Background: an optimization exercise with open tools, aiming at small area, a short achievable clock period and few clock cycles. Do not read the settings as production practice.
At most, simulation tests tie the RTL to the original design; equivalence was not proved.
Not every run is shown, and edits may drop behaviour that the tests do not exercise.
Only the layout flow was run in runs 1 to 5; the RTL was not checked for function there.

Fig. 1: run 1, cell area per tile
26 x 26 tiles, from dark blue (low) to red (high), 0 to 100% covered.
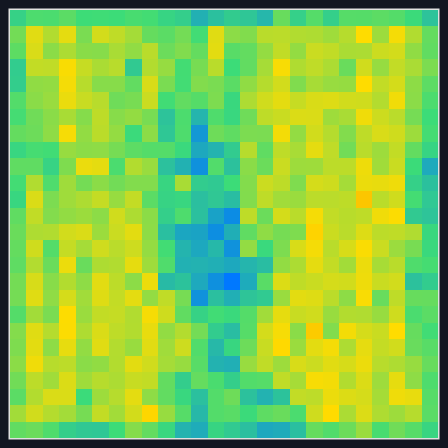
Fig. 2: run 1, sequential cells coloured by netlist name
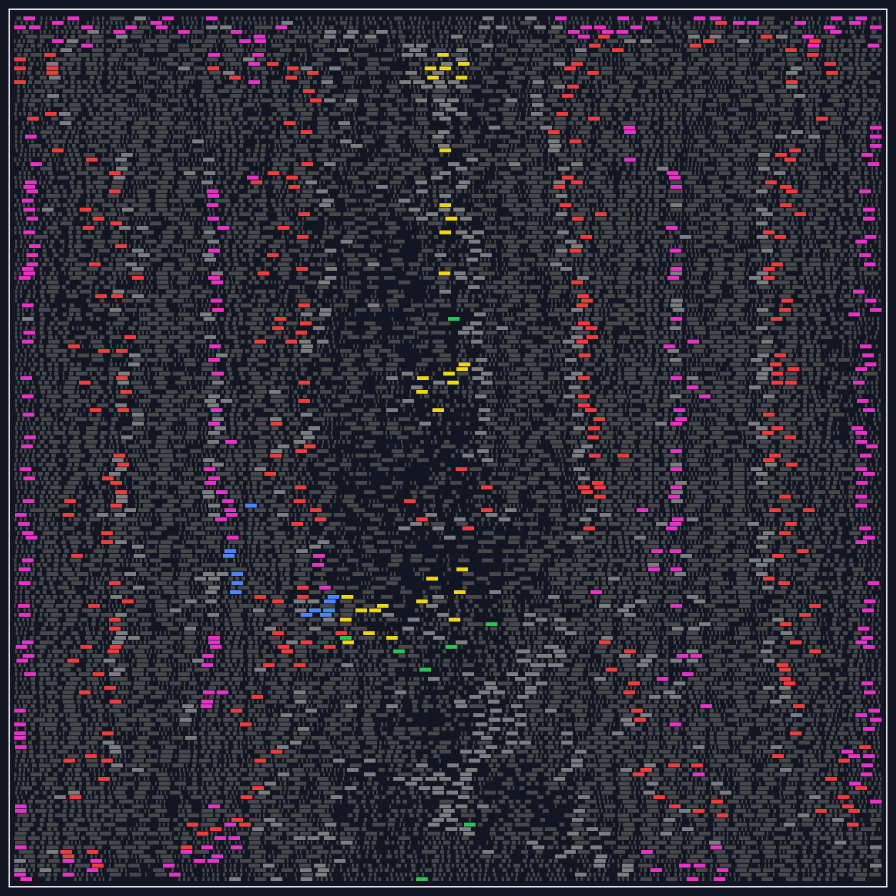
Fig. 3: run 1, I/O nets highlighted
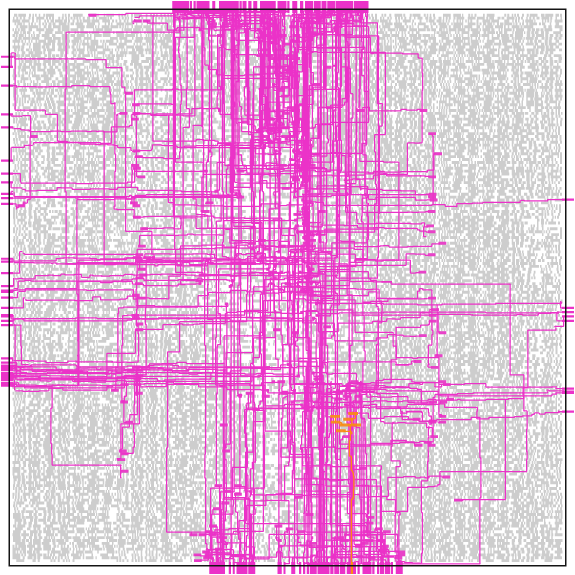
--- flow/design.v: outline only ---
// module mmm_q: 183 lines
// module mmm_inv: 139 lines
// module mmm_dreg: 7 lines
// module mmm_fa: 10 lines
// module mmm_ha: 9 lines
// module mmm_r2mm_2n: 8611 lines
module mmm_r2mm_2n
#(
    parameter K = 256
)
(
    input   wire            clk     ,
    input   wire            rst_n   ,
    input   wire [K-1  :0]  x       ,
    input   wire [K-1  :0]  y       ,
    input   wire [K-1  :0]  m       ,
    input   wire            req     ,
    output  wire [K-1  :0]  res     ,
    output  reg             val     
);
  // ...
==> flow/flow/run.sh <==
#!/bin/bash
set -uo pipefail
bash standard.sh SETUP_SLACK_MARGIN=22.5 MATCH_CELL_FOOTPRINT=0 \
  'BUFFER_PORTS_ARGS=-buffer_cell sky130_fd_sc_hd__buf_2' finish > standard_flow.log 2>&1
==> flow/standard.sh <==
#!/bin/bash
# synth_recipe.tcl (not shown) runs the flow's synth.tcl, then flattens the netlist and writes it again
# the make line also repeats each setting of config.mk as NAME=value (left out here)
make -C /OpenROAD-flow-scripts/flow DESIGN_CONFIG=/design/flow/config.mk WORK_HOME=/design/flow/orfs CLKGATE_MAP_FILE= SYNTH_SCRIPT=/design/flow/synth_recipe.tcl "${@:-finish}"
==> flow/config.mk <==
export PLATFORM = sky130hd
export DESIGN_NAME = mmm_r2mm_2n
export DESIGN_NICKNAME = mmm_r2mm_2n
export VERILOG_FILES = /design/flow/design.v
export SDC_FILE = /design/flow/constraint.sdc
export NUM_CORES = 8
export LEC_CHECK = 0
export CAP_MARGIN = 20
export CELL_PAD_IN_SITES_DETAIL_PLACEMENT = 1
export CORE_MARGIN = 2
export CORE_UTILIZATION = 55
export GPL_TIMING_DRIVEN = 0
export SETUP_SLACK_MARGIN = 2
export SLEW_MARGIN = 20
export SYNTH_HIERARCHICAL = 1
export SYNTH_MINIMUM_KEEP_SIZE = 0
export TNS_END_PERCENT = 5
==> flow/constraint.sdc <==
create_clock -name core_clock -period 30.0 [get_ports {clk}]
set_input_delay 6.0000 -clock core_clock [delete_from_list [all_inputs] [get_ports {clk}]]
set_output_delay 6.0000 -clock core_clock [all_outputs]
set_load 0.01 [all_outputs]
==> impl_results.md, run 1 <==
- Global placer's final weighted congestion: 1.088
- Fillers: 29570
- Crit Path Max Fanout: 3
- Grt total ovfl: 0
- Setup TNS: 0 ps
- DP HPWL: 646700 um
- Gr usage total: 59.77%
- Latest clock arrival within the worst-skew pair: 980 ps
- Number of global-route vias before repair: 147100
- Post-Route WL: 828200 um
- R2R depth: 32
- Levels on crit path: 4
- Share of layout cells above drive strength 1: 13.43%
- Synthesized area: 148200 sq um
- Core Area: 267900 sq um
- Slew margin rel.: 7.816%
- Pre-CTS WS: 17450 ps
- Hold path depth: 1
- R2R setup slack: 22140 ps
- Max capacitance violation total: 0
- Startpoint types: primary input
- Crit share post-route: 27.07%
- Count of TritonRoute iterations in the first routing pass: 10
- Die area: 273700 sq um
- Status: timing/DRC/antenna clean
- Worst Skew: 65.95 ps
- Residual DRC: 0
- Mapped Nets: 19240
- Final Critical Period: 8121 ps
- CTS Buf Count: 163
- CP max stage delay: 1070 ps
- Slowest stage cell, crit path: nand3_1
- RSZ-0062 raised after global routing: true
- DR iter-0 viols: 20620
- CTS max path bufs: 4
- Worst path arrival time: 8950 ps
- Final slew viol count: 0
- Root Driver: clkbuf_16
- Global-route wire length before repair: 1133000 um
-- Fig. 1 (at the start) --
mean over tiles: 60%
fullest tile: 78%
tiles over 75% full: 1.2%
Starting Density: 55.32%
Layout Utilization: 62.78%

-- Fig. 2 (at the start) --
legend:
  `u_bd1.q`:
    colour: blue
    placed_flops: 12
  `sel`:
    colour: yellow
    placed_flops: 31
    where: a vertical strip down the middle
  `Sr`:
    colour: red
    placed_flops: 265
    where: all over the die
  `xd`:
    colour: green
    placed_flops: 8
  `Yr`:
    colour: magenta
    placed_flops: 256
    where: all over the die
register area: 23820 sq um
sequential share of cell area: 14.16%

-- Fig. 3 (at the start) --
legend:
  `rst_n`:
    colour: orange
    direction: input
    edge: bottom
    end_cells: 7
    wire: 185 um
  `m`:
    colour: magenta
    direction: input
    edge: 126 top, 83 bottom, 38 left, 9 right
    end_cells: 384
    wire: 70.4 mm
num ports: 1028
PortBufs: 1027

run 1: layer usage:
| layer | global-route usage (%) | vias to the layer above | part of all wire, % |
|---|---|---|---|
| li1 | - | 51520 | - |
| met1 | 64.25 | 71330 | 31 |
| met2 | 81.02 | 14540 | 40 |
| met3 | 33.29 | 4729 | 16 |
| met4 | 59.00 | 74 | 13 |
| met5 | 3.465 | - | 0.12 |
run 1: through the flow:
step	hold slack [ps]	cell area, sq um	std cells	util, %
floorplan	467.4	148300	14890	-
global placement	485.2	157900	19470	58.92
detailed placement	513.7	160100	19560	59.74
CTS	526.2	166700	19860	62.21
global route	551.3	167800	20040	62.63
finish	532.2	168200	20200	62.78
run 1: layout by cell type (no fill, tap or decap), drive strengths merged, types with 256 or more instances in the layout:
cell	n
clkbuf	1341
a22oi	1180
ha	321
diode	313
xor2	530
nand2	3357
nor2	567
a21oi	256
fa	3257
o21ai	357
nand3	459
dfxtp	1181
xnor2	921
buf	1551
run 1: worst reg2reg max path, delay by kind of cell (launching register included):
family                     cells  cell delay (ps)
AOI/OAI and AO/OA             11             2920
xor gates and xnor gates       2              550
adders and majority gates      2              710
buffers and inverters         11             2190
DFF                            1              440
and+or+nand+nor                6              890
run 1: final cells by class:
class	count	share of cell area [%]
diodes	313	0.4657
plain buffers	1519	4.001
clock buffers	212	2.703
clock inverters	73	0.5475
inverters	105	0.2395
multi-input cells	12080	70.70
flip-flops and latches	1188	14.16
well taps	3552	2.642
repair buffers	1162	4.539
run 1: what timing repair did:
item | 4_1_cts | 5_1_grt
hold endpoints to repair | 0 | 0
buffers inserted | 18 | 20
pin swaps | 19 | 29
endpoints found under the setup margin | 801 | 881
resized for setup | 418 | 243
cloned | 0 | 3
Fig. 4: run 1, critical path on the layout
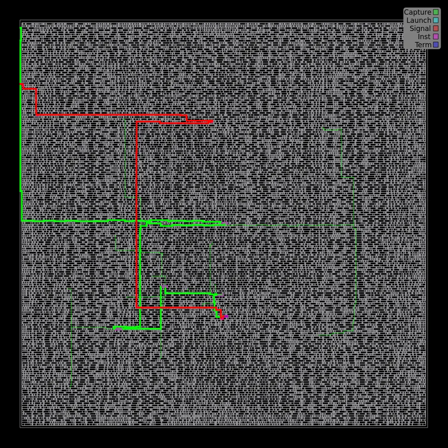

==> inputs of run 2 (changes only) <==
--- a/flow/config.mk
+++ b/flow/config.mk
@@ -9,9 +9,8 @@
 export CELL_PAD_IN_SITES_DETAIL_PLACEMENT = 1
 export CORE_MARGIN = 2
 export CORE_UTILIZATION = 55
-export GPL_TIMING_DRIVEN = 0
 export SETUP_SLACK_MARGIN = 2
 export SLEW_MARGIN = 20
 export SYNTH_HIERARCHICAL = 1
 export SYNTH_MINIMUM_KEEP_SIZE = 0
-export TNS_END_PERCENT = 5
+export TNS_END_PERCENT = 60
Fig. 5: run 2, critical path on the layout
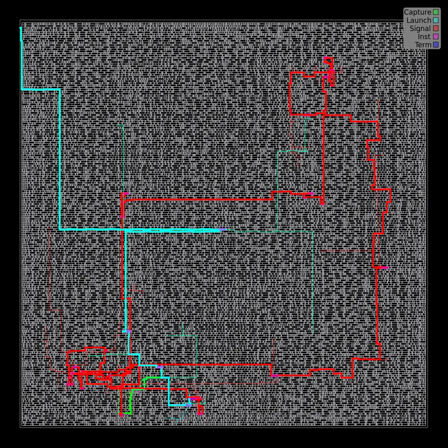
setup TNS: 0 ps
Layout Utilization: 60.50%

Fig. 6: run 2, cell area per tile
26 x 26 tiles, from dark blue (low) to red (high), 0 to 100% covered.
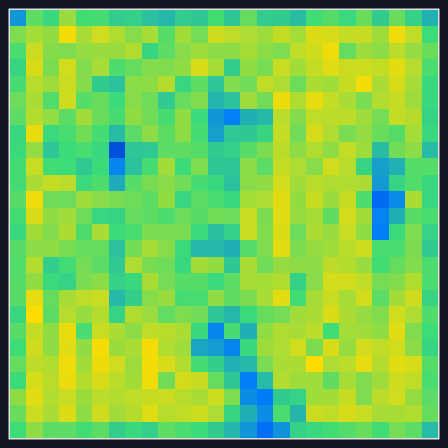
mean over tiles: 57%
fullest tile: 75%
Core Area: 267900 sq um

==> run 2 against run 1 <==
  * Still clean
  * Synthesized cell count unchanged
  * Cell count down 7.4%
  * Die area unchanged
  * Core utilization down 2.3 points
  * Hold slack better by 41 ps
  * Global-route usage down 6.4 points
  * Critical endpoint is now Yr[243]$_DFF_P_
  * Largest cell class unchanged
==> impl_results.md, run 2 <==
- CTS Buf Count: 167 (was 163)
- Share of layout cells above drive strength 1: 14.41% (was 13.43%)
- Nets: 19190 (was 20570)
- DR iter-0 viols: 17190 (was 20620)
- CP max stage delay: 510 ps (was 1070 ps)
- FP Rows: 190 (unchanged)
- Cells after Synth: 14890 (unchanged)
- Most frequent cells in the layout: 3353 x nand2_1, 3253 x fa_1, 1174 x a22oi_1, 1005 x buf_2, 911 x xnor2_1 (was 3352 x nand2_1, 3255 x fa_1, 1180 x dfxtp_1, 1175 x a22oi_1, 1054 x buf_2)
- Worst min-delay path class: reg2reg (unchanged)
- Worst-margin pin slew: 1382 ps (was 1383 ps)
- PortBufs: 1027 (unchanged)
- Max Freq: 129.0 MHz (was 123.1 MHz)
- Slowest stage cell, crit path: a21oi_1 (was nand3_1)
- Initial antenna violation count: 169 (was 235)
- Startpoint types: register (was primary input)
- CTS Hold Bufs: 0 (unchanged)
- Num ports: 1028 (unchanged)
- Global placer's final weighted congestion: 1.077 (was 1.088)
- CTS tree: built (unchanged)
- Residual DRC: 0 (unchanged)
- Global-route wire length before repair: 1035000 um (was 1133000 um)
- Post-Route WL: 734000 um (was 828200 um)
- Root Driver: clkbuf_16 (unchanged)
- Vias per cell: 6.959 (was 7.039)
- CP Class: reg2reg (was in2reg)
- Status: timing/DRC/antenna clean (unchanged)
- Worst path arrival time: 8480 ps (was 8950 ps)
- Final Hold Viols: 0 (unchanged)
- Die height: 523.1 um (unchanged)
- Number of global-route vias before repair: 138700 (was 147100)
- Slew margin rel.: 7.837% (was 7.816%)
- Most used cell, CP: buf_4
- CTS max path bufs: 4 (unchanged)
- Crit path required time: 30730 ps (was 30830 ps)
- R2R depth: 30 (was 32)
- DP HPWL: 550400 um (was 646700 um)
- Vias: 130100 (was 142200)
- Pin count of the biggest net entering global routing: 144 (was 21)
- Starting Density: 55.32% (unchanged)
- Commonest non-fill, non-tap cell in the layout: nand2_1 (unchanged)
- Mapped Nets: 19240 (unchanged)
- Die area: 273700 sq um (unchanged)
- Grt total ovfl: 0 (unchanged)
- Routed WL per cell: 39.25 um (was 41.00 um)
- Clock Sinks: 1188 (unchanged)
- Worst Skew: 63.13 ps (was 65.95 ps)
- # setup viols final: 0 (unchanged)
- Clock transition at path regs: 70 ps (about the same)
- R2R setup slack: 22250 ps (was 22140 ps)
- Gr usage total: 53.40% (was 59.77%)
- Final slew viol count: 0 (unchanged)
- Area Growth Syn to Fin: 9.362% (was 13.47%)
- Synthesized area: 148200 sq um (unchanged)
- Count of TritonRoute iterations in the first routing pass: 9 (was 10)
- Synth Area per Inst: 9.955 sq um (unchanged)
- Final Critical Period: 7753 ps (was 8121 ps)
- Depth of the CTS H-tree: 4 (unchanged)
- Final ANT Viol Nets: 0 (unchanged)
- Latest clock arrival within the worst-skew pair: 900 ps (was 980 ps)
- Kind of end point of the critical path: register (unchanged)
- Die X: 523.1 um (unchanged)
- Max capacitance violation total: 0 (unchanged)
- RSZ-0062 raised after global routing: true (unchanged)
- Crit Path Max Fanout: 29 (was 3)
- Syn. warnings: 10 (unchanged)
- Crit share post-route: 25.84% (was 27.07%)
- Hold path depth: 1 (unchanged)
run 2: worst max-delay path: cells and delay by family, from the launching register on:
family                     cells  cell delay, ps
xor gates and xnor gates       2             430
AOI/OAI and AO/OA             10            2500
adders and majority gates      2             790
and+or+nand+nor                7            1420
DFF                            1             450
buffers and inverters          9            1860
run 2: routing by layer:
layer | vias up | part of all wire [%] | global-route usage [%] | wire length, um
li1 | 48580 | - | - | -
met1 | 67120 | 33 | 62.42 | 243600
met2 | 11230 | 42 | 74.38 | 306000
met3 | 3136 | 15 | 24.64 | 109200
met4 | 82 | 10 | 44.59 | 74330
met5 | - | 0.12 | 2.443 | 885
run 2: per-stage QoR:
step                      instance area (sq um)  cells  hold WS, ps  setup WS [ps]
after detailed placement                 153600  18130        506.3          17520
after floorplan                          148300  14890        467.4          22080
after global placement                   153600  18120        486.2          18420
after CTS                                160400  18450        574.7          22350
after global routing                     161900  18600        594.8          22330
final                                    162100  18700        573.5          22250
run 2: area by class of cell:
class	instances	area [sq um]
multi-input combinational	12080	118700
fill	28890	105800
sequential	1188	24370
timing repair buffer	1299	8108
clock buffer	219	4690
tap	3552	4444
clock inverter	71	874.6
antenna	185	462.9
inverter	105	417.9
run 2: what timing repair did:
action / CTS / global route
gates resized for setup: 343 / 178
setup endpoints to repair: 952 / 866
buffers inserted: 25 / 43
pin swaps: 10 / 23
gates cloned: 13 / 5
Fig. 7: run 2, I/O nets highlighted
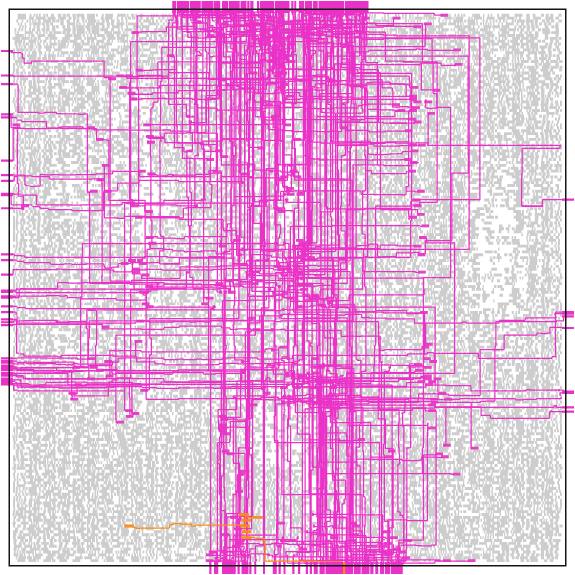

==> inputs of run 3 (changes only) <==
--- a/flow/design.v
+++ b/flow/design.v
@@ -320,6 +320,22 @@
     endcase
 end
 endmodule
+module mmm_bd (
+    input  wire       clk,
+    input  wire [8:0] d,
+    output wire [3:0] one,
+    output wire [3:0] two,
+    output wire [3:0] neg
+);
+reg [8:0] e;
+always @(posedge clk) e <= d;
+genvar g;
+generate for (g = 0; g < 4; g = g + 1) begin : g_b
+    assign one[g] = e[2*g+1] ^ e[2*g];
+    assign two[g] = (e[2*g+2] & ~e[2*g+1] & ~e[2*g]) | (~e[2*g+2] & e[2*g+1] & e[2*g]);
+    assign neg[g] = e[2*g+2];
+end endgenerate
+endmodule
 module mmm_dreg #(parameter W = 8) (
     input  wire         clk,
     input  wire [W-1:0] d,
@@ -367,6 +383,7 @@
 reg           cinr;
 reg  [31:0]   sel;
 reg  [5:0]    cnt;
+reg           s32;
 wire [SW-1:0] ns, nc;
 wire ncin;
 wire idle  = (cnt == 6'd0);
@@ -388,28 +405,23 @@
     xn = {KD{1'b0}}; mn = {KD{1'b0}};
     for (i = 1; i < 32; i = i + 1) begin
         xn = xn | ({KD{sel[i]}} & x[i*KD +: KD]);
-        mn = mn | ({KD{sel[i]}} & m[i*KD +: KD]);
+        if (i < 31) mn = mn | ({KD{sel[i+1]}} & Mr[i*KD +: KD]);
+        else mn = mn | ({KD{s32}} & Mr[i*KD +: KD]);
     end
 end
-reg [KD-1:0] xd, md;
+always @(posedge clk) s32 <= it & sel[31];
+reg [KD-1:0] xd;
 reg          s255, bor, ptop;
-always @(posedge clk) begin xd <= xn; md <= mn; s255 <= x[255]; end
-wire [KD:0] dp = {1'b0, xd} - {1'b0, md & {KD{s255}}} - {{KD{1'b0}}, bor};
+always @(posedge clk) begin xd <= xn; s255 <= x[255]; end
+wire [KD:0] dp = {1'b0, xd} - {1'b0, mn & {KD{s255}}} - {{KD{1'b0}}, bor};
 wire [KD:0] d0 = {1'b0, x[KD-1:0]} - {1'b0, m[KD-1:0] & {KD{x[255]}}};
 wire [KD:0] dd = idle ? d0 : dp;
 wire [KD:0] be = {dd[KD-1:0], ~idle & ptop};
 always @(posedge clk) begin bor <= dd[KD]; ptop <= dd[KD-1]; end
-wire [3:0] b_one, b_two, b_neg;
-genvar gb;
-generate for (gb = 0; gb < 4; gb = gb + 1) begin : g_booth
-    assign b_one[gb] = be[2*gb+1] ^ be[2*gb];
-    assign b_two[gb] = (be[2*gb+2] & ~be[2*gb+1] & ~be[2*gb]) | (~be[2*gb+2] & be[2*gb+1] & be[2*gb]);
-    assign b_neg[gb] = be[2*gb+2];
-end endgenerate
 wire [3:0] bo_0, bt_0, bn_0;
-mmm_dreg #(.W(12)) u_bd0 (.clk(clk), .d({b_neg, b_two, b_one}), .q({bn_0, bt_0, bo_0}));
+mmm_bd u_bd0 (.clk(clk), .d(be), .one(bo_0), .two(bt_0), .neg(bn_0));
 wire [3:0] bo_1, bt_1, bn_1;
-mmm_dreg #(.W(12)) u_bd1 (.clk(clk), .d({b_neg, b_two, b_one}), .q({bn_1, bt_1, bo_1}));
+mmm_bd u_bd1 (.clk(clk), .d(be), .one(bo_1), .two(bt_1), .neg(bn_1));
 always @(posedge clk) begin
     if (start) sel <= {{29{1'b0}}, 3'b100};
     else if (it) sel <= {sel[30:0], 1'b0};
--- a/flow/config.mk
+++ b/flow/config.mk
@@ -13,4 +13,4 @@
 export SLEW_MARGIN = 20
 export SYNTH_HIERARCHICAL = 1
 export SYNTH_MINIMUM_KEEP_SIZE = 0
-export TNS_END_PERCENT = 60
+export TNS_END_PERCENT = 50
Fig. 8: run 3, I/O nets highlighted
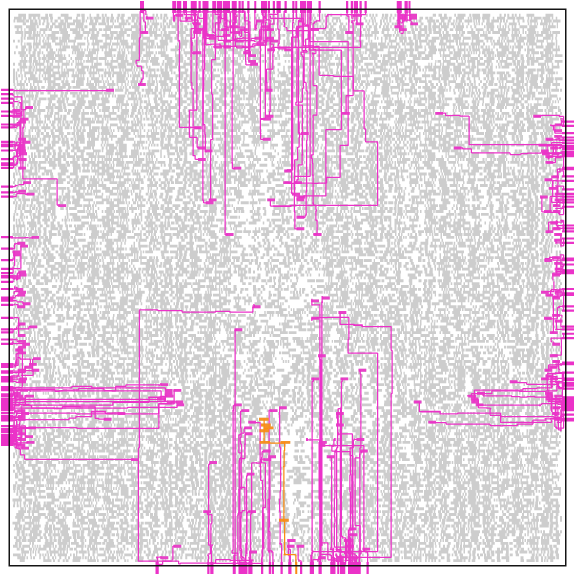
legend:
  `m`:
    colour: magenta
    direction: input
    edge: 77 left, 68 top, 65 right, 46 bottom
    end_cells: 264
    wire: 18400 um
  `rst_n`:
    colour: orange
    direction: input
    edge: bottom
    end_cells: 7
    wire: 173 um

==> run 3 against run 2 <==
  * Highest routed layer unchanged
  * Critical path type is now reg2out
  * Still clean on timing, DRC and antenna
  * Cell count grew 0.20%
  * Via count grew 0.42%
  * Fmax grew 0.70%
  * Critical path depth shrank 29
==> impl_results.md, run 3 <==
- FP Rows: 190 (unchanged)
- Count of TritonRoute iterations in the first routing pass: 8 (was 9)
- Die area: 273600 sq um (was 273700 sq um)
- M2 GR Usage: 74.08% (was 74.38%)
- Most frequent cells in the layout: 3357 x nand2_1, 3253 x fa_1, 1144 x a22oi_1, 991 x buf_2, 907 x xnor2_1 (was 3353 x nand2_1, 3253 x fa_1, 1174 x a22oi_1, 1005 x buf_2, 911 x xnor2_1)
- Grt total ovfl: 0 (unchanged)
- Nets: 19250 (was 19190)
- Hold path depth: 1 (unchanged)
- Num ports: 1028 (unchanged)
- CP max stage delay: 490 ps (was 510 ps)
- Number of global-route vias before repair: 139800 (was 138700)
- DP HPWL: 533500 um (was 550400 um)
- Crit share post-route: 25.66% (was 25.84%)
- Clock Sinks: 1175 (was 1188)
- Mapped Nets: 19280 (was 19240)
- Busiest grt layer: met2 (unchanged)
- Latest clock arrival within the worst-skew pair: 920 ps (was 900 ps)
- Root Driver: clkbuf_16 (unchanged)
- R2R setup slack: 22420 ps (was 22250 ps)
- Share of layout cells above drive strength 1: 14.03% (was 14.41%)
- CTS Buf Count: 156 (was 167)
- Routed WL per cell: 39.07 um (was 39.25 um)
- CP bufs+invs: 1 (was 9)
- CTS Hold Bufs: 0 (unchanged)
- Global-route wire length before repair: 1026000 um (was 1035000 um)
- Area Growth Syn to Fin: 9.632% (was 9.362%)
- Synthesized area: 148200 sq um (about the same)
- Clock transition at path regs: 60 ps (was 70 ps)
- CP top delay family: flip-flops (was compound AO/OA/AOI/OAI gates)
- Register area: 24260 sq um (was 24370 sq um)
- CP Class: reg2out (was reg2reg)
- Worst-margin pin slew: 1351 ps (was 1382 ps)
- Dpl cells: 18180 (was 18130)
- Slowest stage cell, crit path: dfxtp_4 (was a21oi_1)
- RSZ-0062 raised after global routing: true (unchanged)
- Crit Path Max Fanout: 9 (was 29)
- Final slew viol count: 0 (unchanged)
- Kind of end point of the critical path: primary output (was register)
- Met3 usage: 25.27% (was 24.64%)
- # setup viols final: 0 (unchanged)
- Max capacitance violation total: 0 (unchanged)
- CTS tree: built (unchanged)
- Pin count of the biggest net entering global routing: 169 (was 144)
- Post-Route WL: 732200 um (was 734000 um)
- Worst min-delay path class: reg2reg (unchanged)
- CTS max path bufs: 4 (unchanged)
- Worst Skew: 54.33 ps (was 63.13 ps)
- Vias per cell: 6.975 (was 6.959)
- Status: timing/DRC/antenna clean (unchanged)
- Area of the multi-input gates: 119100 sq um (was 118700 sq um)
- Syn. warnings: 10 (unchanged)
- Slew margin rel.: 9.918% (was 7.837%)
- Levels on crit path: 1 (was 30)
- Crit path required time: 24000 ps (was 30730 ps)
- Die X: 523.1 um (about the same)
- Max Freq: 129.9 MHz (was 129.0 MHz)
- R2R depth: 15 (was 30)
- DR iter-0 viols: 16640 (was 17190)
- Fillers: 28810 (was 28890)
- M1 GR Usage: 60.36% (was 62.42%)
- Commonest non-fill, non-tap cell in the layout: nand2_1 (unchanged)
- Initial antenna violation count: 180 (was 169)
- Gr usage total: 52.76% (was 53.40%)
- Startpoint types: register (unchanged)
- PortBufs: 1027 (unchanged)
- Die height: 523.1 um (about the same)
- Depth of the CTS H-tree: 4 (unchanged)
- Global placer's final weighted congestion: 1.097 (was 1.077)
- Synth Area per Inst: 9.923 sq um (was 9.955 sq um)
- Final ANT Viol Nets: 0 (unchanged)
- Worst path arrival time: 1700 ps (was 8480 ps)
- Vias: 130700 (was 130100)
- Residual DRC: 0 (unchanged)
- Setup TNS: 0 ps (unchanged)
- Starting Density: 55.31% (was 55.32%)
- Cell Chain, Critical Path: buf_2
- Final Hold Viols: 0 (unchanged)
- Cells after Synth: 14930 (was 14890)
- Core Area: 267900 sq um (unchanged)
Fig. 9: run 3, critical path on the layout
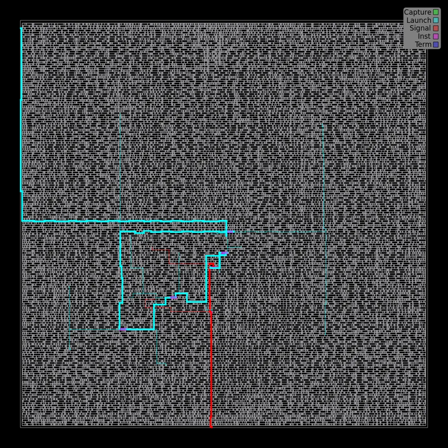
setup ws final: 22300 ps
fin cells: 18740
Final Critical Period: 7699 ps
Layout Utilization: 60.64%

[run 3: changes by cell type in the layout (fill, tap and decap cells not counted), sizes merged, moves of 11 or more]
cell    delta
xor2      +11
a22oi     -34
a221oi    +13
o21ai     +14
nand2b    +14
a22o      +18
nand3     -11
a21oi     +24
diode     -15
dfxtp     -13
buf       +12
nor2      +14
[run 3: cell type report]
class / instances / share of cell area (%)
diodes: 170 / 0.2619
clock buffers: 202 / 2.690
inverters: 108 / 0.2642
flip-flops and latches: 1175 / 14.93
clock inverters: 76 / 0.5499
repair buffers: 1322 / 5.255
well taps: 3552 / 2.736
multi-input cells: 12130 / 73.31
[run 3: timing repair]
| action | in CTS | in global routing |
|---|---|---|
| endpoints found under the setup margin | 1002 | 846 |
| pin swaps | 14 | 11 |
| gates resized for setup | 311 | 379 |
| buffers inserted | 26 | 48 |
| cloned | 14 | 8 |
[run 3: through the flow]
step | setup slack (ps) | area (sq um) | hold WS (ps) | util (%)
5_1_grt | 22340 | 162300 | 536.8 | 60.58
6_report | 22300 | 162500 | 516.1 | 60.64
2_1_floorplan | 22270 | 148200 | 421.7 | -
3_3_place_gp | 18710 | 153800 | 483.7 | 57.40
4_1_cts | 22260 | 160400 | 510.6 | 59.87
3_5_place_dp | 18140 | 153800 | 496.4 | 57.41
[run 3: layer usage]
layer  up-vias  routed length (um)
met2     11170              307500
met1     67490              239900
met5         -                1451
met3      3202              109200
li1      48720                   -
met4       110               74120
Fig. 10: run 3, sequential cells coloured by netlist name
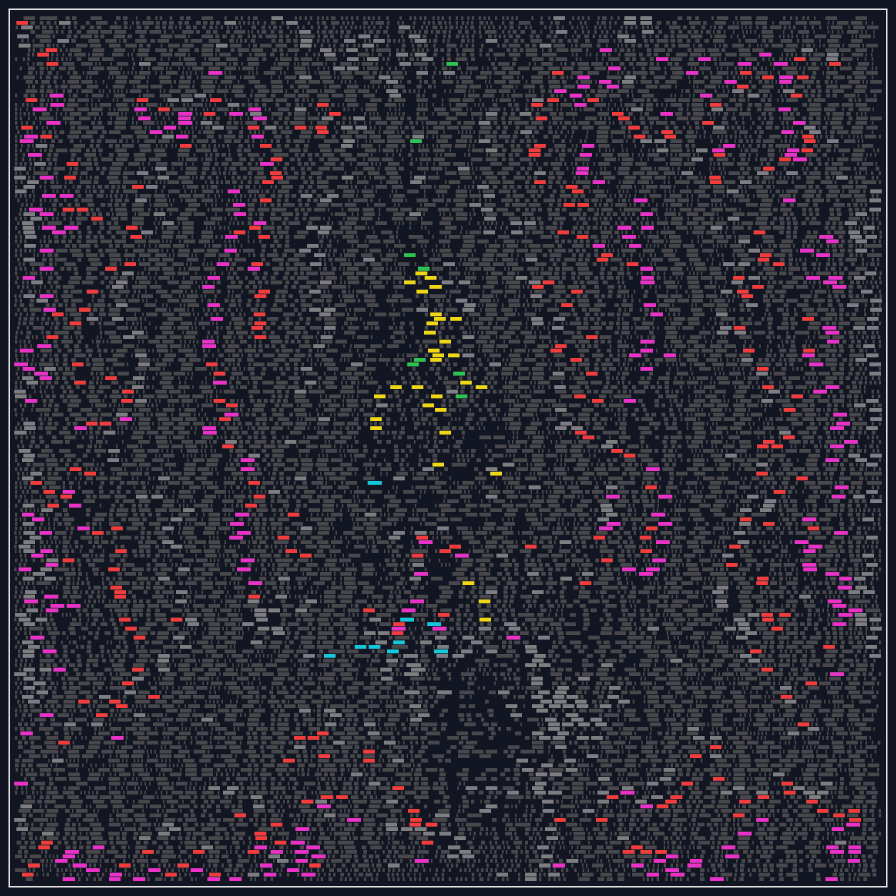

==> inputs of run 4 (changes only) <==
--- a/flow/config.mk
+++ b/flow/config.mk
@@ -8,9 +8,9 @@
 export CAP_MARGIN = 20
 export CELL_PAD_IN_SITES_DETAIL_PLACEMENT = 1
 export CORE_MARGIN = 2
-export CORE_UTILIZATION = 55
+export CORE_UTILIZATION = 58
 export SETUP_SLACK_MARGIN = 2
 export SLEW_MARGIN = 20
 export SYNTH_HIERARCHICAL = 1
 export SYNTH_MINIMUM_KEEP_SIZE = 0
-export TNS_END_PERCENT = 50
+export TNS_END_PERCENT = 25
Fig. 11: run 4, sequential cells coloured by netlist name
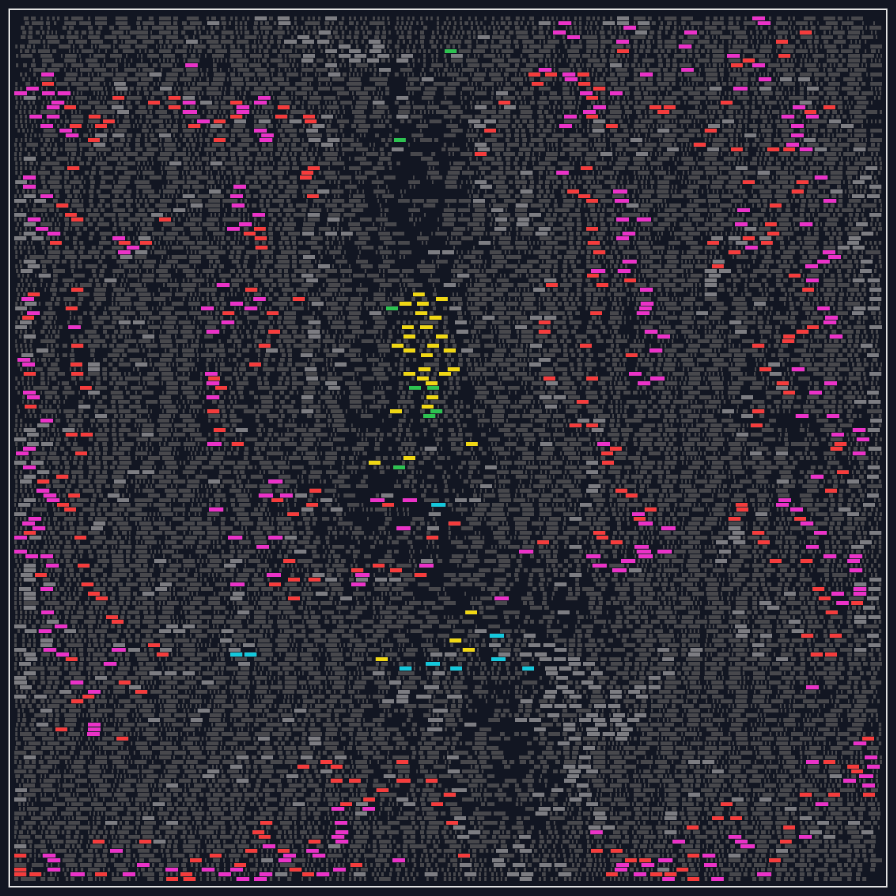
legend:
  `Sr`:
    colour: red
    placed_flops: 265
    where: all over the die
  `Yr`:
    colour: magenta
    placed_flops: 256
    where: all over the die
  `xd`:
    colour: green
    placed_flops: 8
  `u_bd1.e`:
    colour: cyan
    placed_flops: 9
    where: bottom middle
  `sel`:
    colour: yellow
    placed_flops: 31
not coloured: 606
sequential share of cell area: 14.83%
Layout Utilization: 63.72%
register area: 24020 sq um

Fig. 12: run 4, cell area per tile
25 x 25 tiles, from dark blue (low) to red (high), 0 to 100% covered.
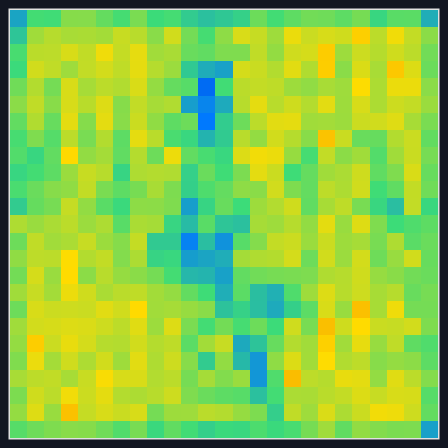
mean over tiles: 61%
tiles over 75% full: 2.4%
fullest tile: 79%
Starting Density: 58.30%
Core Area: 254200 sq um

==> run 4 against run 3 <==
  * First-iteration DRC count grew 29%
  * Global-route usage rose by 5.4 points
  * Hold slack improved by 14 ps
  * Die area is 5.1% lower
  * Sequential cell count unchanged
  * Sequential share of layout area shrank 0.10 points
  * Cell area decreased by 0.31%
  * Non-clock buffer count fell by 18
  * Clock skew is 7.5 ps higher
  * Via count rose by 6.3%
  * Largest cell class unchanged
==> impl_results.md, run 4 <==
- Startpoint types: register (unchanged)
- CTS max path bufs: 4 (unchanged)
- Pin count of the biggest net entering global routing: 184 (was 169)
- Syn. warnings: 10 (unchanged)
- Crit share post-route: 26.14% (was 25.66%)
- Num ports: 1028 (unchanged)
- CTS Hold Bufs: 0 (unchanged)
- Kind of end point of the critical path: register (was primary output)
- Crit path required time: 30710 ps (was 24000 ps)
- Area Growth Syn to Fin: 9.288% (was 9.632%)
- Root Driver: clkbuf_16 (unchanged)
- Worst Skew: 61.82 ps (was 54.33 ps)
- Fillers: 27020 (was 28810)
- Max capacitance violation total: 0 (unchanged)
- CP Class: reg2reg (was reg2out)
- Depth of the CTS H-tree: 4 (unchanged)
- Status: timing/DRC/antenna clean (unchanged)
- Clock transition at path regs: 70 ps (was 60 ps)
- Number of global-route vias before repair: 146700 (was 139800)
- Final Hold Viols: 0 (unchanged)
- CTS Buf Count: 165 (was 156)
- Gr usage total: 58.16% (was 52.76%)
- Max Freq: 127.5 MHz (was 129.9 MHz)
- Vias per cell: 7.507 (was 6.975)
- Count of TritonRoute iterations in the first routing pass: 10 (was 8)
- Routed WL per cell: 42.13 um (was 39.07 um)
- Slew margin rel.: 3.169% (was 9.918%)
- Post-Route WL: 779700 um (was 732200 um)
- Final Critical Period: 7841 ps (was 7699 ps)
- Die area: 259500 sq um (was 273600 sq um)
- Final slew viol count: 0 (unchanged)
- R2R setup slack: 22160 ps (was 22420 ps)
- RSZ-0062 raised after global routing: true (unchanged)
- Global-route wire length before repair: 1071000 um (was 1026000 um)
- Die height: 509.5 um (was 523.1 um)
- DP HPWL: 546500 um (was 533500 um)
- Worst min-delay path class: reg2reg (unchanged)
- Vias: 138900 (was 130700)
- Clock Sinks: 1175 (unchanged)
- Worst path arrival time: 8550 ps (was 1700 ps)
- Commonest non-fill, non-tap cell in the layout: nand2_1 (unchanged)
- R2R depth: 15 (unchanged)
- Share of layout cells above drive strength 1: 13.94% (was 14.03%)
- Final ANT Viol Nets: 0 (unchanged)
- Cells after Synth: 14930 (unchanged)
- Initial antenna violation count: 173 (was 180)
- Die X: 509.5 um (was 523.1 um)
run 4: layer usage:
layer	GRT usage (%)	vias up	share of wire (%)
li1	-	48650	-
met1	63.26	69570	30
met2	81.57	15040	41
met3	30.33	5543	17
met4	53.36	138	12
met5	1.919	-	0.19
run 4: area by class of cell:
type	count	area (sq um)	area share [%]
diodes	136	340.3	0.2101
repair buffers	1304	8414	5.196
flip-flops and latches	1175	24020	14.83
clock buffers	214	4598	2.839
well taps	3366	4212	2.601
multi-input cells	12130	119000	73.50
clock inverters	75	903.4	0.5578
inverters	108	429.2	0.2650
run 4: repair_timing:
| action | in CTS | in global routing |
|---|---|---|
| endpoints found under the setup margin | 1022 | 1058 |
| setup buffers | 15 | 36 |
| pin swaps | 9 | 22 |
| gates cloned | 16 | 13 |
| gates resized for setup | 138 | 372 |
run 4: through the flow:
| step | util (%) | hold WS, ps | setup slack (ps) | area (sq um) | instances |
|---|---|---|---|---|---|
| CTS | 62.98 | 525.0 | 22210 | 160100 | 18320 |
| global placement | 60.44 | 435.9 | 18990 | 153600 | 17990 |
| detailed placement | 60.46 | 484.7 | 18550 | 153700 | 18000 |
| global route | 63.65 | 547.3 | 22270 | 161800 | 18440 |
| floorplan | - | 421.7 | 22270 | 148200 | 14930 |
| finish | 63.72 | 530.1 | 22160 | 161900 | 18510 |
run 4: critical path, stage by stage, from the launching register on:
cell     delay, ps
dfxtp_4        890
buf_6          630
xor2_4         200
buf_12         520
a22oi_1        290
xor2_1         230
fa_1           590
fa_1           550
fa_1           660
fa_1           530
fa_1           450
fa_1           450
fa_1           550
fa_1           460
nand2_1         90
nand3_1        120
Fig. 13: run 4, I/O nets highlighted
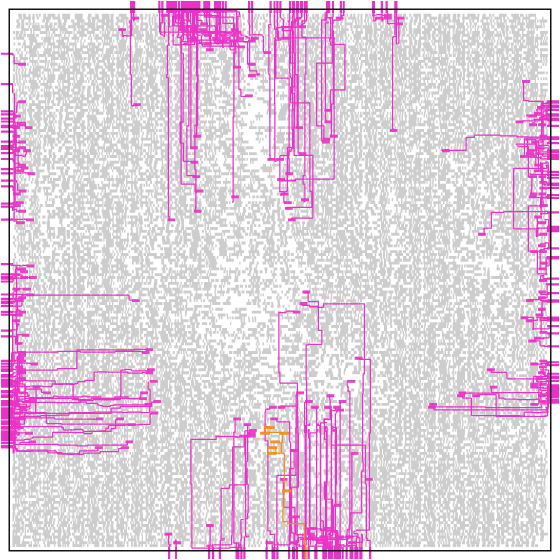

==> inputs of run 5 (changes only) <==
--- a/flow/design.v
+++ b/flow/design.v
@@ -410,9 +410,45 @@
     end
 end
 always @(posedge clk) s32 <= it & sel[31];
-reg [KD-1:0] xd;
 reg          s255, bor, ptop;
-always @(posedge clk) begin xd <= xn; s255 <= x[255]; end
+always @(posedge clk) s255 <= x[255];
+reg [31:0] xg, xgn;
+always @* begin
+    xgn = {32{1'b0}};
+    xgn[7:0] = xgn[7:0] | ({KD{sel[1]}} & x[15:8]);
+    xgn[7:0] = xgn[7:0] | ({KD{sel[2]}} & x[23:16]);
+    xgn[7:0] = xgn[7:0] | ({KD{sel[3]}} & x[31:24]);
+    xgn[7:0] = xgn[7:0] | ({KD{sel[4]}} & x[39:32]);
+    xgn[7:0] = xgn[7:0] | ({KD{sel[5]}} & x[47:40]);
+    xgn[7:0] = xgn[7:0] | ({KD{sel[6]}} & x[55:48]);
+    xgn[7:0] = xgn[7:0] | ({KD{sel[7]}} & x[63:56]);
+    xgn[15:8] = xgn[15:8] | ({KD{sel[8]}} & x[71:64]);
+    xgn[15:8] = xgn[15:8] | ({KD{sel[9]}} & x[79:72]);
+    xgn[15:8] = xgn[15:8] | ({KD{sel[10]}} & x[87:80]);
+    xgn[15:8] = xgn[15:8] | ({KD{sel[11]}} & x[95:88]);
+    xgn[15:8] = xgn[15:8] | ({KD{sel[12]}} & x[103:96]);
+    xgn[15:8] = xgn[15:8] | ({KD{sel[13]}} & x[111:104]);
+    xgn[15:8] = xgn[15:8] | ({KD{sel[14]}} & x[119:112]);
+    xgn[15:8] = xgn[15:8] | ({KD{sel[15]}} & x[127:120]);
+    xgn[23:16] = xgn[23:16] | ({KD{sel[16]}} & x[135:128]);
+    xgn[23:16] = xgn[23:16] | ({KD{sel[17]}} & x[143:136]);
+    xgn[23:16] = xgn[23:16] | ({KD{sel[18]}} & x[151:144]);
+    xgn[23:16] = xgn[23:16] | ({KD{sel[19]}} & x[159:152]);
+    xgn[23:16] = xgn[23:16] | ({KD{sel[20]}} & x[167:160]);
+    xgn[23:16] = xgn[23:16] | ({KD{sel[21]}} & x[175:168]);
+    xgn[23:16] = xgn[23:16] | ({KD{sel[22]}} & x[183:176]);
+    xgn[23:16] = xgn[23:16] | ({KD{sel[23]}} & x[191:184]);
+    xgn[31:24] = xgn[31:24] | ({KD{sel[24]}} & x[199:192]);
+    xgn[31:24] = xgn[31:24] | ({KD{sel[25]}} & x[207:200]);
+    xgn[31:24] = xgn[31:24] | ({KD{sel[26]}} & x[215:208]);
+    xgn[31:24] = xgn[31:24] | ({KD{sel[27]}} & x[223:216]);
+    xgn[31:24] = xgn[31:24] | ({KD{sel[28]}} & x[231:224]);
+    xgn[31:24] = xgn[31:24] | ({KD{sel[29]}} & x[239:232]);
+    xgn[31:24] = xgn[31:24] | ({KD{sel[30]}} & x[247:240]);
+    xgn[31:24] = xgn[31:24] | ({KD{sel[31]}} & x[255:248]);
+end
+always @(posedge clk) xg <= xgn;
+wire [KD-1:0] xd = xg[7:0] | xg[15:8] | xg[23:16] | xg[31:24];
 wire [KD:0] dp = {1'b0, xd} - {1'b0, mn & {KD{s255}}} - {{KD{1'b0}}, bor};
 wire [KD:0] d0 = {1'b0, x[KD-1:0]} - {1'b0, m[KD-1:0] & {KD{x[255]}}};
 wire [KD:0] dd = idle ? d0 : dp;
--- a/flow/config.mk
+++ b/flow/config.mk
@@ -8,7 +8,7 @@
 export CAP_MARGIN = 20
 export CELL_PAD_IN_SITES_DETAIL_PLACEMENT = 1
 export CORE_MARGIN = 2
-export CORE_UTILIZATION = 58
+export CORE_UTILIZATION = 55
 export SETUP_SLACK_MARGIN = 2
 export SLEW_MARGIN = 20
 export SYNTH_HIERARCHICAL = 1
Fig. 14: run 5, I/O nets highlighted
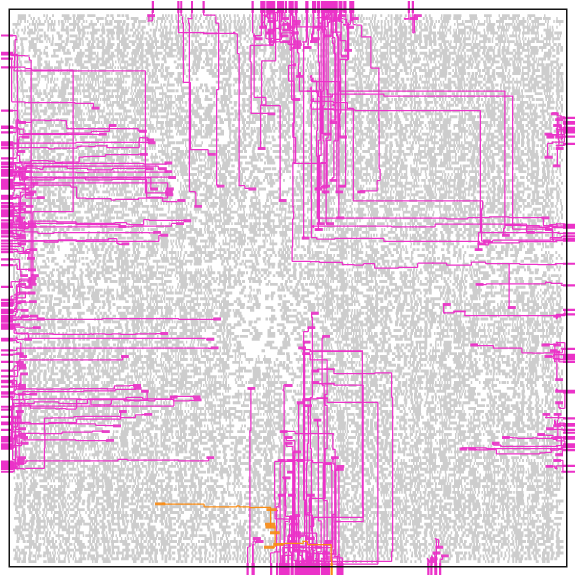
legend:
  `rst_n`:
    colour: orange
    direction: input
    edge: bottom
    end_cells: 7
    wire: 228 um
  `m`:
    colour: magenta
    direction: input
    edge: 107 left, 57 top, 51 bottom, 41 right
    end_cells: 264
    wire: 23.6 mm

==> run 5 against run 4 <==
  * Wire length shrank 9.6%
  * Core utilization down 3.1 points
  * Register-to-register slack gained 230 ps
  * Global-route usage shrank 7.5 points
  * Sequential share of layout area rose by 0.24 points
  * Clock-buffer cell count grew 1
  * Via count decreased by 8.4%
  * Worst setup slack gained 170 ps
  * Hold slack lost 20 ps
==> impl_results.md, run 5 <==
- Slowest stage cell, crit path: dfxtp_2 (was dfxtp_4)
- Syn. warnings: 10 (unchanged)
- CTS Hold Bufs: 0 (unchanged)
- Residual DRC: 0 (unchanged)
- Gr usage total: 50.67% (was 58.16%)
- Cells after Synth: 14620 (was 14930)
- Startpoint types: register (unchanged)
- Cell Chain, Critical Path: buf_2 (was buf_6, xor2_4, buf_12, a22oi_1, xor2_1, fa_1, fa_1, fa_1, fa_1, fa_1, fa_1, fa_1, fa_1, nand2_1, nand3_1)
- Depth of the CTS H-tree: 4 (unchanged)
- CP top delay family: flip-flops (was adder cells)
- Pin count of the biggest net entering global routing: 188 (was 184)
- Post-Route WL: 705100 um (was 779700 um)
- CP max stage delay: 490 ps (was 890 ps)
- Kind of end point of the critical path: primary output (was register)
- Crit Path Max Fanout: 9 (was 128)
- Status: timing/DRC/antenna clean (unchanged)
- Final ANT Viol Nets: 0 (unchanged)
- Worst-margin pin slew: 1348 ps (was 1450 ps)
- Starting Density: 55.35% (was 58.30%)
- Fillers: 28770 (was 27020)
- Slew margin rel.: 10.03% (was 3.169%)
- Area Growth Syn to Fin: 9.502% (was 9.288%)
- Met3 usage: 19.83% (was 30.33%)
- PortBufs: 1027 (unchanged)
- CTS Buf Count: 165 (unchanged)
- RSZ-0062 raised after global routing: true (unchanged)
- DR iter-0 viols: 15470 (was 21480)
- R2R depth: 17 (was 15)
- Crit path required time: 24000 ps (was 30710 ps)
- Die X: 523.5 um (was 509.5 um)
- Num ports: 1028 (unchanged)
- M1 GR Usage: 61.95% (was 63.26%)
- DP HPWL: 512000 um (was 546500 um)
- Synthesized area: 148400 sq um (was 148200 sq um)
- Clock Sinks: 1199 (was 1175)
- CTS tree: built (unchanged)
- Nets: 18950 (was 19230)
- Count of TritonRoute iterations in the first routing pass: 7 (was 10)
- Die area: 274000 sq um (was 259500 sq um)
- Global-route wire length before repair: 991900 um (was 1071000 um)
- Vias per cell: 6.925 (was 7.507)
- Hold path depth: 1 (unchanged)
- Worst path arrival time: 1670 ps (was 8550 ps)
- # setup viols final: 0 (unchanged)
- CP bufs+invs: 1 (was 2)
- Core Area: 268200 sq um (was 254200 sq um)
- Worst Skew: 71.36 ps (was 61.82 ps)
- Root Driver: clkbuf_16 (unchanged)
- Final Hold Viols: 0 (unchanged)
- Mapped Nets: 18960 (was 19280)
- Clock transition at path regs: 60 ps (was 70 ps)
- FP Rows: 190 (was 185)
- CTS max path bufs: 4 (unchanged)
- Most frequent cells in the layout: 3329 x nand2_1, 3253 x fa_1, 1161 x a22oi_1, 1024 x buf_2, 912 x dfxtp_1 (was 3358 x nand2_1, 3253 x fa_1, 1143 x a22oi_1, 1010 x buf_2, 908 x xnor2_1)
- Routed WL per cell: 38.38 um (was 42.13 um)
- Synth Area per Inst: 10.16 sq um (was 9.923 sq um)
- Initial antenna violation count: 111 (was 173)
- Die height: 523.5 um (was 509.5 um)
- Setup TNS: 0 ps (unchanged)
Fig. 15: run 5, sequential cells coloured by netlist name
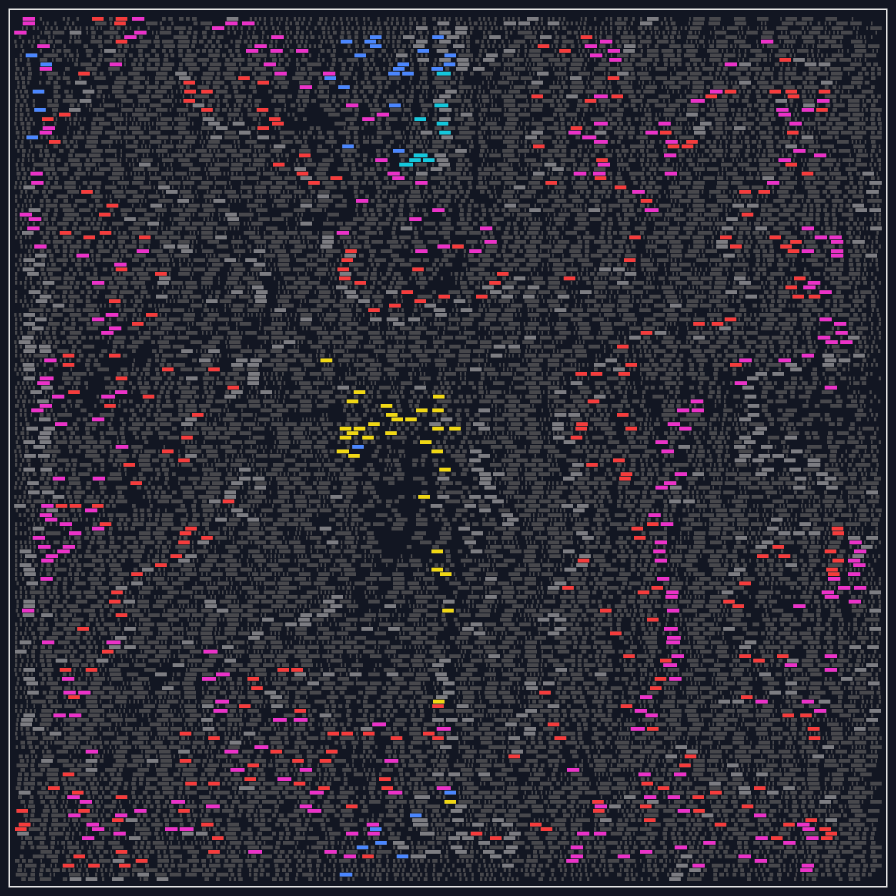
legend:
  `Sr`:
    colour: red
    placed_flops: 265
    where: all over the die
  `sel`:
    colour: yellow
    placed_flops: 31
    where: middle
  `xg`:
    colour: blue
    placed_flops: 32
  `u_bd1.e`:
    colour: cyan
    placed_flops: 9
    where: top middle
  `Yr`:
    colour: magenta
    placed_flops: 256
    where: all over the die
not coloured: 606
sequential share of cell area: 15.07%
Layout Utilization: 60.61%
register area: 24500 sq um

## run 5: layout make-up
cell class / instances / area, sq um / share of cell area, %
Antenna cell: 99 / 247.7 / 0.1524
Clock buffer: 215 / 4672 / 2.874
Clock inverter: 72 / 968.4 / 0.5958
Inverter: 94 / 376.6 / 0.2317
Multi-Input combinational cell: 11820 / 118700 / 73.06
Sequential cell: 1199 / 24500 / 15.07
Tap cell: 3552 / 4444 / 2.734
Timing Repair Buffer: 1322 / 8577 / 5.277
## run 5: per-stage QoR
stage                     cells  setup slack [ps]  cell area, sq um
after global routing      18340             22350            162400
after floorplan           14620             22360            148500
final                     18370             22330            162500
after detailed placement  17870             16790            154000
after global placement    17870             17350            154000
after CTS                 18200             22340            161100
## run 5: repair_timing
item	in CTS	in global routing
cloned	19	17
pin swaps	8	23
setup buffers	28	49
endpoints found under the setup margin	1043	1020
gates resized for setup	380	111
## run 5: layer usage
layer	share of wire (%)	vias to the layer above
li1	-	47860
met1	34	66330
met2	42	10350
met3	14	2606
met4	9.4	88
met5	0.10	-
Fig. 16: run 5, cell area per tile
26 x 26 tiles, from dark blue (low) to red (high), 0 to 100% covered.
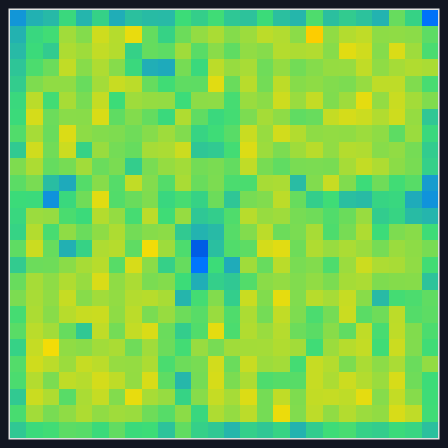

==> inputs of run 6 (changes only) <==
--- a/flow/design.v
+++ b/flow/design.v
@@ -397,8 +397,6 @@
 mmm_inv u_inv (.a(Mr[KD-1:1]), .inv(inv_t), .inv3(inv3_t));
 wire [KD-1:0] q_0;
 mmm_q u_q0 (.clk(clk), .clr(clr), .ns(ns[KD-1:0]), .nc(nc[KD-1:0]), .ncin(ncin), .inv(inv_t), .inv3(inv3_t), .q(q_0));
-wire [KD-1:0] q_1;
-mmm_q u_q1 (.clk(clk), .clr(clr), .ns(ns[KD-1:0]), .nc(nc[KD-1:0]), .ncin(ncin), .inv(inv_t), .inv3(inv3_t), .q(q_1));
 integer i;
 reg [KD-1:0] xn, mn;
 always @* begin
@@ -466,8 +464,7 @@
 wire [2047:0] pq;
 genvar gj;
 generate for (gj = 0; gj < KD; gj = gj + 1) begin : g_pp
-    assign pq[gj*256+0 +: 128] = ~({128{q_0[gj]}} & Mr[127:0]);
-    assign pq[gj*256+128 +: 128] = ~({128{q_1[gj]}} & Mr[255:128]);
+    assign pq[gj*256+0 +: 256] = ~({256{q_0[gj]}} & Mr[255:0]);
 end endgenerate
 wire [1027:0] px;
 wire [3:0] pxn, pxs;
--- a/flow/config.mk
+++ b/flow/config.mk
@@ -9,8 +9,9 @@
 export CELL_PAD_IN_SITES_DETAIL_PLACEMENT = 1
 export CORE_MARGIN = 2
 export CORE_UTILIZATION = 55
+export GPL_ROUTABILITY_DRIVEN = 0
 export SETUP_SLACK_MARGIN = 2
 export SLEW_MARGIN = 20
 export SYNTH_HIERARCHICAL = 1
 export SYNTH_MINIMUM_KEEP_SIZE = 0
-export TNS_END_PERCENT = 25
+export TNS_END_PERCENT = 40
Fig. 17: run 6, cell area per tile
26 x 26 tiles, from dark blue (low) to red (high), 0 to 100% covered.
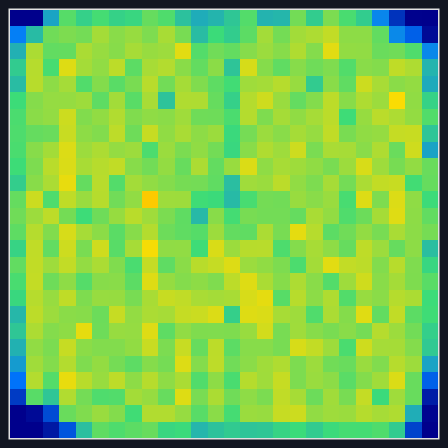
mean over tiles: 57%
nearly empty tiles: 1.3%
tiles over 75% full: 0.10%
fullest tile: 77%
Layout Utilization: 60.19%
Starting Density: 55.15%

==> run 6 against run 5 <==
  * Still clean
  * Global-route usage decreased by 1.4 points
  * Critical path depth increased by 10
  * Clock-buffer cell count decreased by 8
  * Critical path type is now in2reg
==> impl_results.md, run 6 <==
- R2R setup slack: 22440 ps (was 22390 ps)
- Clock transition at path regs: 60 ps (about the same)
- Latest clock arrival within the worst-skew pair: 930 ps (about the same)
- Crit path required time: 30670 ps (was 24000 ps)
- Vias per cell: 6.932 (was 6.925)
- Final slew viol count: 0 (unchanged)
- PortBufs: 1027 (unchanged)
- Die height: 518.9 um (was 523.5 um)
- CTS tree: built (unchanged)
- R2R depth: 25 (was 17)
- Kind of end point of the critical path: register (was primary output)
- FP Rows: 189 (was 190)
- Num ports: 1028 (unchanged)
- CP bufs+invs: 1 (unchanged)
- Fillers: 28300 (was 28770)
- Max capacitance violation total: 0 (unchanged)
- Slowest stage cell, crit path: xnor2_1 (was dfxtp_2)
- DR iter-0 viols: 15860 (was 15470)
- Hold path depth: 1 (unchanged)
- Worst Skew: 53.25 ps (was 71.36 ps)
- Core Area: 264400 sq um (was 268200 sq um)
- RSZ-0062 raised after global routing: true (unchanged)
- Slew margin rel.: 9.117% (was 10.03%)
- Max Freq: 130.0 MHz (was 130.4 MHz)
- CP max stage delay: 550 ps (was 490 ps)
- CP top delay family: compound AO/OA/AOI/OAI gates (was flip-flops)
- Cells after Synth: 14380 (was 14620)
- Setup TNS: 0 ps (unchanged)
- Global-route wire length before repair: 964000 um (was 991900 um)
- Most frequent cells in the layout: 3307 x nand2_1, 3229 x fa_1, 1158 x a22oi_1, 1018 x buf_2, 909 x xnor2_1 (was 3329 x nand2_1, 3253 x fa_1, 1161 x a22oi_1, 1024 x buf_2, 912 x dfxtp_1)
- Initial antenna violation count: 95 (was 111)
- Crit share post-route: 25.64% (was 25.56%)
- Syn. warnings: 10 (unchanged)
- Commonest non-fill, non-tap cell in the layout: nand2_1 (unchanged)
- Worst path arrival time: 8360 ps (was 1670 ps)
- Depth of the CTS H-tree: 4 (unchanged)
- Clock Sinks: 1167 (was 1199)
- Worst min-delay path class: reg2reg (unchanged)
- DP HPWL: 492900 um (was 512000 um)
- CTS Buf Count: 159 (was 165)
- Die area: 269300 sq um (was 274000 sq um)
- Levels on crit path: 11 (was 1)
- Root Driver: clkbuf_16 (unchanged)
- Crit Path Max Fanout: 11 (was 9)
- Mapped Nets: 18690 (was 18960)
- CP Class: in2reg (was reg2out)
- Vias: 125000 (was 127200)
- Routed WL per cell: 37.62 um (was 38.38 um)
- Count of TritonRoute iterations in the first routing pass: 10 (was 7)
- Die X: 518.9 um (was 523.5 um)
- Gr usage total: 49.27% (was 50.67%)
- Nets: 18620 (was 18950)
- Synth Area per Inst: 10.14 sq um (was 10.16 sq um)
- Startpoint types: primary input (was register)
- Share of layout cells above drive strength 1: 14.47% (was 15.33%)
- Area Growth Syn to Fin: 9.131% (was 9.502%)
- Pin count of the biggest net entering global routing: 209 (was 188)
- CTS max path bufs: 4 (unchanged)
- Number of global-route vias before repair: 134400 (was 137700)
- Grt total ovfl: 0 (unchanged)
- Cell Chain, Critical Path: buf_6, and2_4, ha_4, fa_2, nor2b_1, o21ai_1, a21oi_1, o21ai_1, nand2b_1, xnor2_1, a21oi_1 (was buf_2)
- # setup viols final: 0 (unchanged)
- Synthesized area: 145800 sq um (was 148400 sq um)
- CTS Hold Bufs: 0 (unchanged)
- Status: timing/DRC/antenna clean (unchanged)
- Post-Route WL: 678300 um (was 705100 um)
Testbench counts for the RTL of run 6, summed over its fixed seeds: cycles 34,568.
Fig. 18: run 6, critical path on the layout
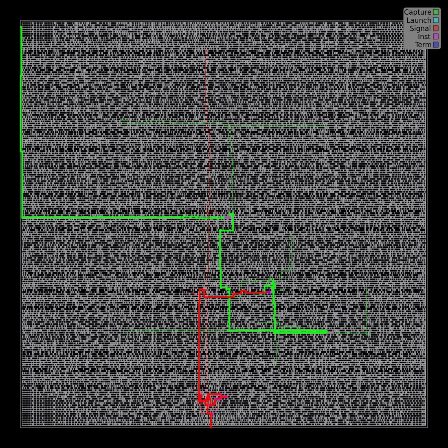
fin cells: 18030
Final Critical Period: 7692 ps
setup ws final: 22310 ps

run 6: changes by cell type in the layout (fill, tap and decap cells not counted), sizes merged, moves of 10 or more:
cell and change:
ha -11, or2 -18, a21o +12, fa -26
dfxtp -32, nor2 -19, a211oi -10, diode -38
nand2 -22, buf -70, mux2 -39, a22o -26
run 6: final cells by class:
cell class                 instances  area (sq um)  share of cell area, %
clock inverter                    76         954.7                 0.5999
clock buffer                     207          4487                  2.820
sequential                      1167         23880                  15.01
tap                             3533          4420                  2.778
multi-input combinational      11630        116900                  73.46
timing repair buffer            1254          7944                  4.992
inverter                          98         391.6                 0.2461
antenna                           61         152.6                0.09592
run 6: per-stage QoR:
step | std cells | util [%] | hold slack, ps | area (sq um)
final | 18030 | 60.19 | 523.0 | 159100
after global routing | 17990 | 60.15 | 516.9 | 159000
after CTS | 17920 | 59.77 | 509.2 | 158000
after detailed placement | 17610 | 57.22 | 501.6 | 151300
after global placement | 17600 | 57.21 | 485.1 | 151300
after floorplan | 14380 | - | 442.7 | 145900
run 6: what timing repair did:
item                                    in CTS  in global routing
gates resized for setup                    413                 51
pin swaps                                   10                 11
setup buffers                               17                 28
hold endpoints to repair                     0                  0
gates cloned                                13                 15
endpoints found under the setup margin    1020                990
run 6: routing by layer:
metal / track usage (%) / wire, um
met5: 0.6223 / 740
met4: 34.77 / 59830
met3: 20.38 / 98560
met2: 70.30 / 285600
met1: 60.36 / 233500
run 6: worst reg2reg max path: cells and delay by family (launching register included):
kind | cells | cell delay, ps
buffers and inverters | 3 | 550
adder cells (fa/ha/maj) | 4 | 1570
AND/OR/NAND/NOR | 4 | 610
AO/OA/AOI/OAI | 13 | 3890
flip-flops | 1 | 460
XOR/XNOR | 1 | 400
Fig. 19: run 6, I/O nets highlighted
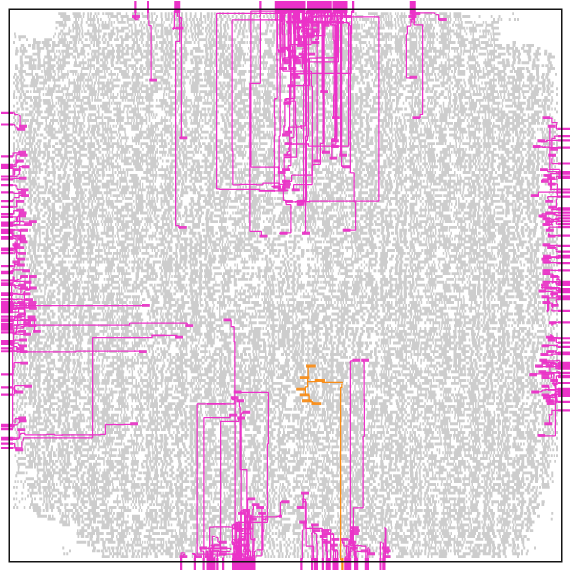

==> inputs of run 7 (changes only) <==
--- a/flow/config.mk
+++ b/flow/config.mk
@@ -9,9 +9,9 @@
 export CELL_PAD_IN_SITES_DETAIL_PLACEMENT = 1
 export CORE_MARGIN = 2
 export CORE_UTILIZATION = 55
-export GPL_ROUTABILITY_DRIVEN = 0
+export PLACE_DENSITY = 0.7
 export SETUP_SLACK_MARGIN = 2
 export SLEW_MARGIN = 20
 export SYNTH_HIERARCHICAL = 1
 export SYNTH_MINIMUM_KEEP_SIZE = 0
-export TNS_END_PERCENT = 40
+export TNS_END_PERCENT = 25
Fig. 20: run 7, I/O nets highlighted
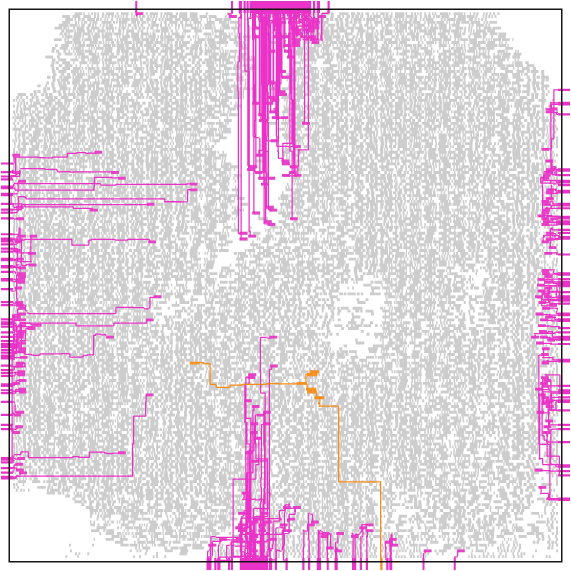
legend:
  `m`:
    colour: magenta
    direction: input
    edge: 71 top, 67 right, 63 left, 55 bottom
    end_cells: 264
    wire: 15400 um
  `rst_n`:
    colour: orange
    direction: input
    edge: bottom
    end_cells: 7
    wire: 378 um

==> run 7 against run 6 <==
  * Clock skew increased by 20 ps
  * Now fails the layout checks on max-capacitance violations, max-slew violations
  * Cell area is 0.78% higher
  * Critical path depth rose by 18
  * Die area unchanged
  * Critical path type is now reg2reg
==> impl_results.md, run 7 <==
- Residual DRC: 0 (unchanged)
- Worst path arrival time: 9610 ps (was 8360 ps)
- R2R depth: 29 (was 25)
- Pin count of the biggest net entering global routing: 164 (was 209)
- CTS max path bufs: 4 (unchanged)
- Vias: 134400 (was 125000)
- CTS Hold Bufs: 0 (unchanged)
- Clock Sinks: 1167 (unchanged)
- Share of layout cells above drive strength 1: 15.11% (was 14.47%)
- Root Driver: clkbuf_16 (unchanged)
- Gr usage total: 52.77% (was 49.27%)
- PortBufs: 1027 (unchanged)
- Max capacitance violation total: 2 (was 0)
- Fillers: 28000 (was 28300)
- RSZ-0062 raised after global routing: true (unchanged)
- Levels on crit path: 29 (was 11)
- Max Freq: 113.0 MHz (was 130.0 MHz)
- Most frequent cells in the layout: 3307 x nand2_1, 3226 x fa_1, 1158 x a22oi_1, 1004 x buf_2, 907 x xnor2_1 (was 3307 x nand2_1, 3229 x fa_1, 1158 x a22oi_1, 1018 x buf_2, 909 x xnor2_1)
- Core Area: 264400 sq um (unchanged)
- Kind of end point of the critical path: register (unchanged)
- Synthesized area: 145800 sq um (unchanged)
- Global-route wire length before repair: 1023000 um (was 964000 um)
- Initial antenna violation count: 96 (was 95)
- Synth Area per Inst: 10.14 sq um (unchanged)
- Worst min-delay path class: reg2reg (unchanged)
- Crit Path Max Fanout: 16 (was 11)
- Slew margin rel.: -3.668% (was 9.117%)
- Die X: 518.9 um (unchanged)
- Mapped Nets: 18690 (unchanged)
- Die height: 518.9 um (unchanged)
- Clock transition at path regs: 70 ps (was 60 ps)
- Count of TritonRoute iterations in the first routing pass: 14 (was 10)
- DR iter-0 viols: 20940 (was 15860)
- Worst Skew: 73.12 ps (was 53.25 ps)
- Latest clock arrival within the worst-skew pair: 950 ps (was 930 ps)
- Worst-margin pin slew: 1555 ps (was 1361 ps)
- Pre-CTS WS: 17740 ps (was 18490 ps)
- CTS Buf Count: 163 (was 159)
- Register area: 23970 sq um (was 23880 sq um)
- Global placer's final weighted congestion: 1.017
- Final slew viol count: 30 (was 0)
- CP Class: reg2reg (was in2reg)
- Hold path depth: 1 (unchanged)
- CP bufs+invs: 7 (was 1)
- Startpoint types: register (was primary input)
- Final Hold Viols: 0 (unchanged)
- Number of global-route vias before repair: 141100 (was 134400)
- Starting Density: 55.15% (unchanged)
- Die area: 269300 sq um (unchanged)
- Cells after Synth: 14380 (unchanged)
- Nets: 18690 (was 18620)
- Routed WL per cell: 41.46 um (was 37.62 um)
- Crit share post-route: 29.51% (was 25.64%)
- Crit path required time: 30750 ps (was 30670 ps)
- Area Growth Syn to Fin: 9.985% (was 9.131%)
- Num ports: 1028 (unchanged)
- Depth of the CTS H-tree: 4 (unchanged)
- Syn. warnings: 10 (unchanged)
- Final ANT Viol Nets: 0 (unchanged)
- Vias per cell: 7.426 (was 6.932)
- CTS tree: built (unchanged)
- FP Rows: 189 (unchanged)
- CP top delay family: compound AO/OA/AOI/OAI gates (unchanged)
- Status: finished with violations (was timing/DRC/antenna clean)
- R2R setup slack: 21150 ps (was 22440 ps)
- Grt total ovfl: 0 (unchanged)
- # setup viols final: 0 (unchanged)
- Commonest non-fill, non-tap cell in the layout: nand2_1 (unchanged)
- Area of the multi-input gates: 117000 sq um (was 116900 sq um)
- CP max stage delay: 1220 ps (was 550 ps)
- Slowest stage cell, crit path: a21oi_1 (was xnor2_1)
- Post-Route WL: 750400 um (was 678300 um)
- Setup TNS: 0 ps (unchanged)
- Failing Checks: max-capacitance violations, max-slew violations
- DP HPWL: 500300 um (was 492900 um)
Fig. 21: run 7, critical path on the layout
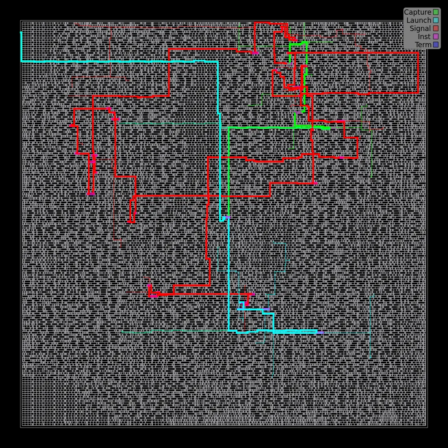
setup ws final: 21150 ps
Final Critical Period: 8852 ps
Layout Utilization: 60.66%

-- run 7: timing repair --
action / 4_1_cts / 5_1_grt
pin swaps: 16 / 34
setup endpoints to repair: 950 / 918
cloned: 15 / 25
resized for setup: 444 / 147
buffers inserted: 37 / 57
-- run 7: per-layer routing --
metal | track usage, % | part of all wire (%)
met2 | 74.64 | 40
met1 | 61.09 | 31
met3 | 27.59 | 18
met4 | 38.02 | 10
met5 | 0 | 0.16
-- run 7: area by class of cell --
cell class / count / area share, %
flip-flops and latches: 1167 / 14.95
multi-input cells: 11630 / 72.97
clock buffers: 221 / 2.919
clock inverters: 72 / 0.5945
diodes: 65 / 0.1014
repair buffers: 1317 / 5.471
well taps: 3533 / 2.756
inverters: 98 / 0.2442
-- run 7: through the flow --
step	cell area (sq um)	hold WS, ps	std cells
after CTS	158700	464.1	17950
after detailed placement	151500	470.9	17610
after floorplan	145900	442.7	14380
after global placement	151400	459.3	17610
final	160400	457.8	18100
after global routing	160200	462.1	18050
Fig. 22: run 7, cell area per tile
26 x 26 tiles, from dark blue (low) to red (high), 0 to 100% covered.
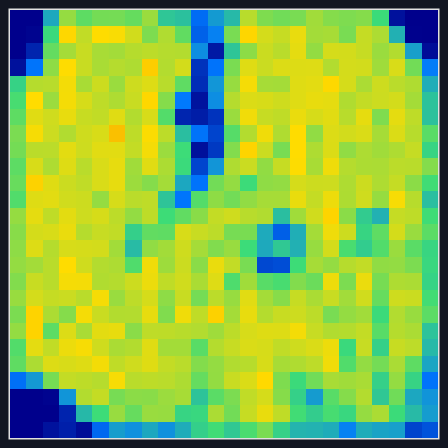

==> inputs of run 8 (changes only) <==
--- a/flow/config.mk
+++ b/flow/config.mk
@@ -9,7 +9,6 @@
 export CELL_PAD_IN_SITES_DETAIL_PLACEMENT = 1
 export CORE_MARGIN = 2
 export CORE_UTILIZATION = 55
-export PLACE_DENSITY = 0.7
 export SETUP_SLACK_MARGIN = 2
 export SLEW_MARGIN = 20
 export SYNTH_HIERARCHICAL = 1
Fig. 23: run 8, cell area per tile
26 x 26 tiles, from dark blue (low) to red (high), 0 to 100% covered.
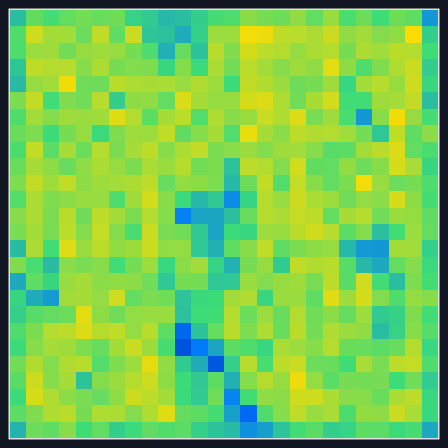
fullest tile: 75%
mean over tiles: 58%
Core Area: 264400 sq um
Layout Utilization: 60.39%

==> run 8 against run 7 <==
  * Register-to-register slack gained 1300 ps
  * Worst setup slack improved by 1200 ps
  * Synthesized area is the same
  * Critical path type is now in2reg
  * Core utilization shrank 0.28 points
  * Highest routed layer unchanged
  * The run now finishes clean
  * Sequential cell count is the same
  * Synthesized cell count unchanged
  * Clock skew shrank 27 ps
  * Non-clock buffer count fell by 34
  * Via count fell by 6.6%
  * Hold slack improved by 39 ps
==> impl_results.md, run 8 <==
- Residual DRC: 0 (unchanged)
- R2R depth: 15 (was 29)
- PortBufs: 1027 (unchanged)
- DP HPWL: 496900 um (was 500300 um)
- Slowest stage cell, crit path: xnor2_1 (was a21oi_1)
- Mapped Nets: 18690 (unchanged)
- Crit Path Max Fanout: 10 (was 16)
- # setup viols final: 0 (unchanged)
- Hold path depth: 1 (unchanged)
- Final Hold Viols: 0 (unchanged)
- Routed WL per cell: 37.97 um (was 41.46 um)
- Cells after Synth: 14380 (unchanged)
- Routed wire length on met2: 290600 um (was 303200 um)
- Final ANT Viol Nets: 0 (unchanged)
- Crit path required time: 30700 ps (was 30750 ps)
- Depth of the CTS H-tree: 4 (unchanged)
- R2R setup slack: 22420 ps (was 21150 ps)
- CP Class: in2reg (was reg2reg)
- Worst-margin pin slew: 1346 ps (was 1555 ps)
- Worst path arrival time: 8380 ps (was 9610 ps)
- CTS Buf Count: 160 (was 163)
- Startpoint types: primary input (was register)
- Highest metal used: met5 (unchanged)
- Slew margin rel.: 10.30% (was -3.668%)
- Commonest non-fill, non-tap cell in the layout: nand2_1 (unchanged)
- Clock Sinks: 1167 (unchanged)
- Max capacitance violation total: 0 (was 2)
- Root Driver: clkbuf_16 (unchanged)
- Gr usage total: 49.87% (was 52.77%)
- RSZ-0062 raised after global routing: true (unchanged)
- CP max stage delay: 540 ps (was 1220 ps)
- Post-Route WL: 686900 um (was 750400 um)
- Pin count of the biggest net entering global routing: 182 (was 164)
- CTS tree: built (unchanged)
- Num ports: 1028 (unchanged)
- Clock transition at path regs: 60 ps (was 70 ps)
- Area Growth Syn to Fin: 9.486% (was 9.985%)
- Synthesized area: 145800 sq um (unchanged)
- Die X: 518.9 um (unchanged)
- Kind of end point of the critical path: register (unchanged)
- Nets: 18650 (was 18690)
- Count of TritonRoute iterations in the first routing pass: 6 (was 14)
- Global placer's final weighted congestion: 1.052 (was 1.017)
- Share of layout cells above drive strength 1: 14.74% (was 15.11%)
- Met3 wire len: 97270 um (was 133700 um)
- Status: timing/DRC/antenna clean (was finished with violations)
- Vias per cell: 6.944 (was 7.426)
- FP Rows: 189 (unchanged)
- Max Freq: 130.2 MHz (was 113.0 MHz)
- Worst Skew: 45.99 ps (was 73.12 ps)
- Final Critical Period: 7679 ps (was 8852 ps)
- Crit share post-route: 25.60% (was 29.51%)
- Latest clock arrival within the worst-skew pair: 920 ps (was 950 ps)
- CTS max path bufs: 4 (unchanged)
- Cell Chain, Critical Path: buf_4, nand2_1, ha_1, nor2b_1, o21ai_1, a21oi_1, o21ai_1, nand2b_1, xnor2_1, a21oi_1
- Most frequent cells in the layout: 3307 x nand2_1, 3228 x fa_1, 1158 x a22oi_1, 1015 x buf_2, 910 x xnor2_1 (was 3307 x nand2_1, 3226 x fa_1, 1158 x a22oi_1, 1004 x buf_2, 907 x xnor2_1)
- Initial antenna violation count: 111 (was 96)
- Worst min-delay path class: reg2reg (unchanged)
- Die area: 269300 sq um (unchanged)
- Starting Density: 55.15% (unchanged)
- Setup TNS: 0 ps (unchanged)
- Syn. warnings: 10 (unchanged)
Fig. 24: run 8, sequential cells coloured by netlist name
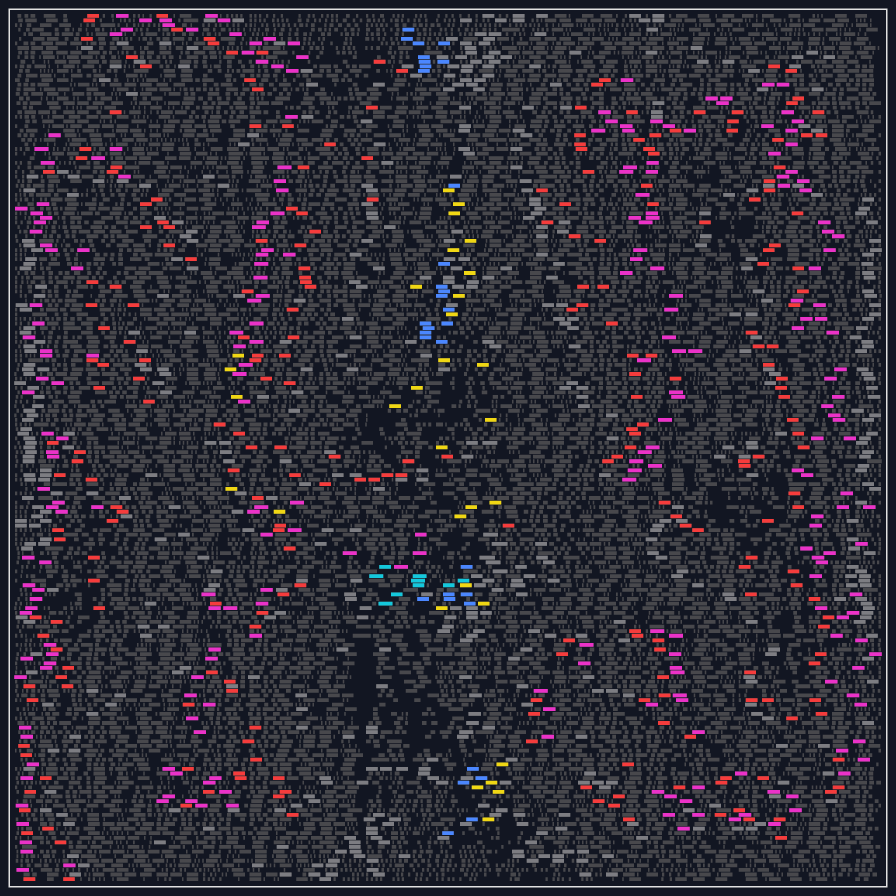
legend:
  `xg`:
    colour: blue
    placed_flops: 32
    where: a vertical strip down the middle
  `sel`:
    colour: yellow
    placed_flops: 31
  `Yr`:
    colour: magenta
    placed_flops: 256
    where: all over the die
  `u_bd1.e`:
    colour: cyan
    placed_flops: 9
  `Sr`:
    colour: red
    placed_flops: 265
    where: all over the die
not coloured: 574
register area: 23890 sq um
sequential share of cell area: 14.96%

-- run 8: repair_timing --
action	in CTS	in global routing
gates resized for setup	410	52
buffers inserted	18	31
pin swaps	9	18
hold buffers	0	0
cloned	16	21
endpoints found under the setup margin	974	848
-- run 8: metal layers --
layer,GRT usage (%),vias up
li1,-,47000
met1,61.17,65530
met2,71.02,10410
met3,20.51,2608
met4,35.53,58
met5,0.4801,-
-- run 8: layout make-up --
cell class,count,area (sq um)
diodes,90,225.2
clock buffers,201,4476
clock inverters,85,1149
fillers,28210,104700
inverters,98,391.6
multi-input cells,11630,117000
flip-flops and latches,1167,23890
well taps,3533,4420
repair buffers,1283,8129
-- run 8: critical path: cells and delay by family --
kind / cells / cell delay [ps]
simple gates: 3 / 390
compound gates: 4 / 820
xor+xnor: 1 / 540
buf+inv: 1 / 310
fa+ha+maj: 1 / 300
-- run 8: stage by stage --
stage / instances / hold WS [ps] / util [%] / setup slack [ps] / cell area, sq um
2_1_floorplan: 14380 / 442.7 / - / 22360 / 145900
3_3_place_gp: 17620 / 474.1 / 57.28 / 18650 / 151400
3_5_place_dp: 17620 / 476.7 / 57.28 / 18210 / 151400
4_1_cts: 17940 / 489.3 / 59.93 / 22370 / 158400
5_1_grt: 18040 / 501.0 / 60.34 / 22320 / 159500
6_report: 18090 / 496.5 / 60.39 / 22320 / 159700
Fig. 25: run 8, I/O nets highlighted
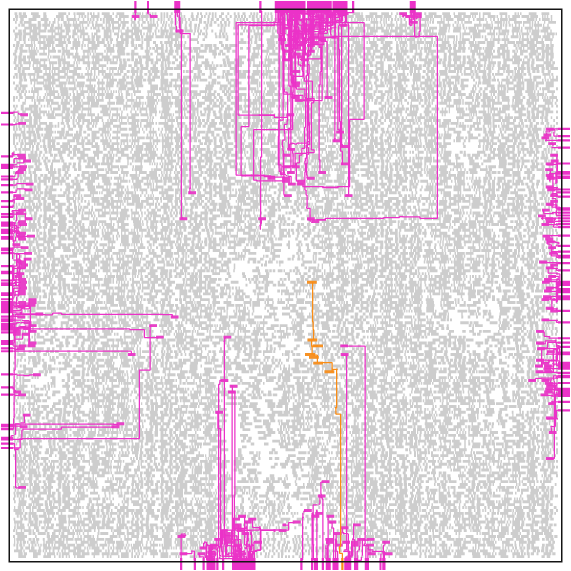

==> inputs of run 9 (changes only) <==
--- a/flow/design.v
+++ b/flow/design.v
@@ -381,9 +381,9 @@
 reg  [255:0]  Yr, Mr;
 reg  [SW-1:0] Sr, Cr;
 reg           cinr;
-reg  [31:0]   sel;
+wire [31:0]   sel;
 reg  [5:0]    cnt;
-reg           s32;
+wire           s32;
 wire [SW-1:0] ns, nc;
 wire ncin;
 wire idle  = (cnt == 6'd0);
@@ -407,7 +407,11 @@
         else mn = mn | ({KD{s32}} & Mr[i*KD +: KD]);
     end
 end
-always @(posedge clk) s32 <= it & sel[31];
+genvar gs;
+generate for (gs = 0; gs < 32; gs = gs + 1) begin : g_sel
+    assign sel[gs] = (cnt == gs - 1);
+end endgenerate
+assign s32 = (cnt == 6'd31);
 reg          s255, bor, ptop;
 always @(posedge clk) s255 <= x[255];
 reg [31:0] xg, xgn;
@@ -456,11 +460,6 @@
 mmm_bd u_bd0 (.clk(clk), .d(be), .one(bo_0), .two(bt_0), .neg(bn_0));
 wire [3:0] bo_1, bt_1, bn_1;
 mmm_bd u_bd1 (.clk(clk), .d(be), .one(bo_1), .two(bt_1), .neg(bn_1));
-always @(posedge clk) begin
-    if (start) sel <= {{29{1'b0}}, 3'b100};
-    else if (it) sel <= {sel[30:0], 1'b0};
-    else sel <= {{30{1'b0}}, 2'b10};
-end
 wire [2047:0] pq;
 genvar gj;
 generate for (gj = 0; gj < KD; gj = gj + 1) begin : g_pp
Fig. 26: run 9, I/O nets highlighted
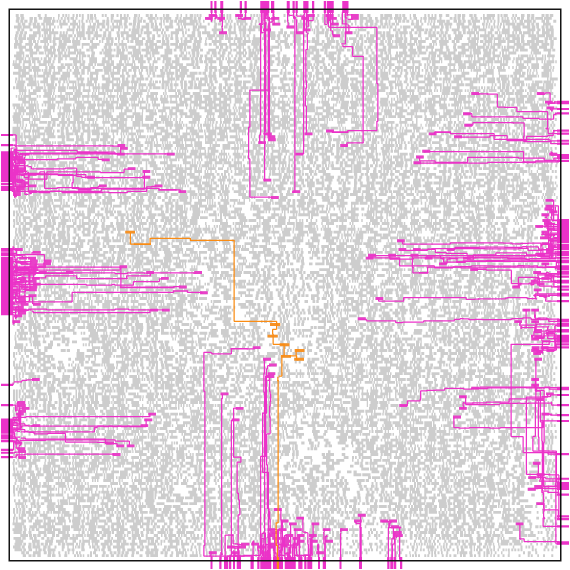
legend:
  `m`:
    colour: magenta
    direction: input
    edge: 90 left, 83 right, 51 bottom, 32 top
    end_cells: 264
    wire: 16400 um
  `rst_n`:
    colour: orange
    direction: input
    edge: bottom
    end_cells: 7
    wire: 504 um

Fig. 27: run 9, critical path on the layout
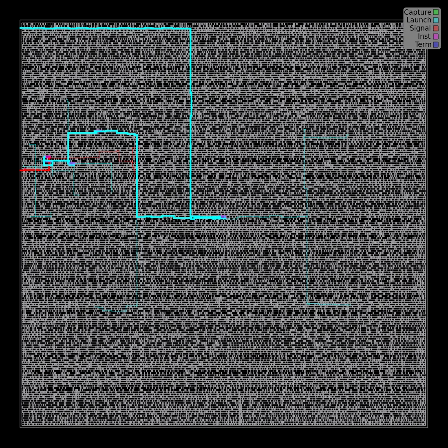
Layout Utilization: 60.62%
setup ws final: 22340 ps
fin cells: 18030
Final Critical Period: 7663 ps

==> run 9 against run 8 <==
  * Critical endpoint is now res[237]
  * Still clean
  * Clock-buffer cell count rose by 7
  * Via count rose by 0.92%
  * Critical path type is now reg2out
  * First-iteration DRC count rose by 0.33%
  * Sequential share of layout area fell by 0.39 points
  * Register-to-register slack got worse by 70 ps
  * Clock skew rose by 11 ps
==> impl_results.md, run 9 <==
- Num ports: 1028 (unchanged)
- CP bufs+invs: 1 (unchanged)
- Crit Path Max Fanout: 9 (was 10)
- DR iter-0 viols: 16210 (was 16160)
- CTS tree: built (unchanged)
- Final ANT Viol Nets: 0 (unchanged)
- Crit share post-route: 25.54% (was 25.60%)
- Cells after Synth: 14360 (was 14380)
- Number of global-route vias before repair: 137900 (was 134800)
- Worst path arrival time: 1660 ps (was 8380 ps)
- Residual DRC: 0 (unchanged)
- Worst Skew: 57.06 ps (was 45.99 ps)
- Clock transition at path regs: 70 ps (was 60 ps)
- Cell Chain, Critical Path: buf_2 (was buf_4, nand2_1, ha_1, nor2b_1, o21ai_1, a21oi_1, o21ai_1, nand2b_1, xnor2_1, a21oi_1)
- Initial antenna violation count: 111 (unchanged)
- Setup TNS: 0 ps (unchanged)
- Mapped Nets: 18670 (was 18690)
- Nets: 18660 (was 18650)
- Latest clock arrival within the worst-skew pair: 910 ps (was 920 ps)
- # setup viols final: 0 (unchanged)
- Pin count of the biggest net entering global routing: 165 (was 182)
- Fillers: 28050 (was 28210)
- Area Growth Syn to Fin: 9.582% (was 9.486%)
- Grt total ovfl: 0 (unchanged)
- Max Freq: 130.5 MHz (was 130.2 MHz)
- Levels on crit path: 1 (was 10)
- Gr usage total: 50.15% (was 49.87%)
- Die height: 517.9 um (was 518.9 um)
- CTS max path bufs: 4 (unchanged)
- Synth Area per Inst: 10.11 sq um (was 10.14 sq um)
- Post-Route WL: 697300 um (was 686900 um)
- Final Hold Viols: 0 (unchanged)
- Status: timing/DRC/antenna clean (unchanged)
- Global-route wire length before repair: 973000 um (was 972500 um)
- Share of layout cells above drive strength 1: 14.86% (was 14.74%)
- Global placer's final weighted congestion: 1.037 (was 1.052)
- Worst min-delay path class: reg2reg (unchanged)
- Final slew viol count: 0 (unchanged)
- PortBufs: 1027 (unchanged)
- Synthesized area: 145200 sq um (was 145800 sq um)
- Vias: 126800 (was 125600)
- Die area: 268200 sq um (was 269300 sq um)
- Die X: 517.9 um (was 518.9 um)
- DP HPWL: 494500 um (was 496900 um)
- FP Rows: 188 (was 189)
- Register area: 23190 sq um (was 23890 sq um)
- Hold path depth: 1 (unchanged)
- Area of the multi-input gates: 117300 sq um (was 117000 sq um)
- Max capacitance violation total: 0 (unchanged)
- R2R depth: 18 (was 15)
- Starting Density: 55.32% (was 55.15%)
- Routed WL per cell: 38.67 um (was 37.97 um)
- R2R setup slack: 22350 ps (was 22420 ps)
- Commonest non-fill, non-tap cell in the layout: nand2_1 (unchanged)
- RSZ-0062 raised after global routing: true (unchanged)
- Worst-margin pin slew: 1374 ps (was 1346 ps)
- CP top delay family: flip-flops (was compound AO/OA/AOI/OAI gates)
- Vias per cell: 7.029 (was 6.944)
- CP max stage delay: 560 ps (was 540 ps)
- Core Area: 262500 sq um (was 264400 sq um)
- Root Driver: clkbuf_16 (unchanged)
- Depth of the CTS H-tree: 4 (unchanged)
- Slew margin rel.: 8.251% (was 10.30%)
Testbench counts for the RTL of run 9, summed over its fixed seeds: cycles 34,568.
## run 9: cell type report
| cell class | instances | share of cell area, % |
|---|---|---|
| Timing Repair Buffer | 1284 | 5.218 |
| Inverter | 87 | 0.2241 |
| Clock buffer | 208 | 2.814 |
| Antenna cell | 57 | 0.08963 |
| Multi-Input combinational cell | 11680 | 73.70 |
| Tap cell | 3515 | 2.763 |
| Clock inverter | 66 | 0.6219 |
| Sequential cell | 1135 | 14.57 |
## run 9: repair_timing
item / CTS / global route
buffers inserted: 26 / 35
hold endpoints to repair: 0 / 0
endpoints found under the setup margin: 969 / 1018
pin swaps: 13 / 26
resized for setup: 269 / 216
gates cloned: 16 / 25
## run 9: metal layers
layer  GRT usage, %  routed length, um
met1          58.95             233000
met2          73.48             299000
met3          19.96              97870
met4          38.65              66100
met5         0.7290               1354
## run 9: per-stage QoR
| stage | cell area [sq um] | worst slack [ps] | std cells | hold slack [ps] | utilization [%] |
|---|---|---|---|---|---|
| after global routing | 159100 | 22380 | 18000 | 514.9 | 60.60 |
| final | 159100 | 22340 | 18030 | 510.7 | 60.62 |
| after CTS | 157500 | 22280 | 17910 | 498.1 | 59.99 |
| after floorplan | 145300 | 22280 | 14360 | 421.7 | - |
| after detailed placement | 150900 | 18100 | 17600 | 478.9 | 57.48 |
| after global placement | 150900 | 18550 | 17600 | 444.4 | 57.47 |
Fig. 28: run 9, sequential cells coloured by netlist name
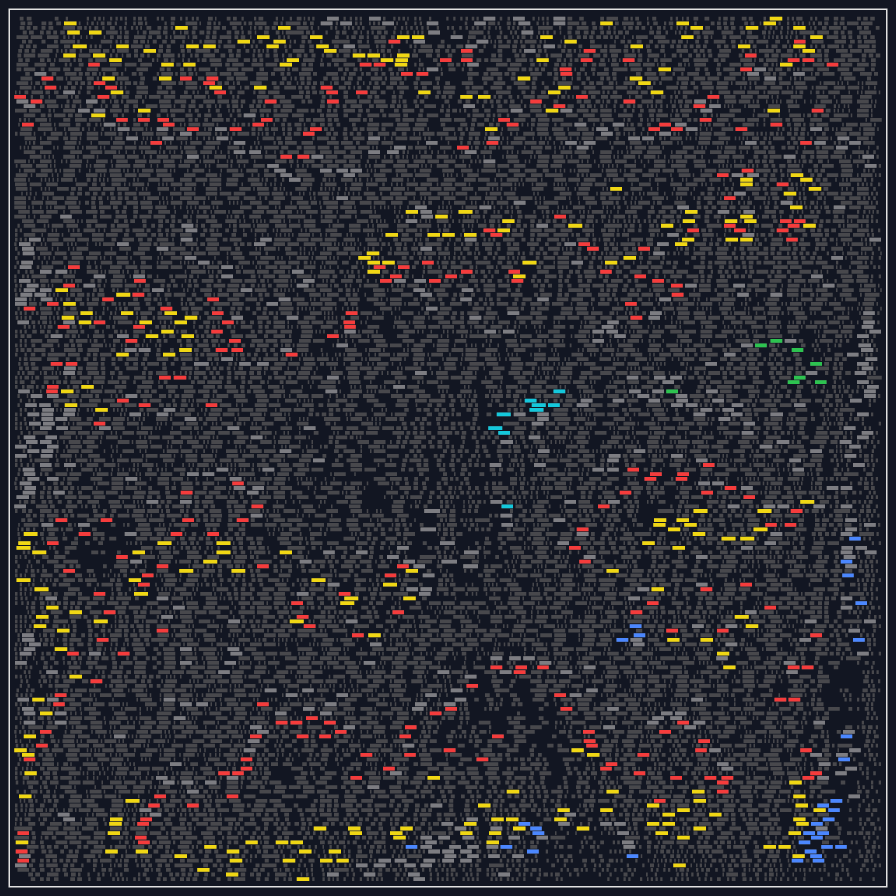

==> inputs of run 10 (changes only) <==
--- a/flow/config.mk
+++ b/flow/config.mk
@@ -9,8 +9,9 @@
 export CELL_PAD_IN_SITES_DETAIL_PLACEMENT = 1
 export CORE_MARGIN = 2
 export CORE_UTILIZATION = 55
+export GPL_ROUTABILITY_DRIVEN = 0
 export SETUP_SLACK_MARGIN = 2
 export SLEW_MARGIN = 20
 export SYNTH_HIERARCHICAL = 1
 export SYNTH_MINIMUM_KEEP_SIZE = 0
-export TNS_END_PERCENT = 25
+export TNS_END_PERCENT = 40
Fig. 29: run 10, sequential cells coloured by netlist name
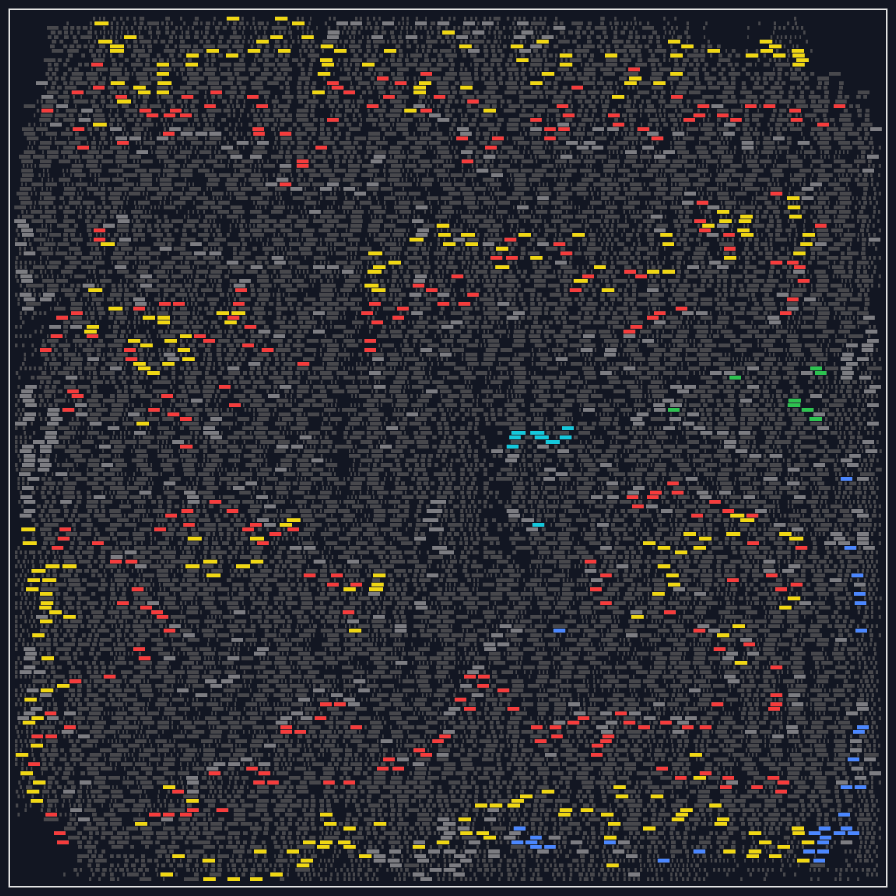
legend:
  `Yr`:
    colour: yellow
    placed_flops: 256
    where: all over the die
  `u_q0.Minv`:
    colour: green
    placed_flops: 8
    where: right middle
  `u_bd1.e`:
    colour: cyan
    placed_flops: 9
    where: middle
  `Sr`:
    colour: red
    placed_flops: 265
    where: all over the die
  `xg`:
    colour: blue
    placed_flops: 32
not coloured: 565
Layout Utilization: 60.56%
sequential share of cell area: 14.60%
register area: 23210 sq um

==> run 10 against run 9 <==
  * Critical path depth did not move
  * Fmax fell by 0.32%
  * Critical path type unchanged
  * Via count shrank 0.17%
  * Core utilization is 0.068 points lower
  * Clock skew rose by 5.9 ps
  * Global-route usage down 0.46 points
  * Cell count barely moved
==> impl_results.md, run 10 <==
- Pre-CTS WS: 18650 ps (was 18100 ps)
- Final Hold Viols: 0 (unchanged)
- PortBufs: 1027 (unchanged)
- Post-Route WL: 680100 um (was 697300 um)
- R2R depth: 29 (was 18)
- RSZ-0062 raised after global routing: true (unchanged)
- Worst-margin pin slew: 1429 ps (was 1374 ps)
- CP top delay family: flip-flops (unchanged)
- CTS Buf Count: 162 (was 161)
- Latest clock arrival within the worst-skew pair: 910 ps (about the same)
- Worst path arrival time: 1690 ps (was 1660 ps)
- Depth of the CTS H-tree: 4 (unchanged)
- Max Freq: 130.1 MHz (was 130.5 MHz)
- Gr usage total: 49.69% (was 50.15%)
- Synthesized area: 145200 sq um (unchanged)
- Number of global-route vias before repair: 138000 (was 137900)
- CTS max path bufs: 4 (unchanged)
- Crit path required time: 24000 ps (about the same)
- Worst Skew: 62.93 ps (was 57.06 ps)
- Kind of end point of the critical path: primary output (unchanged)
- Die X: 517.9 um (unchanged)
- CP Class: reg2out (unchanged)
- Dpl cells: 17590 (was 17600)
- Synth Area per Inst: 10.11 sq um (unchanged)
- CP bufs+invs: 1 (unchanged)
- Final ANT Viol Nets: 0 (unchanged)
- Hold path depth: 1 (unchanged)
- Initial antenna violation count: 107 (was 111)
- # setup viols final: 0 (unchanged)
- Pin count of the biggest net entering global routing: 202 (was 165)
- Crit share post-route: 25.62% (was 25.54%)
- Worst min-delay path class: reg2reg (unchanged)
- Mapped Nets: 18670 (unchanged)
- Root Driver: clkbuf_16 (unchanged)
- R2R setup slack: 22430 ps (was 22350 ps)
- Max capacitance violation total: 0 (unchanged)
- Slew margin rel.: 4.708% (was 8.251%)
- Status: timing/DRC/antenna clean (unchanged)
- Clock transition at path regs: 60 ps (was 70 ps)
- Vias: 126500 (was 126800)
- Cells after Synth: 14360 (unchanged)
- Routed WL per cell: 37.75 um (was 38.67 um)
- Crit Path Max Fanout: 9 (unchanged)
Fig. 30: run 10, critical path on the layout
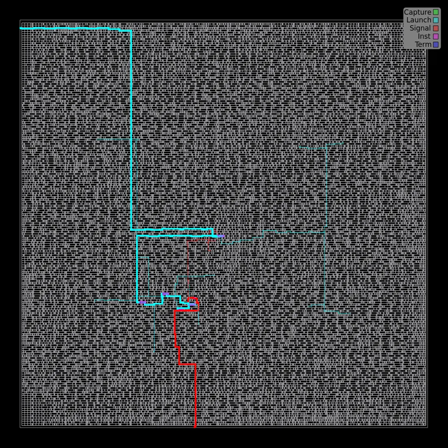
setup ws final: 22310 ps
Final Critical Period: 7688 ps
fin cells: 18020

## run 10: final cells by class
type | instances | area (sq um) | area share [%]
Antenna cell | 60 | 150.1 | 0.09445
Clock buffer | 206 | 4482 | 2.819
Tap cell | 3515 | 4398 | 2.767
Timing Repair Buffer | 1262 | 8094 | 5.092
Multi-Input combinational cell | 11680 | 117300 | 73.76
Clock inverter | 74 | 1035 | 0.6509
Inverter | 87 | 351.6 | 0.2212
Sequential cell | 1135 | 23210 | 14.60
## run 10: through the flow
stage	instance area [sq um]	util, %
finish	159000	60.56
global route	158900	60.52
CTS	157900	60.15
detailed placement	150900	57.49
global placement	150800	57.46
floorplan	145300	-
## run 10: repair_timing
action	in CTS	in global routing
endpoints found under the setup margin	965	867
gates cloned	15	10
pin swaps	14	21
setup buffers	29	35
gates resized for setup	403	102
## run 10: per-layer routing
layer	global-route usage [%]	vias to the layer above	part of all wire, %
li1	-	46970	-
met5	2.098	-	0.21
met4	40.70	86	10
met3	20.90	3147	14
met1	58.10	65640	33
met2	71.04	10710	42
Fig. 31: run 10, cell area per tile
26 x 26 tiles, from dark blue (low) to red (high), 0 to 100% covered.
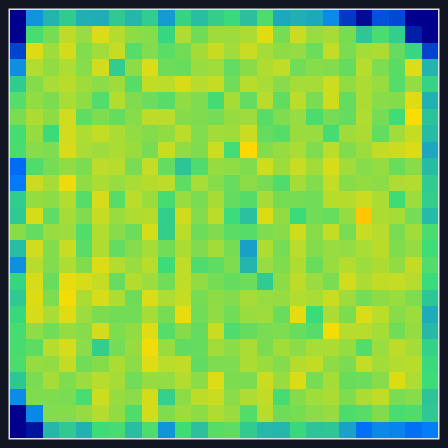

==> inputs of run 11 (changes only) <==
--- a/flow/config.mk
+++ b/flow/config.mk
@@ -11,7 +11,7 @@
 export CORE_UTILIZATION = 55
 export GPL_ROUTABILITY_DRIVEN = 0
 export SETUP_SLACK_MARGIN = 2
-export SLEW_MARGIN = 20
+export SLEW_MARGIN = 30
 export SYNTH_HIERARCHICAL = 1
 export SYNTH_MINIMUM_KEEP_SIZE = 0
 export TNS_END_PERCENT = 40
Fig. 32: run 11, cell area per tile
26 x 26 tiles, from dark blue (low) to red (high), 0 to 100% covered.
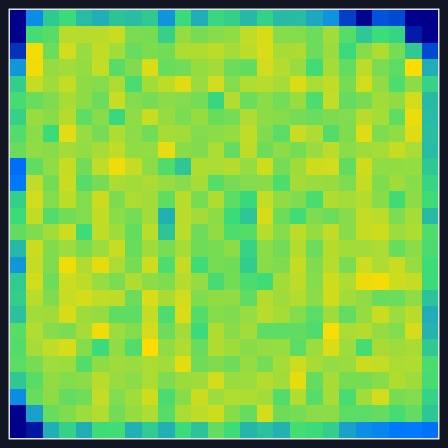
fullest tile: 75%
nearly empty tiles: 1.2%
mean over tiles: 58%
tiles over 75% full: 0.10%
Core Area: 262500 sq um
Layout Utilization: 60.59%

Fig. 33: run 11, I/O nets highlighted
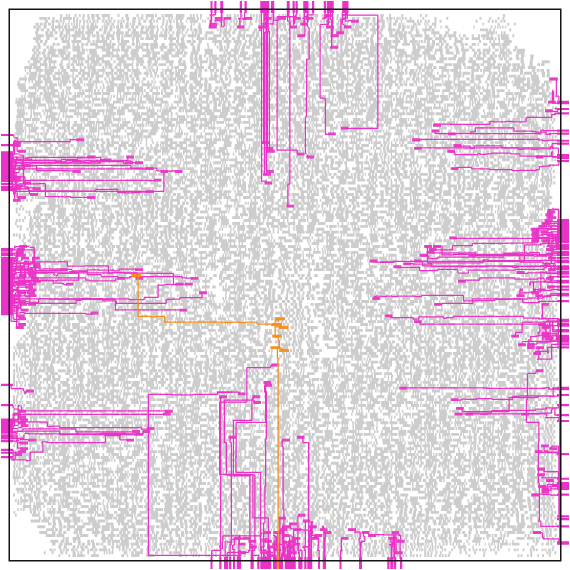
legend:
  `rst_n`:
    colour: orange
    direction: input
    edge: bottom
    end_cells: 7
    wire: 431 um
  `m`:
    colour: magenta
    direction: input
    edge: 90 left, 83 right, 51 bottom, 32 top
    end_cells: 264
    wire: 16700 um

==> run 11 against run 10 <==
  * Non-clock buffer count is the same
  * Fmax shrank 0.22%
  * Highest routed layer unchanged
  * Largest cell class unchanged
  * Via count shrank 0.46%
  * Cell area is essentially flat
  * Sequential cell count is the same
  * Clock-buffer cell count shrank 2
==> impl_results.md, run 11 <==
- Depth of the CTS H-tree: 4 (unchanged)
- Worst Skew: 81.61 ps (was 62.93 ps)
- Design Area, Final: 159000 sq um (about the same)
- Crit path required time: 24000 ps (about the same)
- Latest clock arrival within the worst-skew pair: 950 ps (was 910 ps)
- Final ANT Viol Nets: 0 (unchanged)
- Startpoint types: register (unchanged)
- CP max stage delay: 520 ps (was 500 ps)
- Count of TritonRoute iterations in the first routing pass: 17 (was 10)
- Gr usage total: 49.50% (was 49.69%)
- Levels on crit path: 1 (unchanged)
- Syn. warnings: 10 (unchanged)
- Worst path arrival time: 1700 ps (was 1690 ps)
- Die X: 517.9 um (unchanged)
- Crit share post-route: 25.68% (was 25.62%)
- # setup viols final: 0 (unchanged)
- Starting Density: 55.32% (unchanged)
- Max Freq: 129.8 MHz (was 130.1 MHz)
- CP Class: reg2out (unchanged)
- R2R setup slack: 22360 ps (was 22430 ps)
- Crit Path Max Fanout: 9 (unchanged)
- Commonest non-fill, non-tap cell in the layout: nand2_1 (unchanged)
- CTS max path bufs: 4 (unchanged)
- Vias: 126000 (was 126500)
- Grt total ovfl: 0 (unchanged)
- CTS Hold Bufs: 0 (unchanged)
- Number of global-route vias before repair: 138000 (about the same)
- Initial antenna violation count: 97 (was 107)
- Root Driver: clkbuf_16 (unchanged)
- PortBufs: 1027 (unchanged)
- Status: timing/DRC/antenna clean (unchanged)
- Pin count of the biggest net entering global routing: 202 (unchanged)
- CTS Buf Count: 163 (was 162)
- Final Hold Viols: 0 (unchanged)
- Routed WL per cell: 37.47 um (was 37.75 um)
- R2R depth: 28 (was 29)
- CTS tree: built (unchanged)
- Hold path depth: 1 (unchanged)
run 11: what timing repair did:
item | 4_1_cts | 5_1_grt
pin swaps | 15 | 21
endpoints found under the setup margin | 964 | 889
buffers inserted | 31 | 27
resized for setup | 383 | 89
gates cloned | 12 | 7
run 11: metal layers:
layer | track usage (%) | share of wire, %
met5 | 0.6046 | 0.17
met4 | 40.05 | 9.7
met3 | 20.80 | 14
met2 | 71.25 | 43
met1 | 57.80 | 33
run 11: cell type report:
type	instances	area (sq um)	area share, %
timing repair buffer	1262	8140	5.118
sequential	1135	23220	14.60
clock buffer	204	4534	2.851
inverter	87	351.6	0.2211
clock inverter	82	1041	0.6545
multi-input combinational	11680	117200	73.69
antenna	60	150.1	0.09440
tap	3515	4398	2.765
run 11: stage by stage:
stage / std cells / hold WS (ps)
2_1_floorplan: 14360 / 421.7
3_3_place_gp: 17580 / 443.9
3_5_place_dp: 17590 / 453.2
4_1_cts: 17920 / 458.1
5_1_grt: 17990 / 479.7
6_report: 18020 / 464.1
Fig. 34: run 11, sequential cells coloured by netlist name
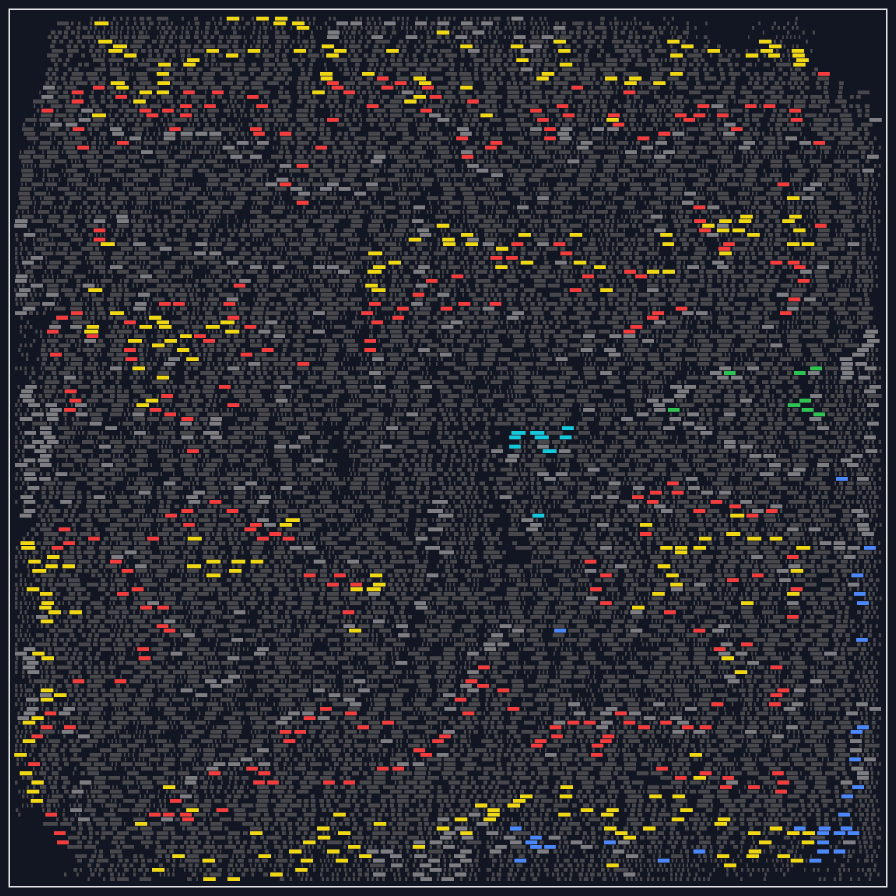

==> inputs of run 12 (changes only) <==
--- a/flow/config.mk
+++ b/flow/config.mk
@@ -8,10 +8,10 @@
 export CAP_MARGIN = 20
 export CELL_PAD_IN_SITES_DETAIL_PLACEMENT = 1
 export CORE_MARGIN = 2
-export CORE_UTILIZATION = 55
+export CORE_UTILIZATION = 49
 export GPL_ROUTABILITY_DRIVEN = 0
 export SETUP_SLACK_MARGIN = 2
-export SLEW_MARGIN = 30
+export SLEW_MARGIN = 20
 export SYNTH_HIERARCHICAL = 1
 export SYNTH_MINIMUM_KEEP_SIZE = 0
 export TNS_END_PERCENT = 40
Fig. 35: run 12, sequential cells coloured by netlist name
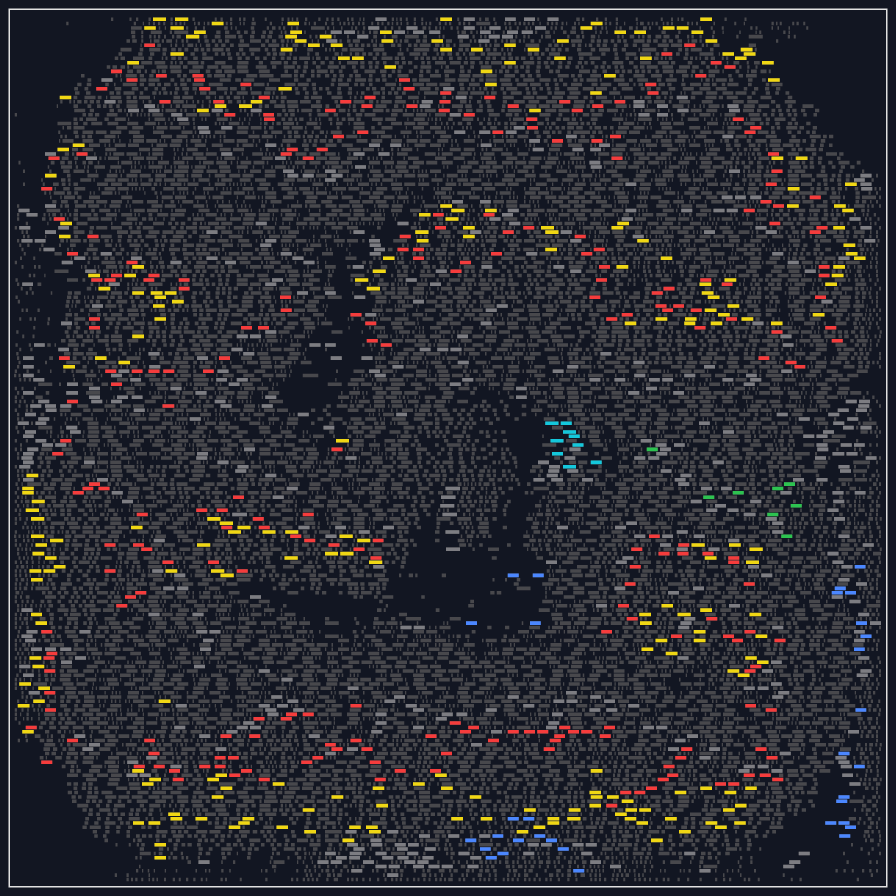
legend:
  `xg`:
    colour: blue
    placed_flops: 32
  `Yr`:
    colour: yellow
    placed_flops: 256
    where: all over the die
  `u_bd1.e`:
    colour: cyan
    placed_flops: 9
  `u_q0.Minv`:
    colour: green
    placed_flops: 8
    where: right middle
  `Sr`:
    colour: red
    placed_flops: 265
    where: all over the die
Layout Utilization: 54.05%
sequential share of cell area: 14.59%
register area: 23200 sq um

==> run 12 against run 11 <==
  * Wire length grew 0.50%
  * Sequential cell count is the same
  * Worst setup slack gained 32 ps
  * Hold slack gained 10 ps
  * Non-clock buffer count shrank 10
  * Cell area is essentially flat
  * Largest cell class unchanged
==> impl_results.md, run 12 <==
- # setup viols final: 0 (unchanged)
- RSZ-0062 raised after global routing: true (unchanged)
- Global-route wire length before repair: 958400 um (was 965100 um)
- CP bufs+invs: 1 (unchanged)
- DP Area: 151500 sq um (was 151000 sq um)
- DR iter-0 viols: 14710 (was 15100)
- CTS Buf Count: 159 (was 163)
- R2R depth: 30 (was 28)
- Crit path required time: 24000 ps (about the same)
- Crit Path Max Fanout: 9 (unchanged)
- Worst-margin pin slew: 1300 ps (was 1401 ps)
- Cell Chain, Critical Path: buf_2 (unchanged)
- Worst Skew: 64.99 ps (was 81.61 ps)
- Vias: 123000 (was 126000)
- Synth Area per Inst: 10.11 sq um (unchanged)
- Worst min-delay path class: reg2reg (unchanged)
- Cells after Synth: 14360 (unchanged)
- Status: timing/DRC/antenna clean (unchanged)
- Number of global-route vias before repair: 133300 (was 138000)
- DP HPWL: 490600 um (was 486800 um)
- Slowest stage cell, crit path: dfxtp_2 (unchanged)
- Die area: 300800 sq um (was 268200 sq um)
- Crit share post-route: 25.58% (was 25.68%)
- Worst path arrival time: 1670 ps (was 1700 ps)
- Commonest non-fill, non-tap cell in the layout: nand2_1 (unchanged)
- Vias per cell: 6.683 (was 6.989)
- Root Driver: clkbuf_16 (unchanged)
- Startpoint types: register (unchanged)
- Max capacitance violation total: 0 (unchanged)
- R2R setup slack: 22470 ps (was 22360 ps)
- Most frequent cells in the layout: 3347 x nand2_1, 3228 x fa_1, 1102 x a22oi_1, 1014 x buf_2, 900 x xnor2_1 (was 3347 x nand2_1, 3228 x fa_1, 1101 x a22oi_1, 1021 x buf_2, 901 x xnor2_1)
- Area of the multi-input gates: 117300 sq um (was 117200 sq um)
- Design Area, Final: 159100 sq um (was 159000 sq um)
- CTS tree: built (unchanged)
- Slew margin rel.: 13.31% (was 6.597%)
- Fillers: 31930 (was 28130)
- Clock Sinks: 1135 (unchanged)
- Latest clock arrival within the worst-skew pair: 910 ps (was 950 ps)
- Hold path depth: 1 (unchanged)
- Final Critical Period: 7673 ps (was 7705 ps)
- Grt total ovfl: 0 (unchanged)
- Num ports: 1028 (unchanged)
- Die X: 548.4 um (was 517.9 um)
- Synthesized area: 145200 sq um (unchanged)
- Die height: 548.4 um (was 517.9 um)
- CP Class: reg2out (unchanged)
Fig. 36: run 12, I/O nets highlighted
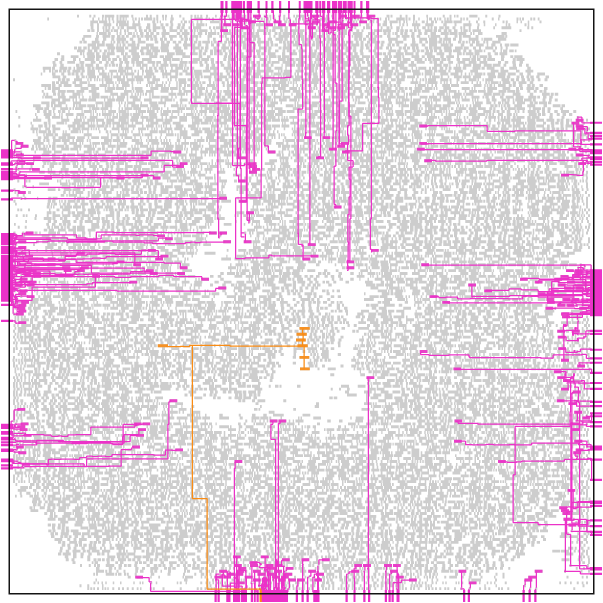
legend:
  `m`:
    colour: magenta
    direction: input
    edge: 79 left, 73 right, 55 bottom, 49 top
    end_cells: 264
    wire: 18300 um
  `rst_n`:
    colour: orange
    direction: input
    edge: bottom
    end_cells: 7
    wire: 473 um

## run 12: changes by cell type in the layout (fill, tap and decap cells not counted), sizes merged
cell / before / now
clkbuf: 223 / 249
buf: 1243 / 1221
diode: 60 / 44
clkinvlp: 19 / 9
bufinv: 20 / 15
nand2b: 34 / 37
clkinv: 36 / 34
inv: 94 / 95
nand2: 3351 / 3350
nand3: 455 / 454
o21ai: 359 / 360
## run 12: layer usage
metal,global-route usage (%),vias up,routed length (um)
met3,17.34,2316,90750
met1,53.82,64770,239600
met4,31.18,70,56920
met2,64.71,8866,290900
met5,0,-,460
li1,-,46960,-
## run 12: timing repair
item,CTS,global route
setup endpoints to repair,913,961
hold buffers,0,0
resized for setup,412,61
endpoints found under the hold margin,0,0
cloned,17,9
buffers inserted,29,18
pin swaps,12,15
## run 12: per-stage QoR
| step | worst slack, ps | hold WS (ps) | std cells |
|---|---|---|---|
| 2_1_floorplan | 22280 | 421.7 | 14360 |
| 3_3_place_gp | 18550 | 444.2 | 17990 |
| 3_5_place_dp | 18200 | 457.6 | 18000 |
| 4_1_cts | 22350 | 473.3 | 18330 |
| 5_1_grt | 22340 | 499.5 | 18380 |
| 6_report | 22330 | 474.5 | 18400 |
## run 12: area by class of cell
cell class | instances | area share [%]
timing repair buffer | 1252 | 4.956
sequential | 1135 | 14.59
antenna | 44 | 0.06921
clock buffer | 218 | 2.850
inverter | 87 | 0.2265
multi-input combinational | 11680 | 73.72
clock inverter | 66 | 0.5144
tap | 3919 | 3.082
## run 12: worst register-to-register path, delay by kind of cell (launching register included)
family | cells | cell delay, ps
buffers and inverters | 8 | 1590
adder cells (fa/ha/maj) | 2 | 750
XOR/XNOR | 2 | 510
AND/OR/NAND/NOR | 11 | 2240
AO/OA/AOI/OAI | 6 | 1500
flip-flops | 1 | 460
multiplexers | 1 | 370

## Gallery

Cell area per tile.
(a)
26 x 26 tiles, from dark blue (low) to red (high), 0 to 100% covered.
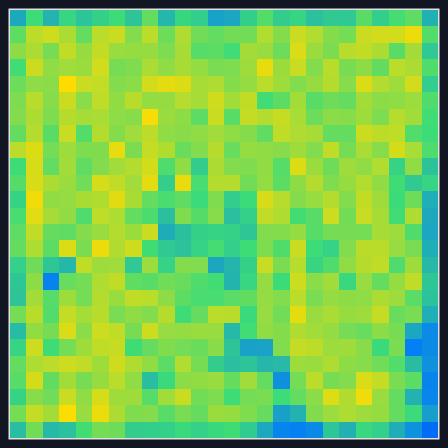
(b)
26 x 26 tiles, from dark blue (low) to red (high), 0 to 100% covered.
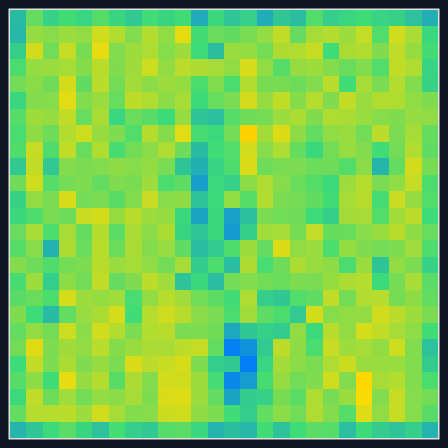
(c)
27 x 27 tiles, from dark blue (low) to red (high), 0 to 100% covered.
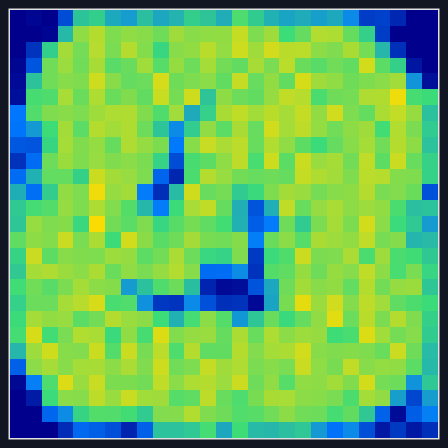
run 3 -> (b)
run 12 -> (c)
run 9 -> (a)

Key to (c):
mean over tiles: 51%
fullest tile: 74%
nearly empty tiles: 3.3%

## what the ideal ports hide
No port has a modelled driver above. Below, the same layouts with a new extraction and two added sets of constraints.
Step 1 assumes that a clkbuf_16 drives the clock port and a buf_2 every other input.
Step 2, shift: input delay + t, output delay - t, t = (earliest + latest rising clock arrival at the registers) / 2. This alone moves slack from input paths to output paths.
a / b / c = ideal ports / drivers / drivers and shift; a / b = the first two.
run | shift t [ns] | setup slack, ns | worst setup path after step 2 | clock arrival spread, ns | pins driven straight from the clock port
run 1 | 1.067 | 21.879 / 21.977 / 20.910 | input to register | 0.066 / 0.066 | 1
run 2 | 0.994 | 22.247 / 22.221 / 21.348 | input to register | 0.065 / 0.065 | 1
run 3 | 1.010 | 22.301 / 22.181 / 21.525 | input to register | 0.054 / 0.055 | 1
run 4 | 1.008 | 22.159 / 22.159 / 21.233 | input to register | 0.063 / 0.063 | 1
run 5 | 1.014 | 22.333 / 22.213 / 21.655 | input to register | 0.071 / 0.072 | 1
run 6 | 1.024 | 22.308 / 22.194 / 21.354 | input to register | 0.053 / 0.053 | 1
run 7 | 1.024 | 21.148 / 21.148 / 21.148 | register to register | 0.074 / 0.074 | 1
run 8 | 1.016 | 22.321 / 22.207 / 21.385 | input to register | 0.046 / 0.046 | 1
run 9 | 0.992 | 22.337 / 22.224 / 21.528 | input to register | 0.057 / 0.057 | 1
run 10 | 0.996 | 22.312 / 22.190 / 21.689 | input to register | 0.063 / 0.063 | 1
run 11 | 1.003 | 22.295 / 22.201 / 21.690 | input to register | 0.082 / 0.082 | 1
run 12 | 0.992 | 22.327 / 22.216 / 21.662 | input to register | 0.065 / 0.065 | 1
The setup slack of run 1, which loses most, moves by +0.098 ns with the drivers and by -0.969 ns with both steps.
